Background: an optimization exercise with open tools, aiming at a short achievable clock period and few clock cycles. Do not read the settings as production practice.
At most, simulation tests tie the RTL to the original design; equivalence was not proved.
The series may have gaps, and a smaller design here may also do less where the tests do not look.
The RTL of runs 2 to 5 was laid out without a check of its function.
No activity file was given, so power comes from the tool's default toggle rates.

==> flow/design.v <==
module decode(
	input wire [31:0] inst,
	output wire bout,lout, otout, sout, ldr, str, p, u, byt, w,
	output wire [23:0] offset,
	output wire [3:0] cond, op, rn, rd, rm,
	output wire [11:0] operand,
	output wire [31:0] branchimm
	);
	reg [3:0] r1_temp, r2_temp;
	reg [2:0] itype;
	reg optype;
	reg b, l;
	reg ldr_temp, str_temp;
	assign branchimm[31:26] = {6{inst[23]}};
   assign branchimm[25:2] = inst[23:0];
   assign branchimm[1:0] = 2'b00;
	assign cond = inst[31:28];
	assign op = inst[24:21];
	assign operand = inst[11:0];
	assign otout  = inst[25];
	assign sout = inst[20];
	assign offset = inst[23:0];
	assign p = inst[24];
	assign u = inst[23];
	assign byt = inst[22];
	assign w = inst[21];
	assign rn = inst[19:16];
	assign rd = inst[15:12];
	assign rm = inst[3:0];
	assign bout = b;
	assign lout = l;
	assign ldr = ldr_temp;
	assign str = str_temp;
	always @ ( * ) begin
		itype = inst[27:26];
		b = 1'b0; l = 1'b0; ldr_temp = 1'b0; str_temp = 1'b0;
		case (itype)
			2'b00: begin
					end	
			2'b01: begin
						ldr_temp = inst[20];
						str_temp = ~inst[20];
					end
			default: begin
							b = 1'b1;
							if (inst[24]) l = 1'b1;
							else l = 1'b0;
						end
		endcase
	end
endmodule
module ALU #(parameter width = 32)(
	input [3:0] ALUop,  
	input [width-1:0] oprd1,
	input [width-1:0] oprd2,
	output reg [width-1:0] result,
	output reg negative,
	output reg zero,
	output reg carry_bit,
	output reg overflow
	);
	reg [width:0] temp_result;  
	always @(*) begin
		carry_bit = 1'b0;
		overflow = 1'b0;
		negative = 1'b0;
		zero = 1'b0;
		temp_result = 33'b0;
		result = 32'b0;
		case(ALUop)
			4'b0100: begin  
							temp_result = oprd1 + oprd2;
							result = temp_result[width-1:0];
							carry_bit = temp_result[width];
							if((~oprd1[width-1] && ~oprd2[width-1] && temp_result[width-1]) || (oprd1[width-1] && oprd2[width-1] && ~temp_result[width-1]))
								overflow = 1'b1;
							if(temp_result[width-1]) negative = 1'b1;
						end
			4'b0010: begin   
							temp_result = oprd1 - oprd2;
							result = temp_result[width-1:0];
							carry_bit = temp_result[width];
							if((~oprd1[width-1] && oprd2[width-1] && temp_result[width-1]) || (oprd1[width-1] && ~oprd2[width-1] && temp_result[width-1]) 
							|| (~oprd1[width-1] && oprd2[width-1] && ~temp_result[width-1]) || (oprd1[width-1] && ~oprd2[width-1] && ~temp_result[width-1]))
								overflow = 1'b1;
							if(temp_result[width-1]) negative = 1'b1;
						end
			4'b1010: begin  
							result = oprd1 - oprd2;   
							if (result[width - 1]) negative = 1'b1;  
						end
			4'b1000: begin  
							result = oprd1 & oprd2;  
							if (result[width - 1]) negative = 1'b1;
						end
			4'b1001: begin  
							result = oprd1 ^ oprd2;   
							if (result[width - 1]) negative = 1'b1;
						end
			4'b1110: begin   
							result = oprd1 & ~oprd2;
							if (result[width - 1]) negative = 1'b1;
						end
			4'b1100: begin  
							result = oprd1 | oprd2;
							if (result[width - 1]) negative = 1'b1;
						end
			4'b0001: begin  
							result = oprd1 ^ oprd2;  
							if (result[width - 1]) negative = 1'b1;
						end
			4'b1101: begin  
							result = oprd2;
							if (result[width - 1]) negative = 1'b1;
						end
			4'b1111: begin  
							result = ~oprd2;
							if (result[width - 1]) negative = 1'b1;
						end
			default: begin end
		endcase
		if (result == 1'b0)
		zero = 1'b1;
	end
endmodule
module shifter(shift, data, out_shift, c_flag);  
	input wire [7:0] shift;
	input wire [31:0] data;
	output wire [31:0] out_shift;
	output wire c_flag;
	wire [4:0] shift_amount;
	wire [1:0] shift_type;
	wire do_shift_amount, do_shift_register;
	reg [31:0] out;
	reg t_c_flag;
	assign do_shift_amount = (!shift[0]) ? 1'b1 : 1'b0;
	assign shift_amount = shift[7:3];
	assign shift_type = shift[2:1];
	assign out_shift = out;
	assign c_flag = t_c_flag;
	always @(*) begin
			case(shift_type)
			2'b00: begin
						t_c_flag = data[31-shift_amount];
						out = data << shift_amount;
					 end
			2'b01: begin
						t_c_flag = data[shift_amount - 1];
						out = data >> shift_amount;
					end 	
			2'b10: begin
						t_c_flag = data[shift_amount - 1];
						out = data >>> shift_amount;
					 end
			2'b11: begin
						t_c_flag = 0;
						if (shift_amount == 0) begin
							out = data;
						end
						else out = (data << (32-shift_amount)) + (data >> shift_amount);
					 end
			endcase					 
	end			
endmodule
module rotate ( 
	input wire [3:0] rotate_amount, 
	input wire [7:0] value,
	output wire [31:0] out_rotate,
	output wire c_flag
	);
	reg [31:0] out;
	wire [31:0] temp_value;
	wire [4:0] true_rot;
	assign out_rotate = out;
	assign true_rot = {rotate_amount,1'b0};
	assign temp_value = {24'b0,value};
	assign c_flag = 0;
	always @(*) begin	
		if (true_rot == 0) out = temp_value;
		else out = ((temp_value >> true_rot) + (temp_value << (32 - true_rot)));
	end
endmodule
module cycles(
	input wire clk,
	input wire reset,
	input wire [31:0] pc,
	input wire [1:0] state,
	input wire [3:0] op,
	input wire b, l, t, s, ldr, str, p, u, byt, w,
	input wire [23:0] offset,
	input wire [3:0] cond, rn, rd, rm,
	input wire [11:0] operand,
	input wire [31:0] regdata1, regdata2, memdata,
	output wire [3:0] regaddrIn, 
	output wire [3:0] regaddrOut1, regaddrOut2, 
	output wire [31:0] regdataIn,
	output wire regwr, regrd1, regrd2,
	output wire [31:0] memaddrIn, memaddrOut, memdataIn,
	output wire memwr, memrd,
	output wire bf
	);
	reg [31:0]  alu1, alu2,cpsr;
	wire [31:0] ALUresult, out_shift, out_rotate;
	reg [3:0] opcode;
	wire [3:0] newcond;
	reg [3:0]temp;
	reg condition, tbf;
	wire c_flag, c_flag2;
	reg [3:0] tregaddrIn; 
	reg [3:0] tregaddrOut1, tregaddrOut2;
	reg [31:0] tregdataIn;
	reg tregwr, tregrd1, tregrd2;
	reg [31:0] tmemaddrIn, tmemaddrOut, tmemdataIn;
	reg tmemwr, tmemrd;
	assign regaddrIn 		= tregaddrIn;
	assign regaddrOut1 	= tregaddrOut1;
	assign regaddrOut2 	= tregaddrOut2;
	assign regdataIn 		= tregdataIn;
	assign regwr 			= tregwr;
	assign regrd1 			= tregrd1;
	assign regrd2 			= tregrd2;
	assign memaddrIn 		= tmemaddrIn;
	assign memaddrOut 	= tmemaddrOut;
	assign memdataIn 		= tmemdataIn;
	assign memwr 			= tmemwr;
	assign memrd 			= tmemrd;
	assign bf 				= tbf;
	localparam EQcc = 4'b0000;
	localparam NEcc = 4'b0001;
	localparam CScc = 4'b0010;
	localparam CCcc = 4'b0011;
	localparam MIcc = 4'b0100;
	localparam PLcc = 4'b0101;
	localparam VScc = 4'b0110;
	localparam VCcc = 4'b0111;
	localparam HIcc = 4'b1000;
	localparam LScc = 4'b1001;
	localparam GEcc = 4'b1010;
	localparam LTcc = 4'b1011;
	localparam GTcc = 4'b1100;
	localparam LEcc = 4'b1101;
	localparam ALcc = 4'b1110;
	always @(*) begin
		case (cond)
			EQcc: condition = cpsr[30];
			NEcc: condition = ~cpsr[30];
			CScc: condition = cpsr[29];
			CCcc: condition = ~cpsr[29];
			MIcc: condition = cpsr[31];
			PLcc: condition = ~cpsr[31];
			VScc: condition = cpsr[28];
			VCcc: condition = ~cpsr[28];
			HIcc: condition = cpsr[28] && ~cpsr[30];
			LScc: condition = ~cpsr[28] && cpsr[30];
			GEcc: condition = cpsr[31] == cpsr[28];
			LTcc: condition = cpsr[31] != cpsr[28];
			GTcc: condition = ~cpsr[30] && (cpsr[31] == cpsr[28]);
			LEcc: condition = cpsr[30] && (cpsr[31] != cpsr[28]);
			ALcc: condition = 1'b1;
			default: condition = 1'b1;
		endcase
	end
	shifter shifting (operand[11:4], regdata2, out_shift, c_flag);  
	rotate rotating(operand[11:8], operand[7:0], out_rotate, c_flag2);  
	ALU calculation(opcode, alu1, alu2, ALUresult, newcond[3], newcond[2], newcond[1], newcond[0]);
	always @(posedge clk) begin
		if (reset) cpsr <= 32'b0;
		else if (s && (state == 2'b10) && !b && !ldr && !str) cpsr <= {newcond, 28'b0};
	end
	always @(*) begin
		tregaddrIn = 0; tregaddrOut1 = 0; tregaddrOut2 = 0; tregdataIn = 0;
		tregwr = 0; tregrd1 = 0; tregrd2 = 0; 
		tmemaddrIn = 0; tmemaddrOut = 0; tmemdataIn = 0; 
		tmemwr = 0; tmemrd = 0; 
		opcode = 0; alu1 = 0; alu2 = 0;
		tbf = 0;
		if (ldr || str) begin
			if (condition) begin
				case (state)
				2'b00: begin
						end
				2'b01: begin
							if (ldr) begin
								tregaddrOut1 = rn;
								tregrd1 = 1'b1;
							end
							else begin
								tregaddrOut1 = rd;
								tregrd1 = 1'b1;
							end
						end
				2'b10: begin
							if (ldr) begin
								if (p) tmemaddrOut = regdata1 + operand;
								else tmemaddrOut = regdata1;
								tmemrd = 1'b1;
							end
							else begin
								tregaddrOut2 = rn;
								tregrd2 = 1'b1;
							end
						end
				2'b11: begin
							if (ldr) begin
								tregaddrIn = rd;
								tregwr = 1'b1;
								if (byt) tregdataIn = {24'b0, memdata[7:0]};
								else tregdataIn = memdata;
							end
							else begin
								if (p) tmemaddrIn = regdata2 + operand;
								else tmemaddrIn = regdata2;
								tmemwr = 1'b1;
								if (byt) tmemdataIn = {4{regdata1[7:0]}};
								else tmemdataIn = regdata1;
								if (w) begin
									tregaddrIn = rn;
									if (u)										
										tregdataIn = regdata2 + operand;
									else tregdataIn = regdata2 - operand;
								end
							end
						end
				endcase
			end
		end
		else begin
			if (b) begin
				if (condition) begin
					tbf = 1'b1;
					if (l) begin
						tregaddrIn = 4'b1110;  
						tregdataIn = pc;  
						tregwr = 1'b1;
					end
				end
			end
			else
				case (op)
				4'b0000: begin  
								case (state)
								2'b00: begin
										end
								2'b01: begin
										end
								2'b10: begin
										end
								2'b11: begin
										end
								endcase
							end
				4'b0001: begin  
								case (state)
								2'b00: begin
										end
								2'b01: begin
											tregaddrOut1 = rn; tregrd1 = 1;
											if (!t) begin
												tregaddrOut2 = rm; tregrd2 = 1;
											end
										end
								2'b10: begin
											opcode = 4'b0001;
											alu1 = regdata1;  
											if (t) alu2 = out_rotate;  
											else alu2 = out_shift;  
											tregaddrIn = rd; tregwr = 1;
											tregdataIn = ALUresult;
										end
								2'b11: begin
										end
								endcase
							end
				4'b0010: begin  
								case (state)
								2'b00: begin
										end
								2'b01: begin
											tregaddrOut1 = rn; tregrd1 = 1;
											if (!t) begin
												tregaddrOut2 = rm; tregrd2 = 1;
											end
										end
								2'b10: begin
											opcode = 4'b0010;
											alu1 = regdata1;  
											if (t) alu2 = out_rotate;  
											else alu2 = out_shift;  
											tregaddrIn = rd; tregwr = 1;
											tregdataIn = ALUresult;
										end
								2'b11: begin
										end
								endcase
							end
				4'b0011: begin  
								case (state)
								2'b00: begin
										end
								2'b01: begin
										end
								2'b10: begin
										end
								2'b11: begin
										end
								endcase
							end
				4'b0100: begin  
								case (state)
								2'b00: begin
										end
								2'b01: begin
											tregaddrOut1 = rn; tregrd1 = 1;
											if (!t) begin
												tregaddrOut2 = rm; tregrd2 = 1;
											end
										end
								2'b10: begin	
											opcode = 4'b0100;
											alu1 = regdata1;  
											if (t) alu2 = out_rotate;  
											else alu2 = out_shift;  
											tregaddrIn = rd; tregwr = 1;
											tregdataIn = ALUresult;
										end
								2'b11: begin
										end
								endcase
							end
				4'b0101: begin  
								case (state)
								2'b00: begin
										end
								2'b01: begin
										end
								2'b10: begin
										end
								2'b11: begin
										end
								endcase
							end
				4'b0110: begin  
								case (state)
								2'b00: begin
										end
								2'b01: begin
										end
								2'b10: begin
										end
								2'b11: begin
										end
								endcase
							end
				4'b0111: begin  
								case (state)
								2'b00: begin
										end
								2'b01: begin
										end
								2'b10: begin
										end
								2'b11: begin
										end
								endcase
							end
				4'b1000: begin  
								case (state)
								2'b00: begin
										end
								2'b01: begin
											tregaddrOut1 = rn; tregrd1 = 1;
											if (!t) begin
												tregaddrOut2 = rm; tregrd2 = 1;
											end
										end
								2'b10: begin
											opcode = 4'b1000;											
											alu1 = regdata1;  
											if (t) alu2 = out_rotate;  
											else alu2 = out_shift;  
											tregaddrIn = rd; tregwr = 1;
											tregdataIn = ALUresult;
										end
								2'b11: begin
										end
								endcase
							end
				4'b1001: begin 
								case (state)
								2'b00: begin
										end
								2'b01: begin
											tregaddrOut1 = rn; tregrd1 = 1;
											if (!t) begin
												tregaddrOut2 = rm; tregrd2 = 1;
											end
										end
								2'b10: begin
											opcode = 4'b1001;
											alu1 = regdata1;  
											if (t) alu2 = out_rotate;  
											else alu2 = out_shift;  
										end
								2'b11: begin
										end
								endcase
							end
				4'b1010: begin 
								case (state)
								2'b00: begin
										end
								2'b01: begin
											tregaddrOut1 = rn; tregrd1 = 1;
											if (!t) begin
												tregaddrOut2 = rm; tregrd2 = 1;
											end
										end
								2'b10: begin
											opcode = 4'b1010;
											alu1 = regdata1;  
											if (t) alu2 = out_rotate;
											else alu2 = out_shift;  
										end
								2'b11: begin
										end
								endcase
							end
				4'b1011: begin 
								case (state)
								2'b00: begin
										end
								2'b01: begin
										end
								2'b10: begin
										end
								2'b11: begin
										end
								endcase
							end
				4'b1100: begin  
								case (state)
								2'b00: begin
										end
								2'b01: begin
											tregaddrOut1 = rn; tregrd1 = 1;
											if (!t) begin
												tregaddrOut2 = rm; tregrd2 = 1;
											end
										end
								2'b10: begin
											opcode = 4'b1100;
											alu1 = regdata1;  
											if (t) alu2 = out_rotate;  
											else alu2 = out_shift;  
											tregaddrIn = rd; tregwr = 1;
											tregdataIn = ALUresult;
										end
								2'b11: begin
										end
								endcase
							end
				4'b1101: begin 
								case (state)
								2'b00: begin
										end
								2'b01: begin
											tregaddrOut1 = rm; tregrd1 = 1;	
										end
								2'b10: begin
											opcode = 4'b1101;
											alu1 = rd;  
											alu2 = regdata1;  
											tregaddrIn = rd; tregwr = 1;
											tregdataIn = ALUresult;
										end
								2'b11: begin 
										end
								endcase
							end
				4'b1110: begin  
								case (state)
								2'b00: begin
										end
								2'b01: begin
											tregaddrOut1 = rm; tregrd1 = 1;
											tregaddrOut2 = rn; tregrd2 = 1;
										end
								2'b10: begin
											opcode = 4'b1110;
											alu1 = regdata1;
											alu2 = regdata2;											
											tregaddrIn = rd; tregwr = 1;
											tregdataIn = ALUresult;
										end
								2'b11: begin
										end
								endcase
							end
				4'b1111: begin  
								case (state)
								2'b00: begin
										end
								2'b01: begin
											tregaddrOut1 = rm; tregrd1 = 1;				
										end
								2'b10: begin
											opcode = 4'b1111;
											alu1 = rd;  
											alu2 = regdata1;  
											tregaddrIn = rd; tregwr = 1;
											tregdataIn = ALUresult;
										end
								2'b11: begin
										end
								endcase
							end
				endcase
		end
	end
endmodule
module registers(
	input wire clk,
	input wire [3:0] addrIn,
	input wire [3:0] addrOut1, addrOut2,
	input wire [31:0] dataIn,
	input wire wr, rd1, rd2,
	output wire [31:0] dataOut1, dataOut2,
	input wire [3:0] dbgAddr,
	output wire [31:0] dbgData) ;
	reg [31:0] ram [0:15];
	reg [31:0] out1, out2;
	assign dataOut1 = out1;
	assign dataOut2 = out2;
	assign dbgData = ram[dbgAddr];
	always @(posedge clk) begin
		if (wr)
			ram[addrIn] <= dataIn;
		if (rd1)
			out1 <= ram[addrOut1];
		if (rd2)
			out2 <= ram[addrOut2];
	end
endmodule
module memory(
	input wire clk,
	input wire [31:0] addrIn,
	input wire [31:0] addrOut,
	input wire [31:0] dataIn,
	input wire wr, rd,
	output wire [31:0] dataOut,
	input wire [4:0] dbgAddr,
	output wire [7:0] dbgData) ;
	reg [7:0] mem [31:0];
	reg [7:0] a,b,c,d;
	wire [4:0] wa, ra;
	assign wa = addrIn[4:0];
	assign ra = addrOut[4:0];
	assign dataOut = {a,b,c,d};
	assign dbgData = mem[dbgAddr];
	always @(posedge clk) begin
		if (wr) begin
			mem[wa] <= dataIn[7:0];
			mem[wa + 5'd1] <= dataIn[15:8];
			mem[wa + 5'd2] <= dataIn[23:16];
			mem[wa + 5'd3] <= dataIn[31:24];
		end
		if (rd) begin
			d <= mem[ra];
			c <= mem[ra + 5'd1];
			b <= mem[ra + 5'd2];
			a <= mem[ra + 5'd3];
		end
	end
endmodule
module cpu(
	input wire clk,
	input wire nreset,
	output wire [31:0] imem_addr,
	input wire [31:0] imem_data,
	input wire [3:0] dbg_reg_addr,
	output wire [31:0] dbg_reg_data,
	input wire [4:0] dbg_mem_addr,
	output wire [7:0] dbg_mem_data,
	output wire halted
	);
	wire reset;
	wire [31:0] regdata1, regdata2, memdata;
	wire [31:0] inst;
	reg [31:0] pc;
	reg [1:0] state;
	wire [3:0] cond, op, rn, rd, rm; 
	wire [11:0] operand;
	wire b, l, t, s, ldr, str, p, u, byt, w;
	wire [23:0] offset;
	wire [3:0] regaddrIn, regaddrOut1, regaddrOut2;
	wire regwr, regrd1, regrd2, memwr, memrd;
	wire [31:0] regdataIn, memaddrIn, memaddrOut, memdataIn; 
	wire bf;
	wire [31:0] branchimm; 
	assign reset = ~nreset;
	assign imem_addr = pc;
	assign inst = imem_data;
	assign halted = (inst == 32'hEAFFFFFE);
	decode decoder(inst, b, l, t, s, ldr, str, p, u, byt, w, offset, cond, op, rn, rd, rm, operand, branchimm);
	cycles operation(clk, reset, pc, state, op, b, l, t, s, ldr, str, p, u, byt, w, offset, cond, rn, rd, rm, operand, regdata1, regdata2, memdata,
						 regaddrIn, regaddrOut1, regaddrOut2, regdataIn, regwr, regrd1, regrd2, 
						 memaddrIn, memaddrOut, memdataIn, memwr, memrd, bf); 
	registers RAM(clk, regaddrIn, regaddrOut1, regaddrOut2, regdataIn, regwr, regrd1, regrd2, regdata1, regdata2,
					  dbg_reg_addr, dbg_reg_data);
	memory MEM(clk, memaddrIn, memaddrOut, memdataIn, memwr, memrd, memdata, dbg_mem_addr, dbg_mem_data);
	always @(posedge clk) begin
		if (reset) begin
			state <= 2'b00;
			pc <= 32'b0;
		end
		else begin
			if (state == 2'b11) begin
				if (!bf) pc <= pc + 1;
				else pc <= pc + {{2{branchimm[31]}}, branchimm[31:2]} + 32'd2;
				state <= 2'b00;
			end
			else state <= state + 1'b1;
		end
	end
endmodule
==> flow/run.sh <==
#!/bin/bash
# synth_recipe.tcl (not shown) runs the flow's synth.tcl, then flattens the netlist and writes it again
# the make line also repeats each setting of config.mk as NAME=value (left out here)
make -C /OpenROAD-flow-scripts/flow DESIGN_CONFIG=/design/flow/config.mk WORK_HOME=/design/flow/orfs CLKGATE_MAP_FILE= SYNTH_SCRIPT=/design/flow/synth_recipe.tcl finish
==> flow/config.mk <==
export PLATFORM = sky130hd
export DESIGN_NAME = cpu
export DESIGN_NICKNAME = cpu
export VERILOG_FILES = /design/flow/design.v
export SDC_FILE = /design/flow/constraint.sdc
export NUM_CORES = 4
export LEC_CHECK = 0
export CAP_MARGIN = 20
export CORE_MARGIN = 2
export CORE_UTILIZATION = 40
export PLACE_DENSITY = 0.6
export SLEW_MARGIN = 20
==> flow/constraint.sdc <==
create_clock -name core_clock -period 10.0 [get_ports {clk}]
set_input_delay 2.0000 -clock core_clock [delete_from_list [all_inputs] [get_ports {clk}]]
set_output_delay 2.0000 -clock core_clock [all_outputs]
set_load 0.01 [all_outputs]
Run 1, signal wires on met4:
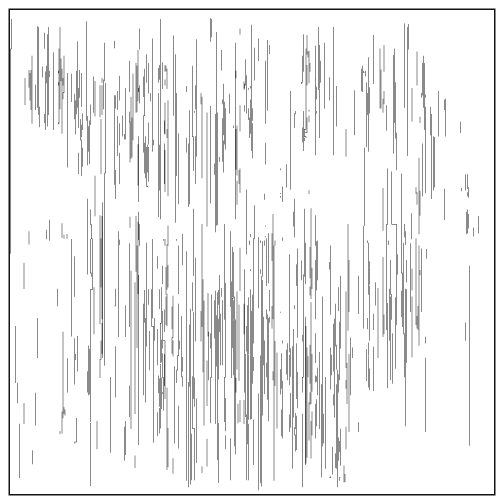
wire length on this layer: 27.7 mm
main direction: vertical
nets with wire on the layer: 427
share of all routed wire: 5.8%
final WL: 475 mm
vias: 88940

Run 1, the whole layout, all layers:
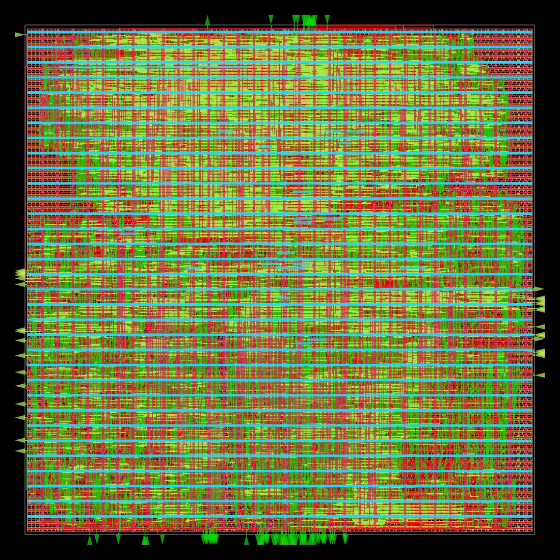
fin cells: 12522
DIE HEIGHT: 458 um
Ports: 116

==> run summary, run 1 <==
DR pass1 iterations 9; clock buffer depth 3; Hold Crit Endpoint state[0]; clk latency of the worst-skew pair 0.84 ns; area grow syn2layout 15.9%; RSZ-0062 raised after global routing no; CP max stage delay 0.64 ns; fraction of layout cells with a size suffix above 1 0.184; Worst Tran Pin Value 1.30 ns; Synth async-reset ratio 0; NumNets Final 10028; Yosys top cell area share 0.315; dpl cells 12313; PortBufs 115; max_cap viols 0; CTS Root Cell clkbuf_16; status finished clean; # rows 166; Syn Nets 9689; synth warn 8; global-route wire length before repair 648 mm; number of enable flip-flop cells after synthesis 864; CTS Buf Count 102; initial antenna violation count 59; Synth cell types 105; largest net degree at the start of global routing 192; vias in the first global route 80745; final worst slack 0.319 ns; Placer Congestion 1.10; post-synthesis sequential area ratio 0.324; final hold slack 0.478 ns; drt drc 0; leakage power 35.9 nW; Critical Path Most Common Cell buf_4; Post-Syn Area 82400 um^2; CP Max Fanout 16; fin crit period 9.68 ns; GRT Residual Overflow 0; Final Cycle Share 0.968; H-tree lvl count 3; reg2reg setup slack 0.94 ns; Synth Flop Type edfxtp_1; Worst Path Required 10.54 ns; Antenna Violating Nets Remaining 0; Mapped Cells 9393; die width 458 um
Testbench counts for the RTL of run 1, summed over its fixed seeds: cycles 299,092.
Run 1, sequential cells colored by instance or generate block:
Other sequential cells in the stronger gray, the rest of the logic in the fainter gray.
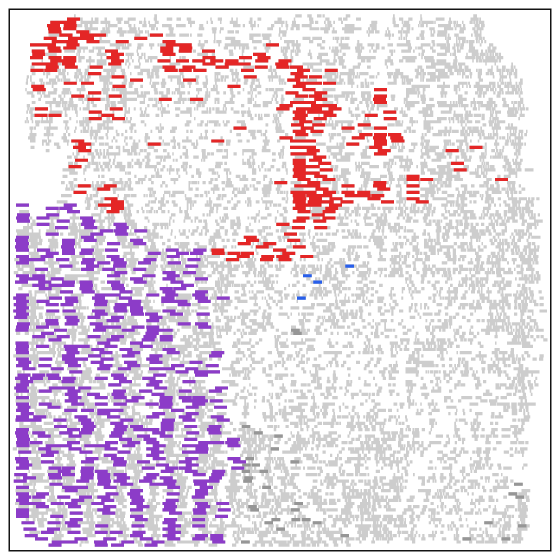
[RAM] purple | placed flops: 576
[operation] blue | placed flops: 4 | where: center
[MEM] red | placed flops: 288
Final Core Density: 0.466
die area: 210000 um^2

[run 1: placed cells by master (no fill, tap or decap), types with 49 or more instances in the layout]
cell	synthesis	final
mux2i_1	238	237
o221ai_1	84	81
a211oi_1	310	307
a311oi_1	209	208
o211ai_1	89	89
edfxtp_1	864	864
clkdlybuf4s50_1	0	98
a31oi_1	152	151
o22ai_1	99	96
nor2_1	728	698
o21ai_0	405	374
a22oi_1	72	69
a21oi_1	618	614
clkbuf_16	0	103
a21o_1	68	68
xor2_1	50	49
buf_4	3	939
xnor2_1	82	79
nor3_1	100	94
nand3_1	379	379
nand2_1	1775	1772
mux2_2	81	81
and3_1	126	126
a221oi_1	107	107
mux4_2	434	434
and2_1	186	186
ha_1	245	244
inv_1	216	215
[run 1: per-stage QoR]
stage                     power, W  TNS [ns]
after floorplan            0.00531         0
after global placement     0.00626     -5.04
after detailed placement   0.00626     -4.00
after CTS                   0.0103         0
after global routing        0.0106         0
final                       0.0104         0
[run 1: state kept, by name (all words and copies together) (netlist names)]
| register | count |
|---|---|
| MEM.a | 8 |
| MEM.mem | 256 |
| MEM.b | 8 |
| MEM.c | 8 |
| operation.cpsr | 4 |
| pc | 32 |
| RAM.out1 | 32 |
| state | 2 |
| RAM.out2 | 32 |
| RAM.ram | 512 |
| MEM.d | 8 |
[run 1: area by class of cell]
type,count,area [um^2]
diodes,18,45.0
clock buffers,122,2650
clock inverters,66,930
fillers,19593,109000
inverters,227,862
multi-input cells,7417,52100
flip-flops and latches,902,26700
well taps,2688,3360
repair buffers,1082,8800
[run 1: cells by family after synthesis]
| group | count (synthesis) | synth area share |
|---|---|---|
| flops | 902 | 0.324 |
| buf+inv | 1074 | 0.0501 |
| simple gates | 3621 | 0.194 |
| compound gates | 2652 | 0.219 |
| fa+ha+maj | 254 | 0.0393 |
| mux | 758 | 0.159 |
| xor+xnor | 132 | 0.0140 |
[run 1: per-layer routing]
metal | up-vias | part of all wire | global-route usage
li1 | 36445 | - | -
met1 | 43687 | 0.39 | 0.587
met2 | 7408 | 0.39 | 0.580
met3 | 1358 | 0.17 | 0.206
met4 | 42 | 0.058 | 0.214
met5 | - | 0.00089 | 0.00574
[run 1: worst max-delay path by stage]
stage | startpoint | end | cells after the start
after floorplan | imem_data[7] | operation.cpsr[30] | 40
after global placement | imem_data[8] | RAM.ram[12][31] | 38
after detailed placement | imem_data[8] | RAM.ram[13][31] | 38
after CTS | imem_data[8] | RAM.ram[2][31] | 38
after global routing | imem_data[8] | operation.cpsr[30] | 37
final | imem_data[8] | RAM.ram[13][31] | 38
[run 1: worst max-delay path, delay by kind of cell]
family	cells	cell delay, ns
compound gates	12	3.50
fa+ha+maj	3	0.90
simple gates	8	0.91
buf+inv	12	2.10
xor+xnor	3	0.80
[run 1: repair_timing]
action,CTS,global route
gates resized for setup,0,3
endpoints found under the setup margin,0,17
hold buffers,0,0
[run 1: power by group]
part,switching [W],internal [W],total (W)
clock,0.00179,0.00233,0.00412
combinational,0.00132,0.000783,0.00210
sequential,0.0000541,0.00412,0.00418
## Run 2: files that changed since run 1, shown whole
==> flow/design.v <==
module condition (
	input wire [3:0] cond,
	input wire [3:0] flags,
	output reg ok
	);
	wire n = flags[3], z = flags[2], c = flags[1], v = flags[0];
	always @(*) begin
		case (cond)
			4'd0:  ok = z;
			4'd1:  ok = ~z;
			4'd2:  ok = c;
			4'd3:  ok = ~c;
			4'd4:  ok = n;
			4'd5:  ok = ~n;
			4'd6:  ok = v;
			4'd7:  ok = ~v;
			4'd8:  ok = v & ~z;
			4'd9:  ok = ~v & z;
			4'd10: ok = (n == v);
			4'd11: ok = (n != v);
			4'd12: ok = ~z & (n == v);
			4'd13: ok = z & (n != v);
			default: ok = 1'b1;
		endcase
	end
endmodule
module ALU (
	input wire [3:0] op,
	input wire [31:0] a, b, op2,
	output reg [31:0] result,
	output wire [3:0] flags
	);
	wire [32:0] sum = {1'b0, a} + {1'b0, op2};
	wire [32:0] dif = {1'b0, a} - {1'b0, op2};
	wire [31:0] x = a ^ op2;
	wire add_zero = (x == {a[30:0] | op2[30:0], 1'b0});
	wire eq = (x == 32'b0);
	reg c, v, z;
	always @(*) begin
		c = 1'b0; v = 1'b0;
		case (op)
			4'b0001: begin result = x;                  z = eq; end                     
			4'b0010: begin result = dif[31:0];          z = eq;                         
			         c = dif[32]; v = a[31] ^ op2[31]; end
			4'b0100: begin result = sum[31:0];          z = add_zero;                   
			         c = sum[32]; v = (a[31] == op2[31]) & (sum[31] != a[31]); end
			4'b1000: begin result = a & op2;            z = ((a & op2) == 32'b0); end   
			4'b1001: begin result = x;                  z = eq; end                     
			4'b1010: begin result = dif[31:0];          z = eq; end                     
			4'b1100: begin result = a | op2;            z = ((a | op2) == 32'b0); end   
			4'b1101: begin result = b;                  z = (b == 32'b0); end           
			4'b1110: begin result = b & ~a;             z = ((b & ~a) == 32'b0); end    
			4'b1111: begin result = ~b;                 z = (b == 32'hFFFFFFFF); end    
			default: begin result = 32'b0;              z = 1'b1; end                   
		endcase
	end
	assign flags = {result[31], z, c, v};
endmodule
module shifter (
	input wire [4:0] amount,
	input wire [1:0] stype,
	input wire [31:0] data,
	output wire [31:0] out_shift
	);
	wire [63:0] ror_in = {data, data};
	wire [63:0] ror_out = ror_in >> amount;
	assign out_shift = (stype == 2'b00) ? (data << amount) :
	                   (stype == 2'b11) ? ror_out[31:0] :
	                                      (data >> amount);
endmodule
module rotate (
	input wire [3:0] rotate_amount,
	input wire [7:0] value,
	output wire [31:0] out_rotate
	);
	wire [63:0] twice = {24'b0, value, 24'b0, value};
	wire [63:0] shifted = twice >> {rotate_amount, 1'b0};
	assign out_rotate = shifted[31:0];
endmodule
module registers (
	input wire clk,
	input wire wr,
	input wire [3:0] waddr,
	input wire [31:0] wdata,
	input wire [3:0] ra1, ra2, ra3,
	output wire [31:0] rd1, rd2, rd3,
	input wire [3:0] dbgAddr,
	output wire [31:0] dbgData
	);
	reg [31:0] ram [0:15];
	always @(posedge clk)
		if (wr) ram[waddr] <= wdata;
	function [31:0] rsel(input [3:0] addr, input [511:0] flat);
		integer k;
		begin
			rsel = 32'b0;
			for (k = 0; k < 16; k = k + 1)
				rsel = rsel | ({32{addr == k}} & flat[32*k +: 32]);
		end
	endfunction
	wire [511:0] flat;
	genvar i;
	generate for (i = 0; i < 16; i = i + 1) begin : g
		assign flat[32*i +: 32] = ram[i];
	end endgenerate
	assign rd1 = (wr && waddr == ra1) ? wdata : rsel(ra1, flat);
	assign rd2 = (wr && waddr == ra2) ? wdata : rsel(ra2, flat);
	assign rd3 = (wr && waddr == ra3) ? wdata : rsel(ra3, flat);
	assign dbgData = rsel(dbgAddr, flat);
endmodule
module memory (
	input wire clk,
	input wire [4:0] addr,
	input wire [31:0] wdata,
	input wire wr,
	output wire [31:0] rdata,
	input wire [4:0] dbgAddr,
	output wire [7:0] dbgData
	);
	reg [7:0] mem [0:31];
	function [7:0] bsel(input [4:0] a, input [255:0] flat);
		integer k;
		begin
			bsel = 8'b0;
			for (k = 0; k < 32; k = k + 1)
				bsel = bsel | ({8{a == k}} & flat[8*k +: 8]);
		end
	endfunction
	wire [255:0] flat;
	genvar i;
	generate for (i = 0; i < 32; i = i + 1) begin : g
		assign flat[8*i +: 8] = mem[i];
	end endgenerate
	assign rdata = {bsel(addr + 5'd3, flat), bsel(addr + 5'd2, flat), bsel(addr + 5'd1, flat), bsel(addr, flat)};
	assign dbgData = bsel(dbgAddr, flat);
	always @(posedge clk)
		if (wr) begin
			mem[addr]        <= wdata[7:0];
			mem[addr + 5'd1] <= wdata[15:8];
			mem[addr + 5'd2] <= wdata[23:16];
			mem[addr + 5'd3] <= wdata[31:24];
		end
endmodule
module cpu(
	input wire clk,
	input wire nreset,
	output wire [31:0] imem_addr,
	input wire [31:0] imem_data,
	input wire [3:0] dbg_reg_addr,
	output wire [31:0] dbg_reg_data,
	input wire [4:0] dbg_mem_addr,
	output wire [7:0] dbg_mem_data,
	output wire halted
	);
	wire reset = ~nreset;
	wire [31:0] inst = imem_data;
	reg [31:0] pc;
	reg [3:0] flags;           
	assign imem_addr = pc;
	reg [31:0] a2, b2;         
	reg [31:0] op2r;           
	reg [3:0]  op2c;           
	reg        setf2;          
	reg        wdp2;           
	reg        ldr2, str2, byt2;
	reg [3:0]  cond2;
	reg [4:0]  off2;
	reg        link2;
	reg [31:0] lpc2;
	reg [3:0]  rd2;
	wire [31:0] alu_res;
	wire [3:0]  alu_flags;
	ALU calculation(op2c, a2, b2, op2r, alu_res, alu_flags);
	wire ls_ok;
	condition ls_cond(cond2, flags, ls_ok);
	wire [4:0]  maddr = a2[4:0] + off2;
	wire [31:0] mword;
	wire        mwr = str2 & ls_ok;
	memory MEM(clk, maddr, byt2 ? {4{b2[7:0]}} : b2, mwr, mword, dbg_mem_addr, dbg_mem_data);
	wire        rwr = wdp2 | (ldr2 & ls_ok) | link2;
	wire [3:0]  rwaddr = link2 ? 4'd14 : rd2;
	wire [31:0] rwdata = link2 ? lpc2 : ldr2 ? (byt2 ? {24'b0, mword[7:0]} : mword) : alu_res;
	wire [3:0] flags_next = setf2 ? alu_flags : flags;
	always @(posedge clk)
		if (reset) flags <= 4'b0;
		else flags <= flags_next;
	wire [1:0] cls = inst[27:26];
	wire dp  = (cls == 2'b00);
	wire ls  = (cls == 2'b01);
	wire br  = inst[27];
	wire [3:0] op = inst[24:21];
	wire [3:0] rn = inst[19:16], rd = inst[15:12], rm = inst[3:0];
	wire [31:0] vn, vm, vd;
	registers RAM(clk, rwr, rwaddr, rwdata, rn, rm, rd, vn, vm, vd, dbg_reg_addr, dbg_reg_data);
	wire [31:0] rot;
	rotate rotating(inst[11:8], inst[7:0], rot);
	wire [31:0] sh_out;
	shifter shifting(inst[11:7], inst[6:5], vm, sh_out);
	wire br_ok;
	condition br_cond(inst[31:28], flags_next, br_ok);
	wire taken = br & br_ok;
	wire writes_rd = (op == 4'b0001) | (op == 4'b0010) | (op == 4'b0100) | (op == 4'b1000) |
	                 (op == 4'b1100) | (op == 4'b1101) | (op == 4'b1110) | (op == 4'b1111);
	always @(posedge clk) begin
		a2    <= vn;
		b2    <= (ls & ~inst[20]) ? vd : vm;
		op2r  <= inst[25] ? rot : sh_out;
		op2c  <= op;
		byt2  <= inst[22];
		cond2 <= inst[31:28];
		off2  <= inst[24] ? inst[4:0] : 5'd0;
		lpc2  <= pc;
		rd2   <= rd;
		if (reset) begin
			setf2 <= 1'b0; wdp2 <= 1'b0; ldr2 <= 1'b0; str2 <= 1'b0; link2 <= 1'b0;
		end else begin
			setf2 <= dp & inst[20];
			wdp2  <= dp & writes_rd;
			ldr2  <= ls & inst[20];
			str2  <= ls & ~inst[20];
			link2 <= taken & inst[24];
		end
	end
	always @(posedge clk)
		if (reset) pc <= 32'b0;
		else if (taken) pc <= pc + {{8{inst[23]}}, inst[23:0]} + 32'd2;
		else pc <= pc + 32'd1;
	wire busy2 = rwr | mwr | setf2;
	assign halted = (inst == 32'hEAFFFFFE) & ~busy2;
endmodule
==> flow/config.mk <==
export PLATFORM = sky130hd
export DESIGN_NAME = cpu
export DESIGN_NICKNAME = cpu
export VERILOG_FILES = /design/flow/design.v
export SDC_FILE = /design/flow/constraint.sdc
export NUM_CORES = 4
export LEC_CHECK = 0
export ABC_CLOCK_PERIOD_IN_PS = 4500
export CAP_MARGIN = 20
export CORE_MARGIN = 2
export CORE_UTILIZATION = 40
export PLACE_DENSITY = 0.6
export SETUP_SLACK_MARGIN = 5
export SLEW_MARGIN = 20
==> run summary, run 2 <==
Synth async-reset ratio 0; PortBufs 115; Yosys top cell area share 0.290; Syn Nets 9354; synth warn 5; Post-Syn Area 79400 um^2; number of enable flip-flop cells after synthesis 768; post-synthesis sequential area ratio 0.337; Ports 116; clk sinks 954; Fail Step global routing (5_1_grt); mux cell area share after synthesis 0.0443; gr usage total 0.742; largest area contributor in the netlist edfxtp_1; Synth Area in Simple Gates 0.163; CTS Hold Buffers Added 0; post-DP HPWL 457 mm; largest net degree at the start of global routing 74; Synth cell types 127; first error [ERROR GRT-0116] Global routing finished with congestion. Check the congestion regions in the DRC Viewer.; Synth Flop Type edfxtp_1; global-route wire length before repair 1070 mm; clock buffer depth 3; # rows 163; status stopped before the end; largest family of logic cells by synthesized area compound AO/OA/AOI/OAI gates; vias in the first global route 109597; CTS Buf Count 110; Post-DP Area 86200 um^2; DIE HEIGHT 450 um; Placer Congestion 1.36; Post-Synth XOR/XNOR Area 0.0125; Mapped Cells 9141; CTS Root Cell clkbuf_16; die width 450 um; initial core utilization 0.402; GRT Residual Overflow 477; post-synthesis compound-gate area fraction 0.362; most frequent cells after synthesis nor2_1 (774), edfxtp_1 (768), clkbuf_1 (634); most frequent cell after synthesis nor2_1; FF+latch count, synth 954; H-tree lvl count 3; fraction of the mapped netlist area in adder cells 0.0272
run 2: stage by stage:
step / setup slack [ns] / cells / util / total power (W)
3_5_place_dp: 1.76 / 11542 / 0.437 / 0.0122
4_1_cts: 3.94 / 12135 / 0.496 / 0.0177
2_1_floorplan: 4.32 / 9141 / - / 0.00881
3_3_place_gp: 1.71 / 11537 / 0.436 / 0.0122
run 2: what timing repair did:
| action | in CTS |
|---|---|
| endpoints found under the setup margin | 1195 |
| buffers inserted | 359 |
| gates resized for setup | 1247 |
| endpoints found under the hold margin | 0 |
| pin swaps | 240 |
| gates cloned | 29 |
run 2: cells by family after synthesis:
| family | after synthesis |
|---|---|
| compound gates | 3912 |
| simple gates | 2643 |
| buf+inv | 1049 |
| flops | 954 |
| mux | 305 |
| fa+ha+maj | 170 |
| xor+xnor | 108 |
run 2: power by group through the flow:
stage          Sequential [W]  Combinational [W]  Clock, W
2_1_floorplan         0.00476            0.00405         0
3_3_place_gp          0.00496            0.00726         0
3_5_place_dp          0.00496            0.00726         0
4_1_cts               0.00488            0.00856   0.00423
run 2: how the worst max path moves through the flow:
| stage | cells past startpoint | slack (ns) | endpoint |
|---|---|---|---|
| after floorplan | 27 | 4.32 | op2r[29] |
| after global placement | 15 | 1.71 | RAM.ram[12][28] |
| after CTS | 8 | 3.94 | halted |
| after detailed placement | 15 | 1.76 | RAM.ram[10][28] |
run 2: layer usage:
layer  overflow  track usage
met3         21        0.617
met5          2        0.318
met4        196        0.693
met2        246        0.879
met1         12        0.761
==> run 2 -> run 3 <==
--- a/flow/design.v
+++ b/flow/design.v
@@ -78,4 +78,30 @@
 	assign out_rotate = shifted[31:0];
 endmodule
+module ksadd (
+	input wire [31:0] a, b,
+	input wire cin,
+	output wire [31:0] s,
+	output wire cout
+	);
+	wire [31:0] p0 = a ^ b;
+	wire [31:0] g0 = a & b;
+	wire [31:0] g1, p1, g2, p2, g3, p3, g4, p4, g5, p5;
+	wire [31:0] gi = {g0[31:1], g0[0] | (p0[0] & cin)};
+	genvar i;
+	generate for (i = 0; i < 32; i = i + 1) begin : t
+		if (i >= 1)  begin assign g1[i] = gi[i] | (p0[i] & gi[i-1]);  assign p1[i] = p0[i] & p0[i-1]; end
+		else         begin assign g1[i] = gi[i];                      assign p1[i] = p0[i]; end
+		if (i >= 2)  begin assign g2[i] = g1[i] | (p1[i] & g1[i-2]);  assign p2[i] = p1[i] & p1[i-2]; end
+		else         begin assign g2[i] = g1[i];                      assign p2[i] = p1[i]; end
+		if (i >= 4)  begin assign g3[i] = g2[i] | (p2[i] & g2[i-4]);  assign p3[i] = p2[i] & p2[i-4]; end
+		else         begin assign g3[i] = g2[i];                      assign p3[i] = p2[i]; end
+		if (i >= 8)  begin assign g4[i] = g3[i] | (p3[i] & g3[i-8]);  assign p4[i] = p3[i] & p3[i-8]; end
+		else         begin assign g4[i] = g3[i];                      assign p4[i] = p3[i]; end
+		if (i >= 16) begin assign g5[i] = g4[i] | (p4[i] & g4[i-16]); assign p5[i] = p4[i] & p4[i-16]; end
+		else         begin assign g5[i] = g4[i];                      assign p5[i] = p4[i]; end
+	end endgenerate
+	assign s = p0 ^ {g5[30:0], cin};
+	assign cout = g5[31];
+endmodule
 module registers (
 	input wire clk,
@@ -84,5 +110,5 @@
 	input wire [31:0] wdata,
 	input wire [3:0] ra1, ra2, ra3,
-	output wire [31:0] rd1, rd2, rd3,
+	output wire [31:0] rd1, rd2, rd3, rd2_old,
 	input wire [3:0] dbgAddr,
 	output wire [31:0] dbgData
@@ -105,5 +131,6 @@
 	end endgenerate
 	assign rd1 = (wr && waddr == ra1) ? wdata : rsel(ra1, flat);
-	assign rd2 = (wr && waddr == ra2) ? wdata : rsel(ra2, flat);
+	assign rd2_old = rsel(ra2, flat);
+	assign rd2 = (wr && waddr == ra2) ? wdata : rd2_old;
 	assign rd3 = (wr && waddr == ra3) ? wdata : rsel(ra3, flat);
 	assign dbgData = rsel(dbgAddr, flat);
@@ -191,10 +218,12 @@
 	wire [3:0] op = inst[24:21];
 	wire [3:0] rn = inst[19:16], rd = inst[15:12], rm = inst[3:0];
-	wire [31:0] vn, vm, vd;
-	registers RAM(clk, rwr, rwaddr, rwdata, rn, rm, rd, vn, vm, vd, dbg_reg_addr, dbg_reg_data);
+	wire [31:0] vn, vm, vd, vm_old;
+	registers RAM(clk, rwr, rwaddr, rwdata, rn, rm, rd, vn, vm, vd, vm_old, dbg_reg_addr, dbg_reg_data);
+	wire shop  = dp & ~inst[25] & ~(op == 4'b1101 | op == 4'b1110 | op == 4'b1111);
+	wire stall = shop & rwr & (rwaddr == rm);
 	wire [31:0] rot;
 	rotate rotating(inst[11:8], inst[7:0], rot);
 	wire [31:0] sh_out;
-	shifter shifting(inst[11:7], inst[6:5], vm, sh_out);
+	shifter shifting(inst[11:7], inst[6:5], vm_old, sh_out);
 	wire br_ok;
 	condition br_cond(inst[31:28], flags_next, br_ok);
@@ -212,5 +241,5 @@
 		lpc2  <= pc;
 		rd2   <= rd;
-		if (reset) begin
+		if (reset | stall) begin
 			setf2 <= 1'b0; wdp2 <= 1'b0; ldr2 <= 1'b0; str2 <= 1'b0; link2 <= 1'b0;
 		end else begin
@@ -222,7 +251,11 @@
 		end
 	end
+	wire [31:0] target;
+	wire        target_c;
+	ksadd target_add(pc + 32'd2, {{8{inst[23]}}, inst[23:0]}, 1'b0, target, target_c);
 	always @(posedge clk)
 		if (reset) pc <= 32'b0;
-		else if (taken) pc <= pc + {{8{inst[23]}}, inst[23:0]} + 32'd2;
+		else if (stall) pc <= pc;
+		else if (taken) pc <= target;
 		else pc <= pc + 32'd1;
 	wire busy2 = rwr | mwr | setf2;
--- a/flow/config.mk
+++ b/flow/config.mk
@@ -9,6 +9,6 @@
 export CAP_MARGIN = 20
 export CORE_MARGIN = 2
-export CORE_UTILIZATION = 40
-export PLACE_DENSITY = 0.6
+export CORE_UTILIZATION = 60
+export PLACE_DENSITY = 0.72
 export SETUP_SLACK_MARGIN = 5
 export SLEW_MARGIN = 20
==> run summary, run 3 <==
DIE HEIGHT 353 um; first error [ERROR GRT-0116] Global routing finished with congestion. Check the congestion regions in the DRC Viewer.; CTS Buf Count 100; PortBufs 115; post-DP HPWL 319 mm; largest net degree at the start of global routing 60; clock buffer depth 3; H-tree lvl count 3; global-route wire length before repair 830 mm; Post-DP Area 78200 um^2; largest area contributor in the netlist edfxtp_1; vias in the first global route 100030; most frequent cell after synthesis nor2_1; die width 353 um; Synth Flop Type edfxtp_1; most frequent cells after synthesis nor2_1 (883), edfxtp_1 (768), a21oi_1 (657); Post-Syn Area 73100 um^2; GRT Residual Overflow 2490; synth warn 5; Yosys top cell area share 0.315; CTS Root Cell clkbuf_16; number of enable flip-flop cells after synthesis 768; # rows 128; Placer Congestion 1.59; CTS Hold Buffers Added 0; ranking of synthesized cells by area edfxtp_1 (32%), a22oi_1 (6.6%), a221oi_1 (5.1%); Synth cell types 96; Syn Nets 8522; Fail Step global routing (5_1_grt); clk sinks 954; Ports 116; Synth async-reset ratio 0; post-synthesis sequential area ratio 0.366; gr usage total 0.908; Mapped Cells 8338; initial core utilization 0.602; Avg Cell Area, Syn 8.77 um^2; status stopped before the end; FF+latch count, synth 954; dpl cells 9780
==> run 3: changes by cell type after synthesis, moves of 50 or more <==
cell and delta:
nor2_1 +109, nor3_1 +51, nand3_1 -138, a211oi_1 -117, a22oi_1 +128, o211ai_1 -57, buf_2 -93, xnor2_1 +50
==> run 3: routing by layer <==
| metal | GRT overflow | track usage |
|---|---|---|
| met1 | 216 | 0.905 |
| met2 | 1154 | 1.01 |
| met3 | 295 | 0.827 |
| met4 | 772 | 0.894 |
| met5 | 53 | 0.643 |
==> run 3: timing repair <==
action	4_1_cts
cloned	36
endpoints found under the setup margin	1093
resized for setup	927
setup buffers	232
pin swaps	139
==> run 3: how the worst min path moves through the flow <==
stage                          end  slack (ns)  cells past startpoint  startpoint
after CTS                 lpc2[31]        0.43                      0      pc[31]
after detailed placement  lpc2[31]        0.41                      0      pc[31]
after global placement    lpc2[31]        0.41                      0      pc[31]
after floorplan           lpc2[12]        0.39                      0      pc[12]
==> run 3: power by group through the flow <==
stage                     clock [W]  sequential (W)  combinational (W)
after CTS                   0.00399         0.00487            0.00553
after detailed placement          0         0.00496            0.00502
after global placement            0         0.00495            0.00495
after floorplan                   0         0.00478            0.00294
==> run 3: cell families after synthesis <==
kind of cell	after synthesis	synth area share
flops	954	0.366
xor+xnor	136	0.0172
mux	267	0.0425
simple gates	2475	0.160
fa+ha+maj	141	0.0245
buf+inv	893	0.0471
compound gates	3472	0.342
==> run 3: stage by stage <==
stage                      util  setup WS, ns  power (W)
after CTS                 0.718          4.19     0.0144
after detailed placement  0.644          2.53    0.00998
after global placement    0.643          2.63    0.00990
after floorplan               -          4.33    0.00772
==> run 3 -> run 4 <==
--- a/flow/design.v
+++ b/flow/design.v
@@ -109,63 +109,53 @@
 	input wire [3:0] waddr,
 	input wire [31:0] wdata,
-	input wire [3:0] ra1, ra2, ra3,
-	output wire [31:0] rd1, rd2, rd3, rd2_old,
+	input wire [3:0] ra1, ra2,
+	output wire [31:0] rd1, rd2, rd2_old,
 	input wire [3:0] dbgAddr,
-	output wire [31:0] dbgData
-	);
-	reg [31:0] ram [0:15];
-	always @(posedge clk)
-		if (wr) ram[waddr] <= wdata;
-	function [31:0] rsel(input [3:0] addr, input [511:0] flat);
-		integer k;
-		begin
-			rsel = 32'b0;
-			for (k = 0; k < 16; k = k + 1)
-				rsel = rsel | ({32{addr == k}} & flat[32*k +: 32]);
-		end
-	endfunction
+	output reg [31:0] dbgData
+	);
 	wire [511:0] flat;
 	genvar i;
-	generate for (i = 0; i < 16; i = i + 1) begin : g
-		assign flat[32*i +: 32] = ram[i];
+	generate for (i = 0; i < 16; i = i + 1) begin : r
+		reg [31:0] q;
+		always @(posedge clk)
+			if (wr && waddr == i) q <= wdata;
+		assign flat[32*i +: 32] = q;
 	end endgenerate
-	assign rd1 = (wr && waddr == ra1) ? wdata : rsel(ra1, flat);
-	assign rd2_old = rsel(ra2, flat);
+	assign rd1 = (wr && waddr == ra1) ? wdata : flat[32*ra1 +: 32];
+	assign rd2_old = flat[32*ra2 +: 32];
 	assign rd2 = (wr && waddr == ra2) ? wdata : rd2_old;
-	assign rd3 = (wr && waddr == ra3) ? wdata : rsel(ra3, flat);
-	assign dbgData = rsel(dbgAddr, flat);
+	integer k;
+	always @(*) begin
+		dbgData = 32'b0;
+		for (k = 0; k < 16; k = k + 1)
+			dbgData = dbgData | ({32{dbgAddr == k}} & flat[32*k +: 32]);
+	end
 endmodule
 module memory (
 	input wire clk,
 	input wire [4:0] addr,
+	input wire [19:0] raddr,      
 	input wire [31:0] wdata,
 	input wire wr,
 	output wire [31:0] rdata,
 	input wire [4:0] dbgAddr,
-	output wire [7:0] dbgData
-	);
-	reg [7:0] mem [0:31];
-	function [7:0] bsel(input [4:0] a, input [255:0] flat);
-		integer k;
-		begin
-			bsel = 8'b0;
-			for (k = 0; k < 32; k = k + 1)
-				bsel = bsel | ({8{a == k}} & flat[8*k +: 8]);
-		end
-	endfunction
+	output reg [7:0] dbgData
+	);
 	wire [255:0] flat;
 	genvar i;
-	generate for (i = 0; i < 32; i = i + 1) begin : g
-		assign flat[8*i +: 8] = mem[i];
+	generate for (i = 0; i < 32; i = i + 1) begin : b
+		reg [7:0] q;
+		wire [4:0] d = i - addr;
+		always @(posedge clk)
+			if (wr && d[4:2] == 3'b0) q <= wdata[8*d[1:0] +: 8];
+		assign flat[8*i +: 8] = q;
 	end endgenerate
-	assign rdata = {bsel(addr + 5'd3, flat), bsel(addr + 5'd2, flat), bsel(addr + 5'd1, flat), bsel(addr, flat)};
-	assign dbgData = bsel(dbgAddr, flat);
-	always @(posedge clk)
-		if (wr) begin
-			mem[addr]        <= wdata[7:0];
-			mem[addr + 5'd1] <= wdata[15:8];
-			mem[addr + 5'd2] <= wdata[23:16];
-			mem[addr + 5'd3] <= wdata[31:24];
-		end
+	assign rdata = {flat[8*raddr[19:15] +: 8], flat[8*raddr[14:10] +: 8], flat[8*raddr[9:5] +: 8], flat[8*raddr[4:0] +: 8]};
+	integer k;
+	always @(*) begin
+		dbgData = 8'b0;
+		for (k = 0; k < 32; k = k + 1)
+			dbgData = dbgData | ({8{dbgAddr == k}} & flat[8*k +: 8]);
+	end
 endmodule
 module cpu(
@@ -192,5 +182,5 @@
 	reg        ldr2, str2, byt2;
 	reg [3:0]  cond2;
-	reg [4:0]  off2;
+	reg [4:0]  off2, off2_1, off2_2, off2_3;    
 	reg        link2;
 	reg [31:0] lpc2;
@@ -202,7 +192,8 @@
 	condition ls_cond(cond2, flags, ls_ok);
 	wire [4:0]  maddr = a2[4:0] + off2;
+	wire [19:0] mraddr = {a2[4:0] + off2_3, a2[4:0] + off2_2, a2[4:0] + off2_1, maddr};
 	wire [31:0] mword;
 	wire        mwr = str2 & ls_ok;
-	memory MEM(clk, maddr, byt2 ? {4{b2[7:0]}} : b2, mwr, mword, dbg_mem_addr, dbg_mem_data);
+	memory MEM(clk, maddr, mraddr, byt2 ? {4{b2[7:0]}} : b2, mwr, mword, dbg_mem_addr, dbg_mem_data);
 	wire        rwr = wdp2 | (ldr2 & ls_ok) | link2;
 	wire [3:0]  rwaddr = link2 ? 4'd14 : rd2;
@@ -218,6 +209,8 @@
 	wire [3:0] op = inst[24:21];
 	wire [3:0] rn = inst[19:16], rd = inst[15:12], rm = inst[3:0];
-	wire [31:0] vn, vm, vd, vm_old;
-	registers RAM(clk, rwr, rwaddr, rwdata, rn, rm, rd, vn, vm, vd, vm_old, dbg_reg_addr, dbg_reg_data);
+	wire        st1 = ls & ~inst[20];
+	wire [3:0]  r2 = st1 ? rd : rm;
+	wire [31:0] vn, v2, v2_old;
+	registers RAM(clk, rwr, rwaddr, rwdata, rn, r2, vn, v2, v2_old, dbg_reg_addr, dbg_reg_data);
 	wire shop  = dp & ~inst[25] & ~(op == 4'b1101 | op == 4'b1110 | op == 4'b1111);
 	wire stall = shop & rwr & (rwaddr == rm);
@@ -225,5 +218,5 @@
 	rotate rotating(inst[11:8], inst[7:0], rot);
 	wire [31:0] sh_out;
-	shifter shifting(inst[11:7], inst[6:5], vm_old, sh_out);
+	shifter shifting(inst[11:7], inst[6:5], v2_old, sh_out);
 	wire br_ok;
 	condition br_cond(inst[31:28], flags_next, br_ok);
@@ -233,5 +226,5 @@
 	always @(posedge clk) begin
 		a2    <= vn;
-		b2    <= (ls & ~inst[20]) ? vd : vm;
+		b2    <= v2;
 		op2r  <= inst[25] ? rot : sh_out;
 		op2c  <= op;
@@ -239,4 +232,7 @@
 		cond2 <= inst[31:28];
 		off2  <= inst[24] ? inst[4:0] : 5'd0;
+		off2_1 <= (inst[24] ? inst[4:0] : 5'd0) + 5'd1;
+		off2_2 <= (inst[24] ? inst[4:0] : 5'd0) + 5'd2;
+		off2_3 <= (inst[24] ? inst[4:0] : 5'd0) + 5'd3;
 		lpc2  <= pc;
 		rd2   <= rd;
--- a/flow/config.mk
+++ b/flow/config.mk
@@ -6,9 +6,8 @@
 export NUM_CORES = 4
 export LEC_CHECK = 0
-export ABC_CLOCK_PERIOD_IN_PS = 4500
 export CAP_MARGIN = 20
 export CORE_MARGIN = 2
-export CORE_UTILIZATION = 60
-export PLACE_DENSITY = 0.72
+export CORE_UTILIZATION = 50
+export PLACE_DENSITY = 0.65
 export SETUP_SLACK_MARGIN = 5
 export SLEW_MARGIN = 20
==> run summary, run 4 <==
multi-input logic area 41300 um^2; Worst Path Required 8.00 ns; Register Area 27100 um^2; largest area contributor in the netlist edfxtp_1; Syn Nets 6334; CTS Buf Count 106; FF+latch count, synth 967; Antenna Violating Nets Remaining 0; Ports 116; Post-DP Area 70400 um^2; CP max stage delay 0.56 ns; post-route setup TNS 0 ns; vias in the first global route 60910; most frequent cells after synthesis edfxtp_1 (768), nand2_1 (758), mux4_2 (452); post-DP HPWL 196 mm; fin crit period 5.89 ns; RSZ-0062 raised after global routing yes; clock buffer depth 3; reg2reg setup slack 4.99 ns; Biggest register RAM.r.q; global-route wire length before repair 462 mm; Synth cell types 99; Bufs and invs on worst path 6; Synth async-reset ratio 0; final hold slack 0.460 ns; Sw Share 0.379; number of enable flip-flop cells after synthesis 768; status finished clean; Placer Congestion 1.04; most common cell after layout, fill and taps aside edfxtp_1; area grow syn2layout 25.8%; Final Cycle Share 0.589; Mapped Cells 6129; vias 66080; largest net degree at the start of global routing 89; number of flip-flops in the largest register 512; leakage power 29.8 nW
## run 4: cell types whose count changed after synthesis, moves of 172 or more
cell      before  now
clkbuf_1     603  327
a211oi_1     320   86
a22oi_1      640   96
nor2_1       883  331
a221oi_1     429  178
mux4_2        26  452
a21oi_1      657  210
a22o_1       392  158
o21ai_0      364  192
nand2_1      484  758
## run 4: logic make-up (layout without fill, tap and decap cells)
logic type               Yosys count  after routing  share of synthesized area
multiplexers                     794            794                      0.207
adder cells (fa/ha/maj)          162            162                     0.0312
XOR/XNOR                         144            144                     0.0189
other                              0             20                          0
buffers and inverters            663           1093                     0.0412
AO/OA/AOI/OAI                   1442           1454                      0.158
AND/OR/NAND/NOR                 1957           1964                      0.137
flip-flops                       967            967                      0.406
## run 4: final timing paths
path,start,to,cells after the start
hold reg to reg,pc[31],lpc2[31],0
setup / recovery,dbg_reg_addr[1],dbg_reg_data[14],10
setup reg to reg,a2[1],a2[10],14
hold / removal,pc[31],lpc2[31],0
## run 4: stage by stage
stage / std cells / power (W)
CTS: 8200 / 0.0144
detailed placement: 7690 / 0.00969
global route: 8337 / 0.0153
finish: 8353 / 0.0151
global placement: 7690 / 0.00966
floorplan: 6129 / 0.00786
## run 4: metal layers
metal	global-route usage	routed length [um]	vias up
met5	0	181	-
met1	0.569	108000	31537
li1	-	-	25163
met2	0.662	137000	7062
met3	0.201	59300	2294
met4	0.399	36700	24
## run 4: what timing repair did
item	in CTS	in global routing
resized for setup	947	340
hold buffers	0	0
pin swaps	194	172
cloned	53	13
buffers inserted	258	118
endpoints found under the setup margin	408	374
## run 4: layout make-up
class,count,share of cell area
antenna,20,0.000598
clock buffer,128,0.0332
clock inverter,71,0.0119
inverter,167,0.00749
multi-input combinational,4518,0.494
sequential,967,0.323
tap,1755,0.0262
timing repair buffer,727,0.103
## run 4: power by group through the flow
stage,Sequential (W),Combinational (W),Clock (W)
final,0.00497,0.00575,0.00438
after global routing,0.00497,0.00584,0.00449
after CTS,0.00495,0.00519,0.00431
after detailed placement,0.00503,0.00466,0
after global placement,0.00503,0.00463,0
after floorplan,0.00489,0.00297,0
Run 4, sequential cells colored by instance or generate block:
Other sequential cells in the stronger gray, the rest of the logic in the fainter gray.
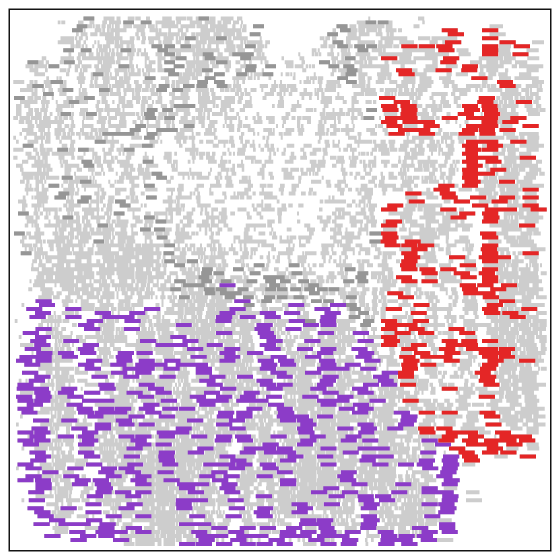
[RAM] purple | placed flops: 512
[MEM] red | placed flops: 256 | where: a column on the right
not colored: 199
die area: 136000 um^2
fin cells: 8353
Final Core Density: 0.635

Run 4, the whole layout, all layers:
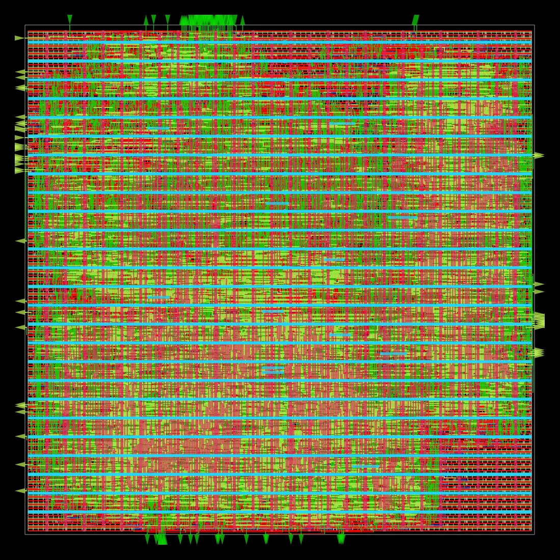
die width: 369 um
# rows: 133
final WL: 341 mm
Design Area, Final: 83700 um^2
DIE HEIGHT: 369 um

Run 4, I/O pins on the die edge:
Pins as bars across the die edge, other pins in gray.
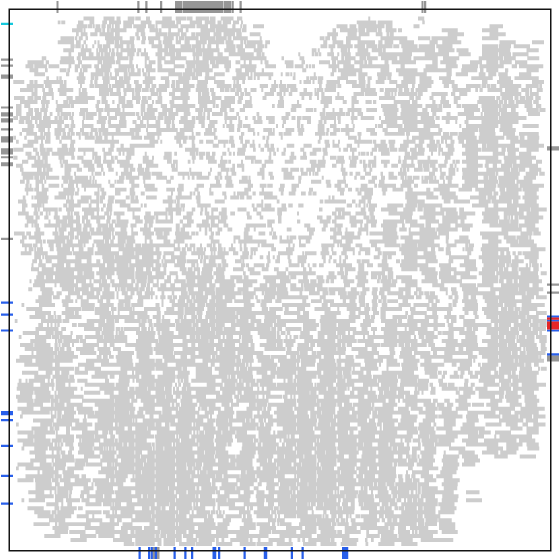
[dbg_reg_data] blue | pins: 32 | direction: output | edge: 19 south, 9 west, 4 east
[clk] cyan | pins: 1 | direction: input | edge: west
[dbg_mem_addr] red | pins: 5 | direction: input | edge: east
PortBufs: 115

Run 4, signal wires on met4:
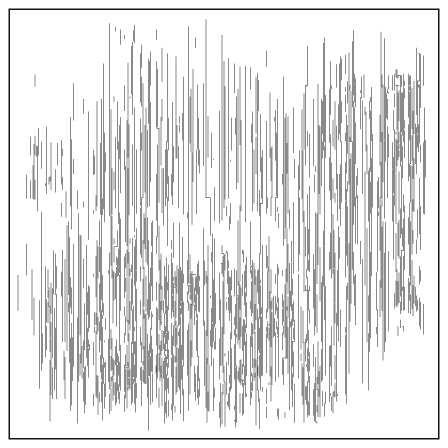
main direction: vertical
nets with wire on the layer: 592
longest straight run: 212 um
wire length on this layer: 36.7 mm

==> run 4 -> run 5 <==
--- a/flow/config.mk
+++ b/flow/config.mk
@@ -8,6 +8,6 @@
 export CAP_MARGIN = 20
 export CORE_MARGIN = 2
-export CORE_UTILIZATION = 50
-export PLACE_DENSITY = 0.65
+export CORE_UTILIZATION = 40
+export PLACE_DENSITY = 0.6
 export SETUP_SLACK_MARGIN = 5
 export SLEW_MARGIN = 20
==> run summary, run 5 <==
area grow syn2layout 27.5%; r2r startpoint a2[1]; Synth async-reset ratio 0; CP Max Fanout 8; most frequent cells in the layout edfxtp_1 (768), nand2_1 (742), mux4_2 (452); post-route setup TNS 0 ns; status finished clean; Synth Flop Type edfxtp_1; Placer Congestion 1.04; GRT Residual Overflow 0; Final Cycle Share 0.587; Worst Min Path Start pc[31]; DR pass1 iterations 10; fillers 14029; most frequent cells after synthesis edfxtp_1 (768), nand2_1 (758), mux4_2 (452); FF+latch count, synth 967; CTS Hold Buffers Added 0; gr usage total 0.388; Synth cell types 99; multi-input logic area 41300 um^2; drt drc 0; Post-Syn Area 66600 um^2; post-DP HPWL 201 mm; Reg2Reg Capture Point RAM.r[3].q[19]; Biggest register RAM.r.q; clock buffer depth 3; CTS Root Cell clkbuf_16; largest net degree at the start of global routing 113; Mapped Cells 6129; leakage power 30.2 nW; die area 170000 um^2; most common cell after layout, fill and taps aside edfxtp_1; largest area contributor in the netlist edfxtp_1; fin cells 8826; clk sinks 967; crit path from dbg_mem_addr[4]; number of flip-flops in the largest register 512; vias in the first global route 60649; RSZ-0062 raised after global routing yes; worst hold stages 0; number of enable flip-flop cells after synthesis 768; synth warn 5; NumNets Final 6736; post-synthesis sequential area ratio 0.406; CTS Buf Count 108; H-tree lvl count 3; ranking of synthesized cells by area edfxtp_1 (35%), mux4_2 (15%), dfxtp_1 (6.0%); fin crit period 5.87 ns; top flop regs RAM.r.q: 512 flops, MEM.b.q: 256 flops; initial antenna violation count 26; most frequent cell after synthesis edfxtp_1; Worst Tran Pin Value 1.23 ns; vias 65315; max_cap viols 0; initial core utilization 0.403; Antenna Violating Nets Remaining 0; reg2reg setup slack 5.00 ns; Hold Crit Endpoint lpc2[31]
-- run 5: report_power, final --
part | total (W) | leakage [nW] | internal, W | switching [W]
registers | 0.00499 | 8.63 | 0.00471 | 0.000275
logic | 0.00577 | 19.8 | 0.00222 | 0.00355
clock network | 0.00429 | 1.81 | 0.00239 | 0.00190
-- run 5: routing by layer --
metal / up-vias / global-route usage / wire length, um
met4: 36 / 0.299 / 33500
met5: - / 0.00311 / 630
met1: 31567 / 0.479 / 117000
met2: 6580 / 0.541 / 139000
met3: 1940 / 0.152 / 57100
li1: 25192 / - / -
-- run 5: cell type report --
class	count	share of cell area
antenna	11	0.000324
clock buffer	140	0.0347
clock inverter	65	0.00930
inverter	167	0.00743
multi-input combinational	4508	0.486
sequential	967	0.319
tap	2189	0.0323
timing repair buffer	779	0.110
-- run 5: repair_timing --
| item | CTS | global route |
|---|---|---|
| cloned | 49 | 19 |
| pin swaps | 165 | 182 |
| buffers inserted | 287 | 132 |
| gates resized for setup | 984 | 345 |
| endpoints found under the setup margin | 462 | 394 |
-- run 5: critical path, stage by stage --
cell,delay [ns]
buf_8,0.11
nand3b_1,0.27
buf_6,0.17
nor2_4,0.03
buf_8,0.15
buf_6,0.13
a22oi_2,0.16
nand4_1,0.12
or4_4,0.56
buf_6,0.15
-- run 5: how the worst max path moves through the flow --
| stage | end | slack (ns) | cells past startpoint |
|---|---|---|---|
| floorplan | dbg_mem_data[2] | 4.72 | 7 |
| global placement | dbg_reg_data[8] | 2.48 | 8 |
| detailed placement | dbg_reg_data[8] | 2.45 | 8 |
| CTS | dbg_mem_data[0] | 4.15 | 10 |
| global route | dbg_mem_data[5] | 4.12 | 10 |
| finish | dbg_mem_data[0] | 4.13 | 10 |
-- run 5: kinds of logic after synthesis --
family	synth area share
AO/OA/AOI/OAI	0.158
XOR/XNOR	0.0189
adder cells (fa/ha/maj)	0.0312
buffers and inverters	0.0412
flip-flops	0.406
multiplexers	0.207
AND/OR/NAND/NOR	0.137
-- run 5: metrics by stage --
stage / cell area [um^2] / hold slack, ns / setup WS [ns] / util / total power [W]
after floorplan: 67300 / 0.392 / 4.72 / - / 0.00786
final: 84900 / 0.444 / 4.13 / 0.514 / 0.0150
after global routing: 84800 / 0.446 / 4.12 / 0.514 / 0.0153
after global placement: 70800 / 0.423 / 2.48 / 0.429 / 0.00969
after CTS: 81500 / 0.440 / 4.15 / 0.494 / 0.0144
after detailed placement: 70900 / 0.428 / 2.45 / 0.429 / 0.00973
Run 5, the whole layout, all layers:
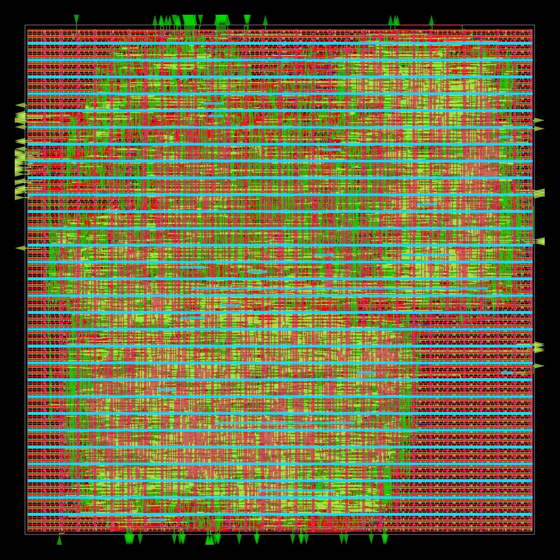
# rows: 149
final WL: 346 mm
DIE HEIGHT: 412 um
Design Area, Final: 84900 um^2
die width: 412 um

Run 5, I/O pins on the die edge:
Pins as bars across the die edge, other pins in gray.
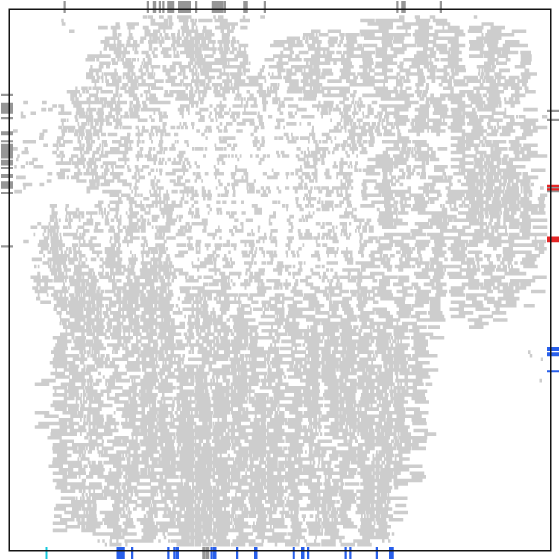
[clk] cyan | pins: 1 | direction: input | edge: south
[dbg_reg_data] blue | pins: 32 | direction: output | edge: 27 south, 5 east
[dbg_mem_addr] red | pins: 5 | direction: input | edge: east

Run 5, sequential cells colored by instance or generate block:
Other sequential cells in the stronger gray, the rest of the logic in the fainter gray.
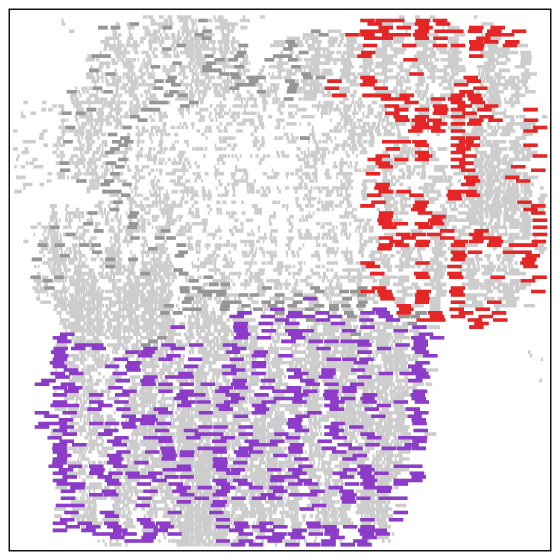
[MEM] red | placed flops: 256
[RAM] purple | placed flops: 512
not colored: 199

Run 5, signal wires on met4:
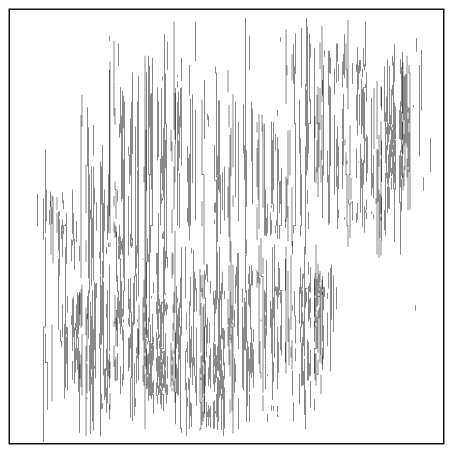
main direction: vertical
longest straight run: 252 um
share of all routed wire: 9.7%
wire length on this layer: 33.5 mm
nets with wire on the layer: 538

==> run 5 -> run 6 <==
--- a/flow/design.v
+++ b/flow/design.v
@@ -174,5 +174,6 @@
 	reg [31:0] pc;
 	reg [3:0] flags;           
-	assign imem_addr = pc;
+	wire [31:0] pc_f = reset ? 32'b0 : pc;
+	assign imem_addr = pc_f;
 	reg [31:0] a2, b2;         
 	reg [31:0] op2r;           
@@ -194,7 +195,7 @@
 	wire [19:0] mraddr = {a2[4:0] + off2_3, a2[4:0] + off2_2, a2[4:0] + off2_1, maddr};
 	wire [31:0] mword;
-	wire        mwr = str2 & ls_ok;
+	wire        mwr = str2 & ls_ok & nreset;
 	memory MEM(clk, maddr, mraddr, byt2 ? {4{b2[7:0]}} : b2, mwr, mword, dbg_mem_addr, dbg_mem_data);
-	wire        rwr = wdp2 | (ldr2 & ls_ok) | link2;
+	wire        rwr = (wdp2 | (ldr2 & ls_ok) | link2) & nreset;
 	wire [3:0]  rwaddr = link2 ? 4'd14 : rd2;
 	wire [31:0] rwdata = link2 ? lpc2 : ldr2 ? (byt2 ? {24'b0, mword[7:0]} : mword) : alu_res;
@@ -220,5 +221,5 @@
 	shifter shifting(inst[11:7], inst[6:5], v2_old, sh_out);
 	wire br_ok;
-	condition br_cond(inst[31:28], flags_next, br_ok);
+	condition br_cond(inst[31:28], reset ? 4'b0 : flags_next, br_ok);
 	wire taken = br & br_ok;
 	wire writes_rd = (op == 4'b0001) | (op == 4'b0010) | (op == 4'b0100) | (op == 4'b1000) |
@@ -235,7 +236,7 @@
 		off2_2 <= (inst[24] ? inst[4:0] : 5'd0) + 5'd2;
 		off2_3 <= (inst[24] ? inst[4:0] : 5'd0) + 5'd3;
-		lpc2  <= pc;
+		lpc2  <= pc_f;
 		rd2   <= rd;
-		if (reset | stall) begin
+		if (stall) begin
 			setf2 <= 1'b0; wdp2 <= 1'b0; ldr2 <= 1'b0; str2 <= 1'b0; link2 <= 1'b0;
 		end else begin
@@ -250,6 +251,7 @@
 	wire        target_c;
 	ksadd target_add(pc + 32'd2, {{8{inst[23]}}, inst[23:0]}, 1'b0, target, target_c);
+	wire [31:0] target0 = {{8{inst[23]}}, inst[23:0]} + 32'd2;    
 	always @(posedge clk)
-		if (reset) pc <= 32'b0;
+		if (reset) pc <= taken ? target0 : 32'd1;
 		else if (stall) pc <= pc;
 		else if (taken) pc <= target;
==> run summary, run 6 <==
total power 0.0152 W; fraction of layout cells with a size suffix above 1 0.343; initial core utilization 0.403; FF+latch count, synth 967; reg2reg setup slack 4.94 ns; post-synthesis sequential area ratio 0.400; final worst slack 4.14 ns; clock group share of total power 0.276; area grow syn2layout 26.8%; switching pwr 0.00583 W; Worst Tran Pin Value 1.21 ns; Reg2Reg Capture Point b2[6]; number of flip-flops in the largest register 512; post-route setup TNS 0 ns; most common cell after layout, fill and taps aside edfxtp_1; Biggest register RAM.r.q; R2R cell count 14; largest area contributor in the netlist edfxtp_1; sequential share of power 0.330; die width 417 um; status finished clean; Int Power 0.00939 W; clock buffer depth 3; CTS Buf Count 108; Place WS 2.41 ns; Final Cycle Share 0.586; top flop regs RAM.r.q: 512 flops, MEM.b.q: 256 flops; global-route wire length before repair 477 mm; r2r startpoint a2[1]; DR pass1 iterations 10; Worst Min Path Start flags[1]; H-tree lvl count 3; CTS Root Cell clkbuf_16; number of enable flip-flop cells after synthesis 800; ranking of synthesized cells by area edfxtp_1 (35%), mux4_2 (16%), mux2i_1 (6.4%); Yosys top cell area share 0.352; Avg Cell Area, Syn 11.4 um^2; most frequent cells after synthesis edfxtp_1 (800), nand2_1 (498), mux4_2 (497); PortBufs 115; leakage power 31.4 nW; Worst Path Required 8.00 ns; GRT Residual Overflow 0; post-DP HPWL 216 mm; initial antenna violation count 23
Testbench counts for the RTL of run 6, summed over its fixed seeds: cycles 74,777.
run 6: critical path: stages:
cell	delay (ns)
buf_8	0.11
or3b_4	0.30
nor2_4	0.07
buf_6	0.13
buf_4	0.14
a22oi_2	0.18
nand3_1	0.10
or4_4	0.64
buf_6	0.16
run 6: what timing repair did:
action | in CTS | in global routing
endpoints found under the hold margin | 0 | 0
resized for setup | 983 | 433
setup buffers | 310 | 146
hold buffers | 0 | 0
pin swaps | 178 | 166
gates cloned | 50 | 8
endpoints found under the setup margin | 638 | 375
run 6: through the flow:
step	cells	area, um^2
floorplan	6015	69000
finish	8776	86700
CTS	8613	83200
detailed placement	8049	72700
global placement	8049	72700
global route	8769	86700
run 6: cell families after synthesis:
family / after synthesis / synth area share
AOI/OAI and AO/OA: 1530 / 0.162
and+or+nand+nor: 1519 / 0.105
muxes: 1000 / 0.239
xor gates and xnor gates: 182 / 0.0233
DFF: 967 / 0.400
buffers and inverters: 654 / 0.0399
adders and majority gates: 163 / 0.0306
run 6: worst max-delay path by stage:
stage | from | cells after the start | end
after global placement | imem_data[27] | 14 | op2r[17]
after detailed placement | imem_data[27] | 14 | op2r[17]
after global routing | dbg_mem_addr[1] | 10 | dbg_mem_data[4]
after floorplan | imem_data[1] | 8 | halted
final | dbg_mem_addr[1] | 9 | dbg_mem_data[4]
after CTS | dbg_mem_addr[0] | 10 | dbg_mem_data[4]
run 6: final cells by class:
class,count,area [um^2]
well taps,2218,2780
fillers,14324,82800
clock buffers,131,2910
multi-input cells,4401,42900
diodes,8,20.0
repair inverters,2,17.5
flip-flops and latches,967,27400
repair buffers,793,9220
clock inverters,73,757
inverters,183,721
run 6: routing by layer:
layer | track usage | wire length, um | up-vias
met3 | 0.140 | 51700 | 2165
met1 | 0.444 | 111000 | 31338
met5 | 0.000834 | 248 | -
met2 | 0.563 | 145000 | 6277
li1 | - | - | 25076
met4 | 0.357 | 44000 | 26
run 6: power by group through the flow:
stage	registers [W]	clock network (W)	logic, W
6_report	0.00503	0.00419	0.00600
3_5_place_dp	0.00509	0	0.00494
5_1_grt	0.00502	0.00432	0.00611
2_1_floorplan	0.00491	0	0.00318
3_3_place_gp	0.00508	0	0.00489
4_1_cts	0.00500	0.00416	0.00539
Run 6, the whole layout, all layers:
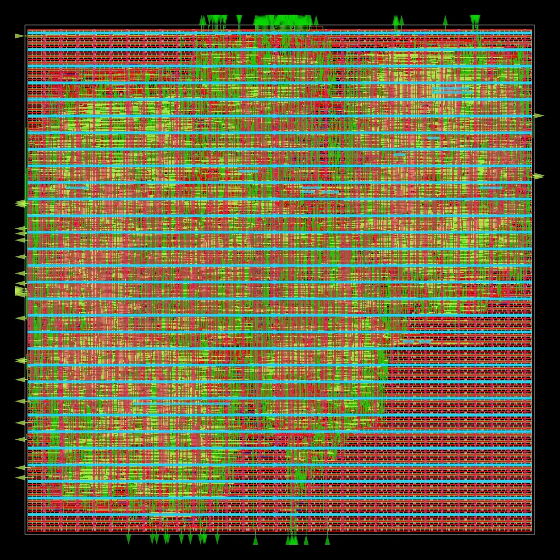
final WL: 352 mm
Final Core Density: 0.511
Design Area, Final: 86700 um^2
die area: 174000 um^2
# rows: 151

Run 6, sequential cells colored by instance or generate block:
Other sequential cells in the stronger gray, the rest of the logic in the fainter gray.
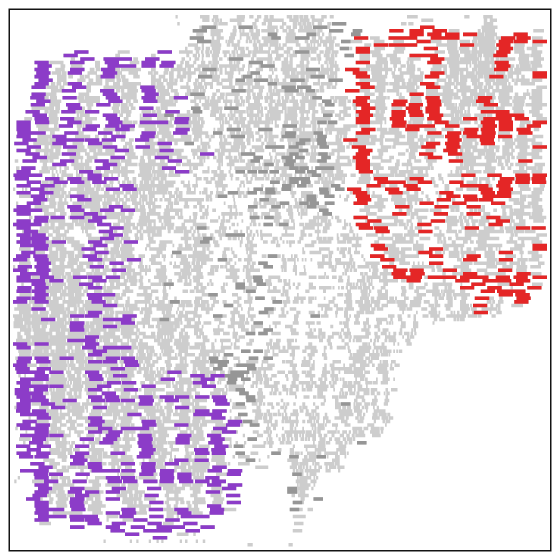
fin cells: 8776

Run 6, signal wires on met4:
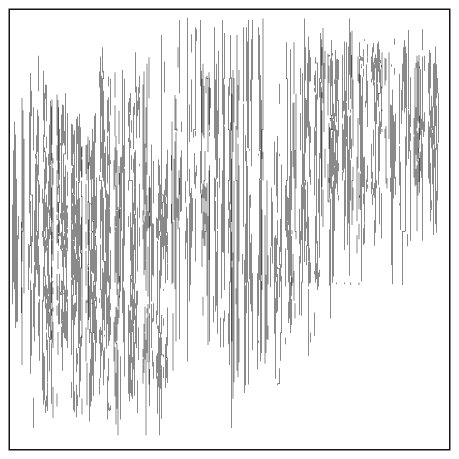
vias: 64882

Run 6, I/O pins on the die edge:
Pins as bars across the die edge, other pins in gray.
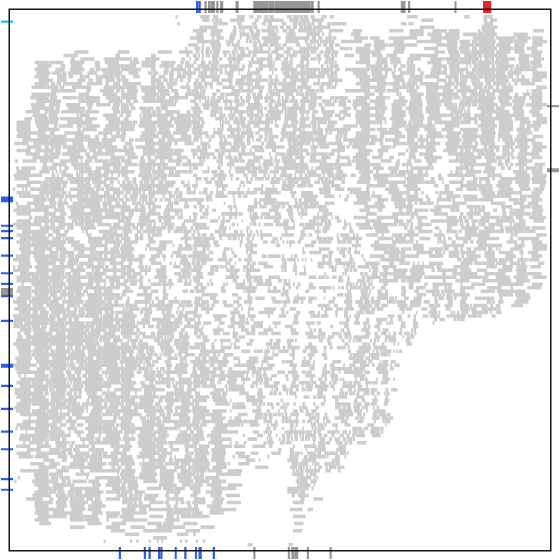
[dbg_reg_data] blue | pins: 32 | direction: output | edge: 19 west, 11 south, 2 north
[dbg_mem_addr] red | pins: 5 | direction: input | edge: north
[clk] cyan | pins: 1 | direction: input | edge: west
all pins by edge: 70 north, 24 west, 19 south, 3 east

==> run 6 -> run 7 <==
--- a/flow/design.v
+++ b/flow/design.v
@@ -114,11 +114,15 @@
 	output reg [31:0] dbgData
 	);
-	wire [511:0] flat;
+	wire [511:0] flat, flatn;
 	genvar i;
 	generate for (i = 0; i < 16; i = i + 1) begin : r
-		reg [31:0] q;
+		reg [31:0] q, qn;
 		always @(posedge clk)
-			if (wr && waddr == i) q <= wdata;
+			if (wr && waddr == i) begin
+				q <= wdata;
+				qn <= ~wdata;
+			end
 		assign flat[32*i +: 32] = q;
+		assign flatn[32*i +: 32] = qn;
 	end endgenerate
 	assign rd1 = (wr && waddr == ra1) ? wdata : flat[32*ra1 +: 32];
@@ -129,5 +133,5 @@
 		dbgData = 32'b0;
 		for (k = 0; k < 16; k = k + 1)
-			dbgData = dbgData | ({32{dbgAddr == k}} & flat[32*k +: 32]);
+			dbgData = dbgData | ({32{dbgAddr == k}} & ~flatn[32*k +: 32]);
 	end
 endmodule
@@ -142,12 +146,16 @@
 	output reg [7:0] dbgData
 	);
-	wire [255:0] flat;
+	wire [255:0] flat, flatn;
 	genvar i;
 	generate for (i = 0; i < 32; i = i + 1) begin : b
-		reg [7:0] q;
+		reg [7:0] q, qn;
 		wire [4:0] d = i - addr;
 		always @(posedge clk)
-			if (wr && d[4:2] == 3'b0) q <= wdata[8*d[1:0] +: 8];
+			if (wr && d[4:2] == 3'b0) begin
+				q <= wdata[8*d[1:0] +: 8];
+				qn <= ~wdata[8*d[1:0] +: 8];
+			end
 		assign flat[8*i +: 8] = q;
+		assign flatn[8*i +: 8] = qn;
 	end endgenerate
 	assign rdata = {flat[8*raddr[19:15] +: 8], flat[8*raddr[14:10] +: 8], flat[8*raddr[9:5] +: 8], flat[8*raddr[4:0] +: 8]};
@@ -156,5 +164,5 @@
 		dbgData = 8'b0;
 		for (k = 0; k < 32; k = k + 1)
-			dbgData = dbgData | ({8{dbgAddr == k}} & flat[8*k +: 8]);
+			dbgData = dbgData | ({8{dbgAddr == k}} & ~flatn[8*k +: 8]);
 	end
 endmodule
==> run summary, run 7 <==
status finished clean; synth warn 5; Post-Syn Area 89700 um^2; drt drc 0; Final Cycle Share 0.587; CTS Buf Count 180; vias in the first global route 67940; crit path from dbg_mem_addr[2]; clock buffer depth 3; top flop regs RAM.r.q: 512 flops, RAM.r.qn: 512 flops; gr usage total 0.317; GRT Residual Overflow 0; CP Cell Sequence buf_12 > buf_6 > nor3b_4 > buf_4 > nand2_8 > o22ai_1 > nor4_4 > nand3_2 > buf_6; total power 0.0221 W; Avg Cell Area, Syn 12.7 um^2; RSZ-0062 raised after global routing yes; Antenna Violating Nets Remaining 0; Mapped Cells 7069; die width 478 um; Placer Congestion 1.03; clk sinks 1735; Critical Path Most Common Cell buf_6; fin crit period 5.87 ns; largest net degree at the start of global routing 121; Synth Flop Type edfxtp_1; CP max stage delay 0.49 ns; global-route wire length before repair 519 mm; ranking of synthesized cells by area edfxtp_1 (52%), mux4_2 (11%), dfxtp_1 (3.7%); Synth cell types 88; most frequent cells in the layout edfxtp_1 (1568), nand2_1 (711), mux4_2 (442); area grow syn2layout 26.3%; largest area contributor in the netlist edfxtp_1; CP endpoint dbg_mem_data[1]; CP Max Fanout 8; Syn Nets 7275; H-tree lvl count 4
Testbench counts for the RTL of run 7, summed over its fixed seeds: cycles 74,777.
## run 7: changes by cell type after synthesis, moves of 38 or more
| cell | change |
|---|---|
| a311oi_1 | +66 |
| a22oi_1 | -81 |
| edfxtp_1 | +768 |
| nand3_1 | +87 |
| nand2_1 | +267 |
| nor2_1 | +65 |
| inv_1 | +48 |
| a221oi_1 | -160 |
| a211oi_1 | +47 |
| a22o_1 | -156 |
| o22ai_1 | +357 |
| mux4_2 | -55 |
| mux2i_1 | -168 |
| nand4_1 | -38 |
## run 7: worst max-delay path, delay by kind of cell
family | cells | cell delay, ns
compound gates | 1 | 0.38
simple gates | 4 | 0.87
buf+inv | 4 | 0.61
## run 7: timing repair
| item | 4_1_cts | 5_1_grt |
|---|---|---|
| resized for setup | 941 | 535 |
| gates cloned | 61 | 19 |
| buffers inserted | 277 | 187 |
| endpoints found under the setup margin | 1356 | 740 |
| pin swaps | 170 | 217 |
## run 7: cell type report
type | instances | share of cell area
sequential | 1735 | 0.445
clock buffer | 222 | 0.0426
timing repair inverter | 1 | 0.0000662
multi-input combinational | 4636 | 0.369
timing repair buffer | 865 | 0.0908
antenna | 8 | 0.000177
tap | 2975 | 0.0328
clock inverter | 105 | 0.0110
inverter | 228 | 0.00809
## run 7: layer usage
layer,vias up,global-route usage,wire length [um]
met5,-,0,43
met3,1219,0.0765,47100
met1,36383,0.420,140000
met4,6,0.164,24500
met2,5522,0.485,170000
li1,29002,-,-
## run 7: worst min-delay path by stage
stage               startpoint       end  slack [ns]  cells after the start
floorplan             lpc2[30]    b2[30]        0.54                      2
global placement        pc[30]  lpc2[30]        0.68                      1
detailed placement      pc[30]  lpc2[30]        0.70                      1
CTS                     pc[30]  lpc2[30]        0.67                      1
global route            pc[31]  lpc2[31]        0.67                      1
finish                  pc[30]  lpc2[30]        0.67                      1
## run 7: cells by family (layout without fill, tap and decap cells)
| kind of cell | count (synthesis) | in the layout | share of synthesized area |
|---|---|---|---|
| AND/OR/NAND/NOR | 1885 | 1892 | 0.0952 |
| flip-flops | 1735 | 1735 | 0.562 |
| AO/OA/AOI/OAI | 1584 | 1591 | 0.116 |
| multiplexers | 795 | 798 | 0.152 |
| buffers and inverters | 715 | 1421 | 0.0324 |
| XOR/XNOR | 192 | 192 | 0.0187 |
| adder cells (fa/ha/maj) | 163 | 163 | 0.0233 |
| other | 0 | 8 | 0 |
## run 7: report_power, final
part / total [W] / leakage, nW / switching, W / internal [W]
clock network: 0.00699 / 2.95 / 0.00305 / 0.00393
registers: 0.00889 / 15.5 / 0.000301 / 0.00859
logic: 0.00626 / 20.9 / 0.00395 / 0.00232
## run 7: metrics by stage
step                utilization  hold WS [ns]  area, um^2  instances  worst slack (ns)
global route              0.509         0.672      113000      10768              4.12
floorplan                     -         0.544       90600       7069              4.05
global placement          0.429         0.684       95500       9894              2.27
finish                    0.509         0.670      113000      10775              4.13
detailed placement        0.429         0.698       95500       9894              2.13
CTS                       0.488         0.667      109000      10559              4.19
Run 7, the whole layout, all layers:
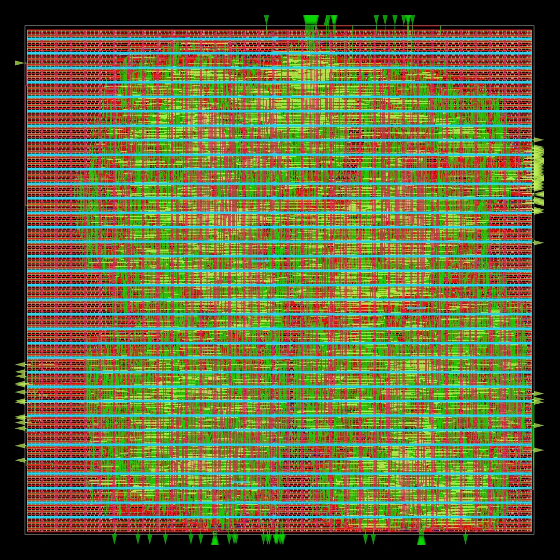
die area: 228000 um^2
DIE HEIGHT: 478 um
final WL: 382 mm

Run 7, I/O pins on the die edge:
Pins as bars across the die edge, other pins in gray.
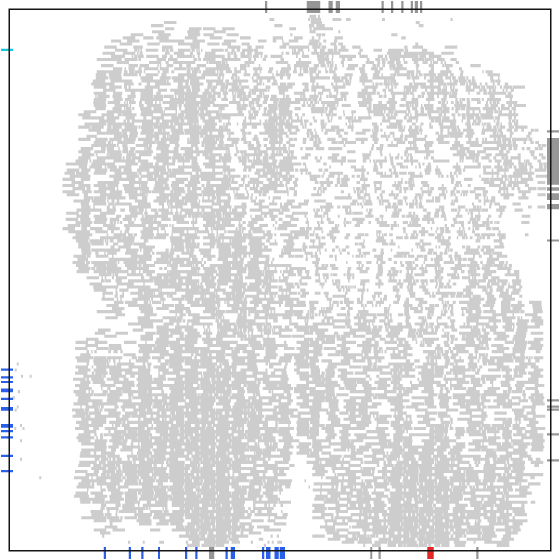
[dbg_reg_data] blue | pins: 32 | direction: output | edge: 18 south, 14 west
[clk] cyan | pins: 1 | direction: input | edge: west
[dbg_mem_addr] red | pins: 5 | direction: input | edge: south
all pins by edge: 46 east, 30 south, 25 north, 15 west

Run 7, signal wires on met4:
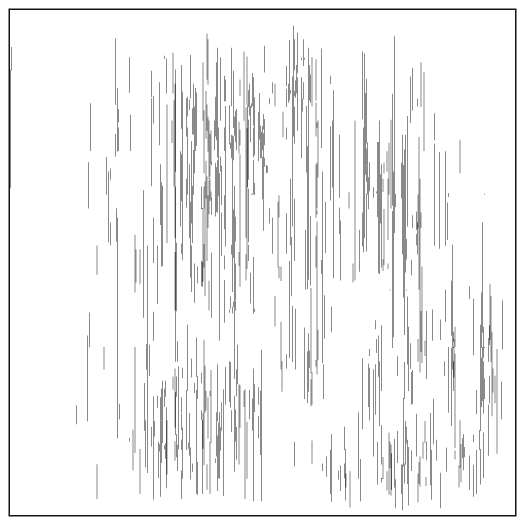
main direction: vertical
wire length on this layer: 24.5 mm
longest straight run: 219 um
share of all routed wire: 6.4%
nets with wire on the layer: 371
vias: 72132

Run 7, sequential cells colored by instance or generate block:
Other sequential cells in the stronger gray, the rest of the logic in the fainter gray.
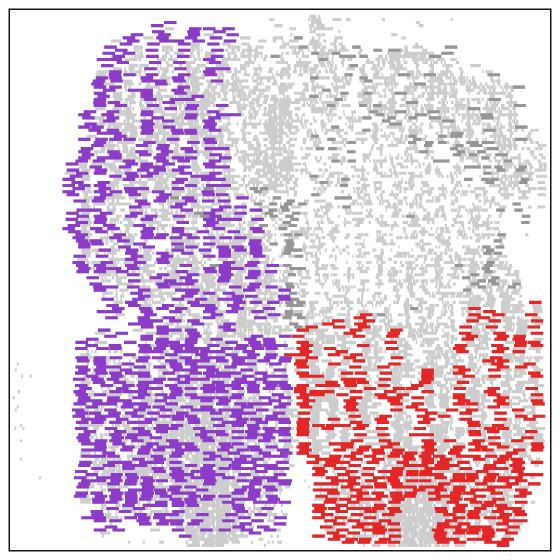
[RAM] purple | placed flops: 1024
[MEM] red | placed flops: 512
not colored: 199
fin cells: 10775
Final Core Density: 0.509

-- afterwards: timing with drivers on the ports --
How much do the figures lean on ideal ports? The routed layouts below were timed once more, with nothing changed but the port constraints. Step 1 (the two cells are an assumption about what drives the block):
set clk [get_ports {clk}]
set_driving_cell -lib_cell sky130_fd_sc_hd__clkbuf_16 $clk
set_driving_cell -lib_cell sky130_fd_sc_hd__buf_2 [delete_from_list [all_inputs] $clk]
Step 2 times the ports against the registers' clock, not the clock port: input delays grow and output delays shrink by t, the midpoint of the rising clock arrivals with the driver on. a / b / c = ideal ports / drivers / drivers and shift; a / b = the first two.
run | t, ns | setup WS [ns] | worst hold slack (ns) | worst register clock-pin slew, ns
run 1 | 0.870 | 0.319 / 0.383 / -0.487 | 0.478 / 0.478 / 0.478 | 0.11 / 0.11
run 4 | 0.866 | 4.112 / 4.034 / 3.748 | 0.460 / 0.460 / 0.460 | 0.09 / 0.09
run 5 | 0.879 | 4.133 / 4.074 / 3.746 | 0.444 / 0.444 / 0.444 | 0.08 / 0.08
run 6 | 0.885 | 4.142 / 4.088 / 3.935 | 0.569 / 0.569 / 0.569 | 0.08 / 0.08
run 7 | 0.950 | 4.134 / 4.058 / 3.726 | 0.670 / 0.670 / 0.670 | 0.07 / 0.07
Met with ideal ports but missed after step 2: setup timing in run 1. The setup slack of run 1, which loses most, moves by +0.064 ns with the drivers and by -0.806 ns with both steps.
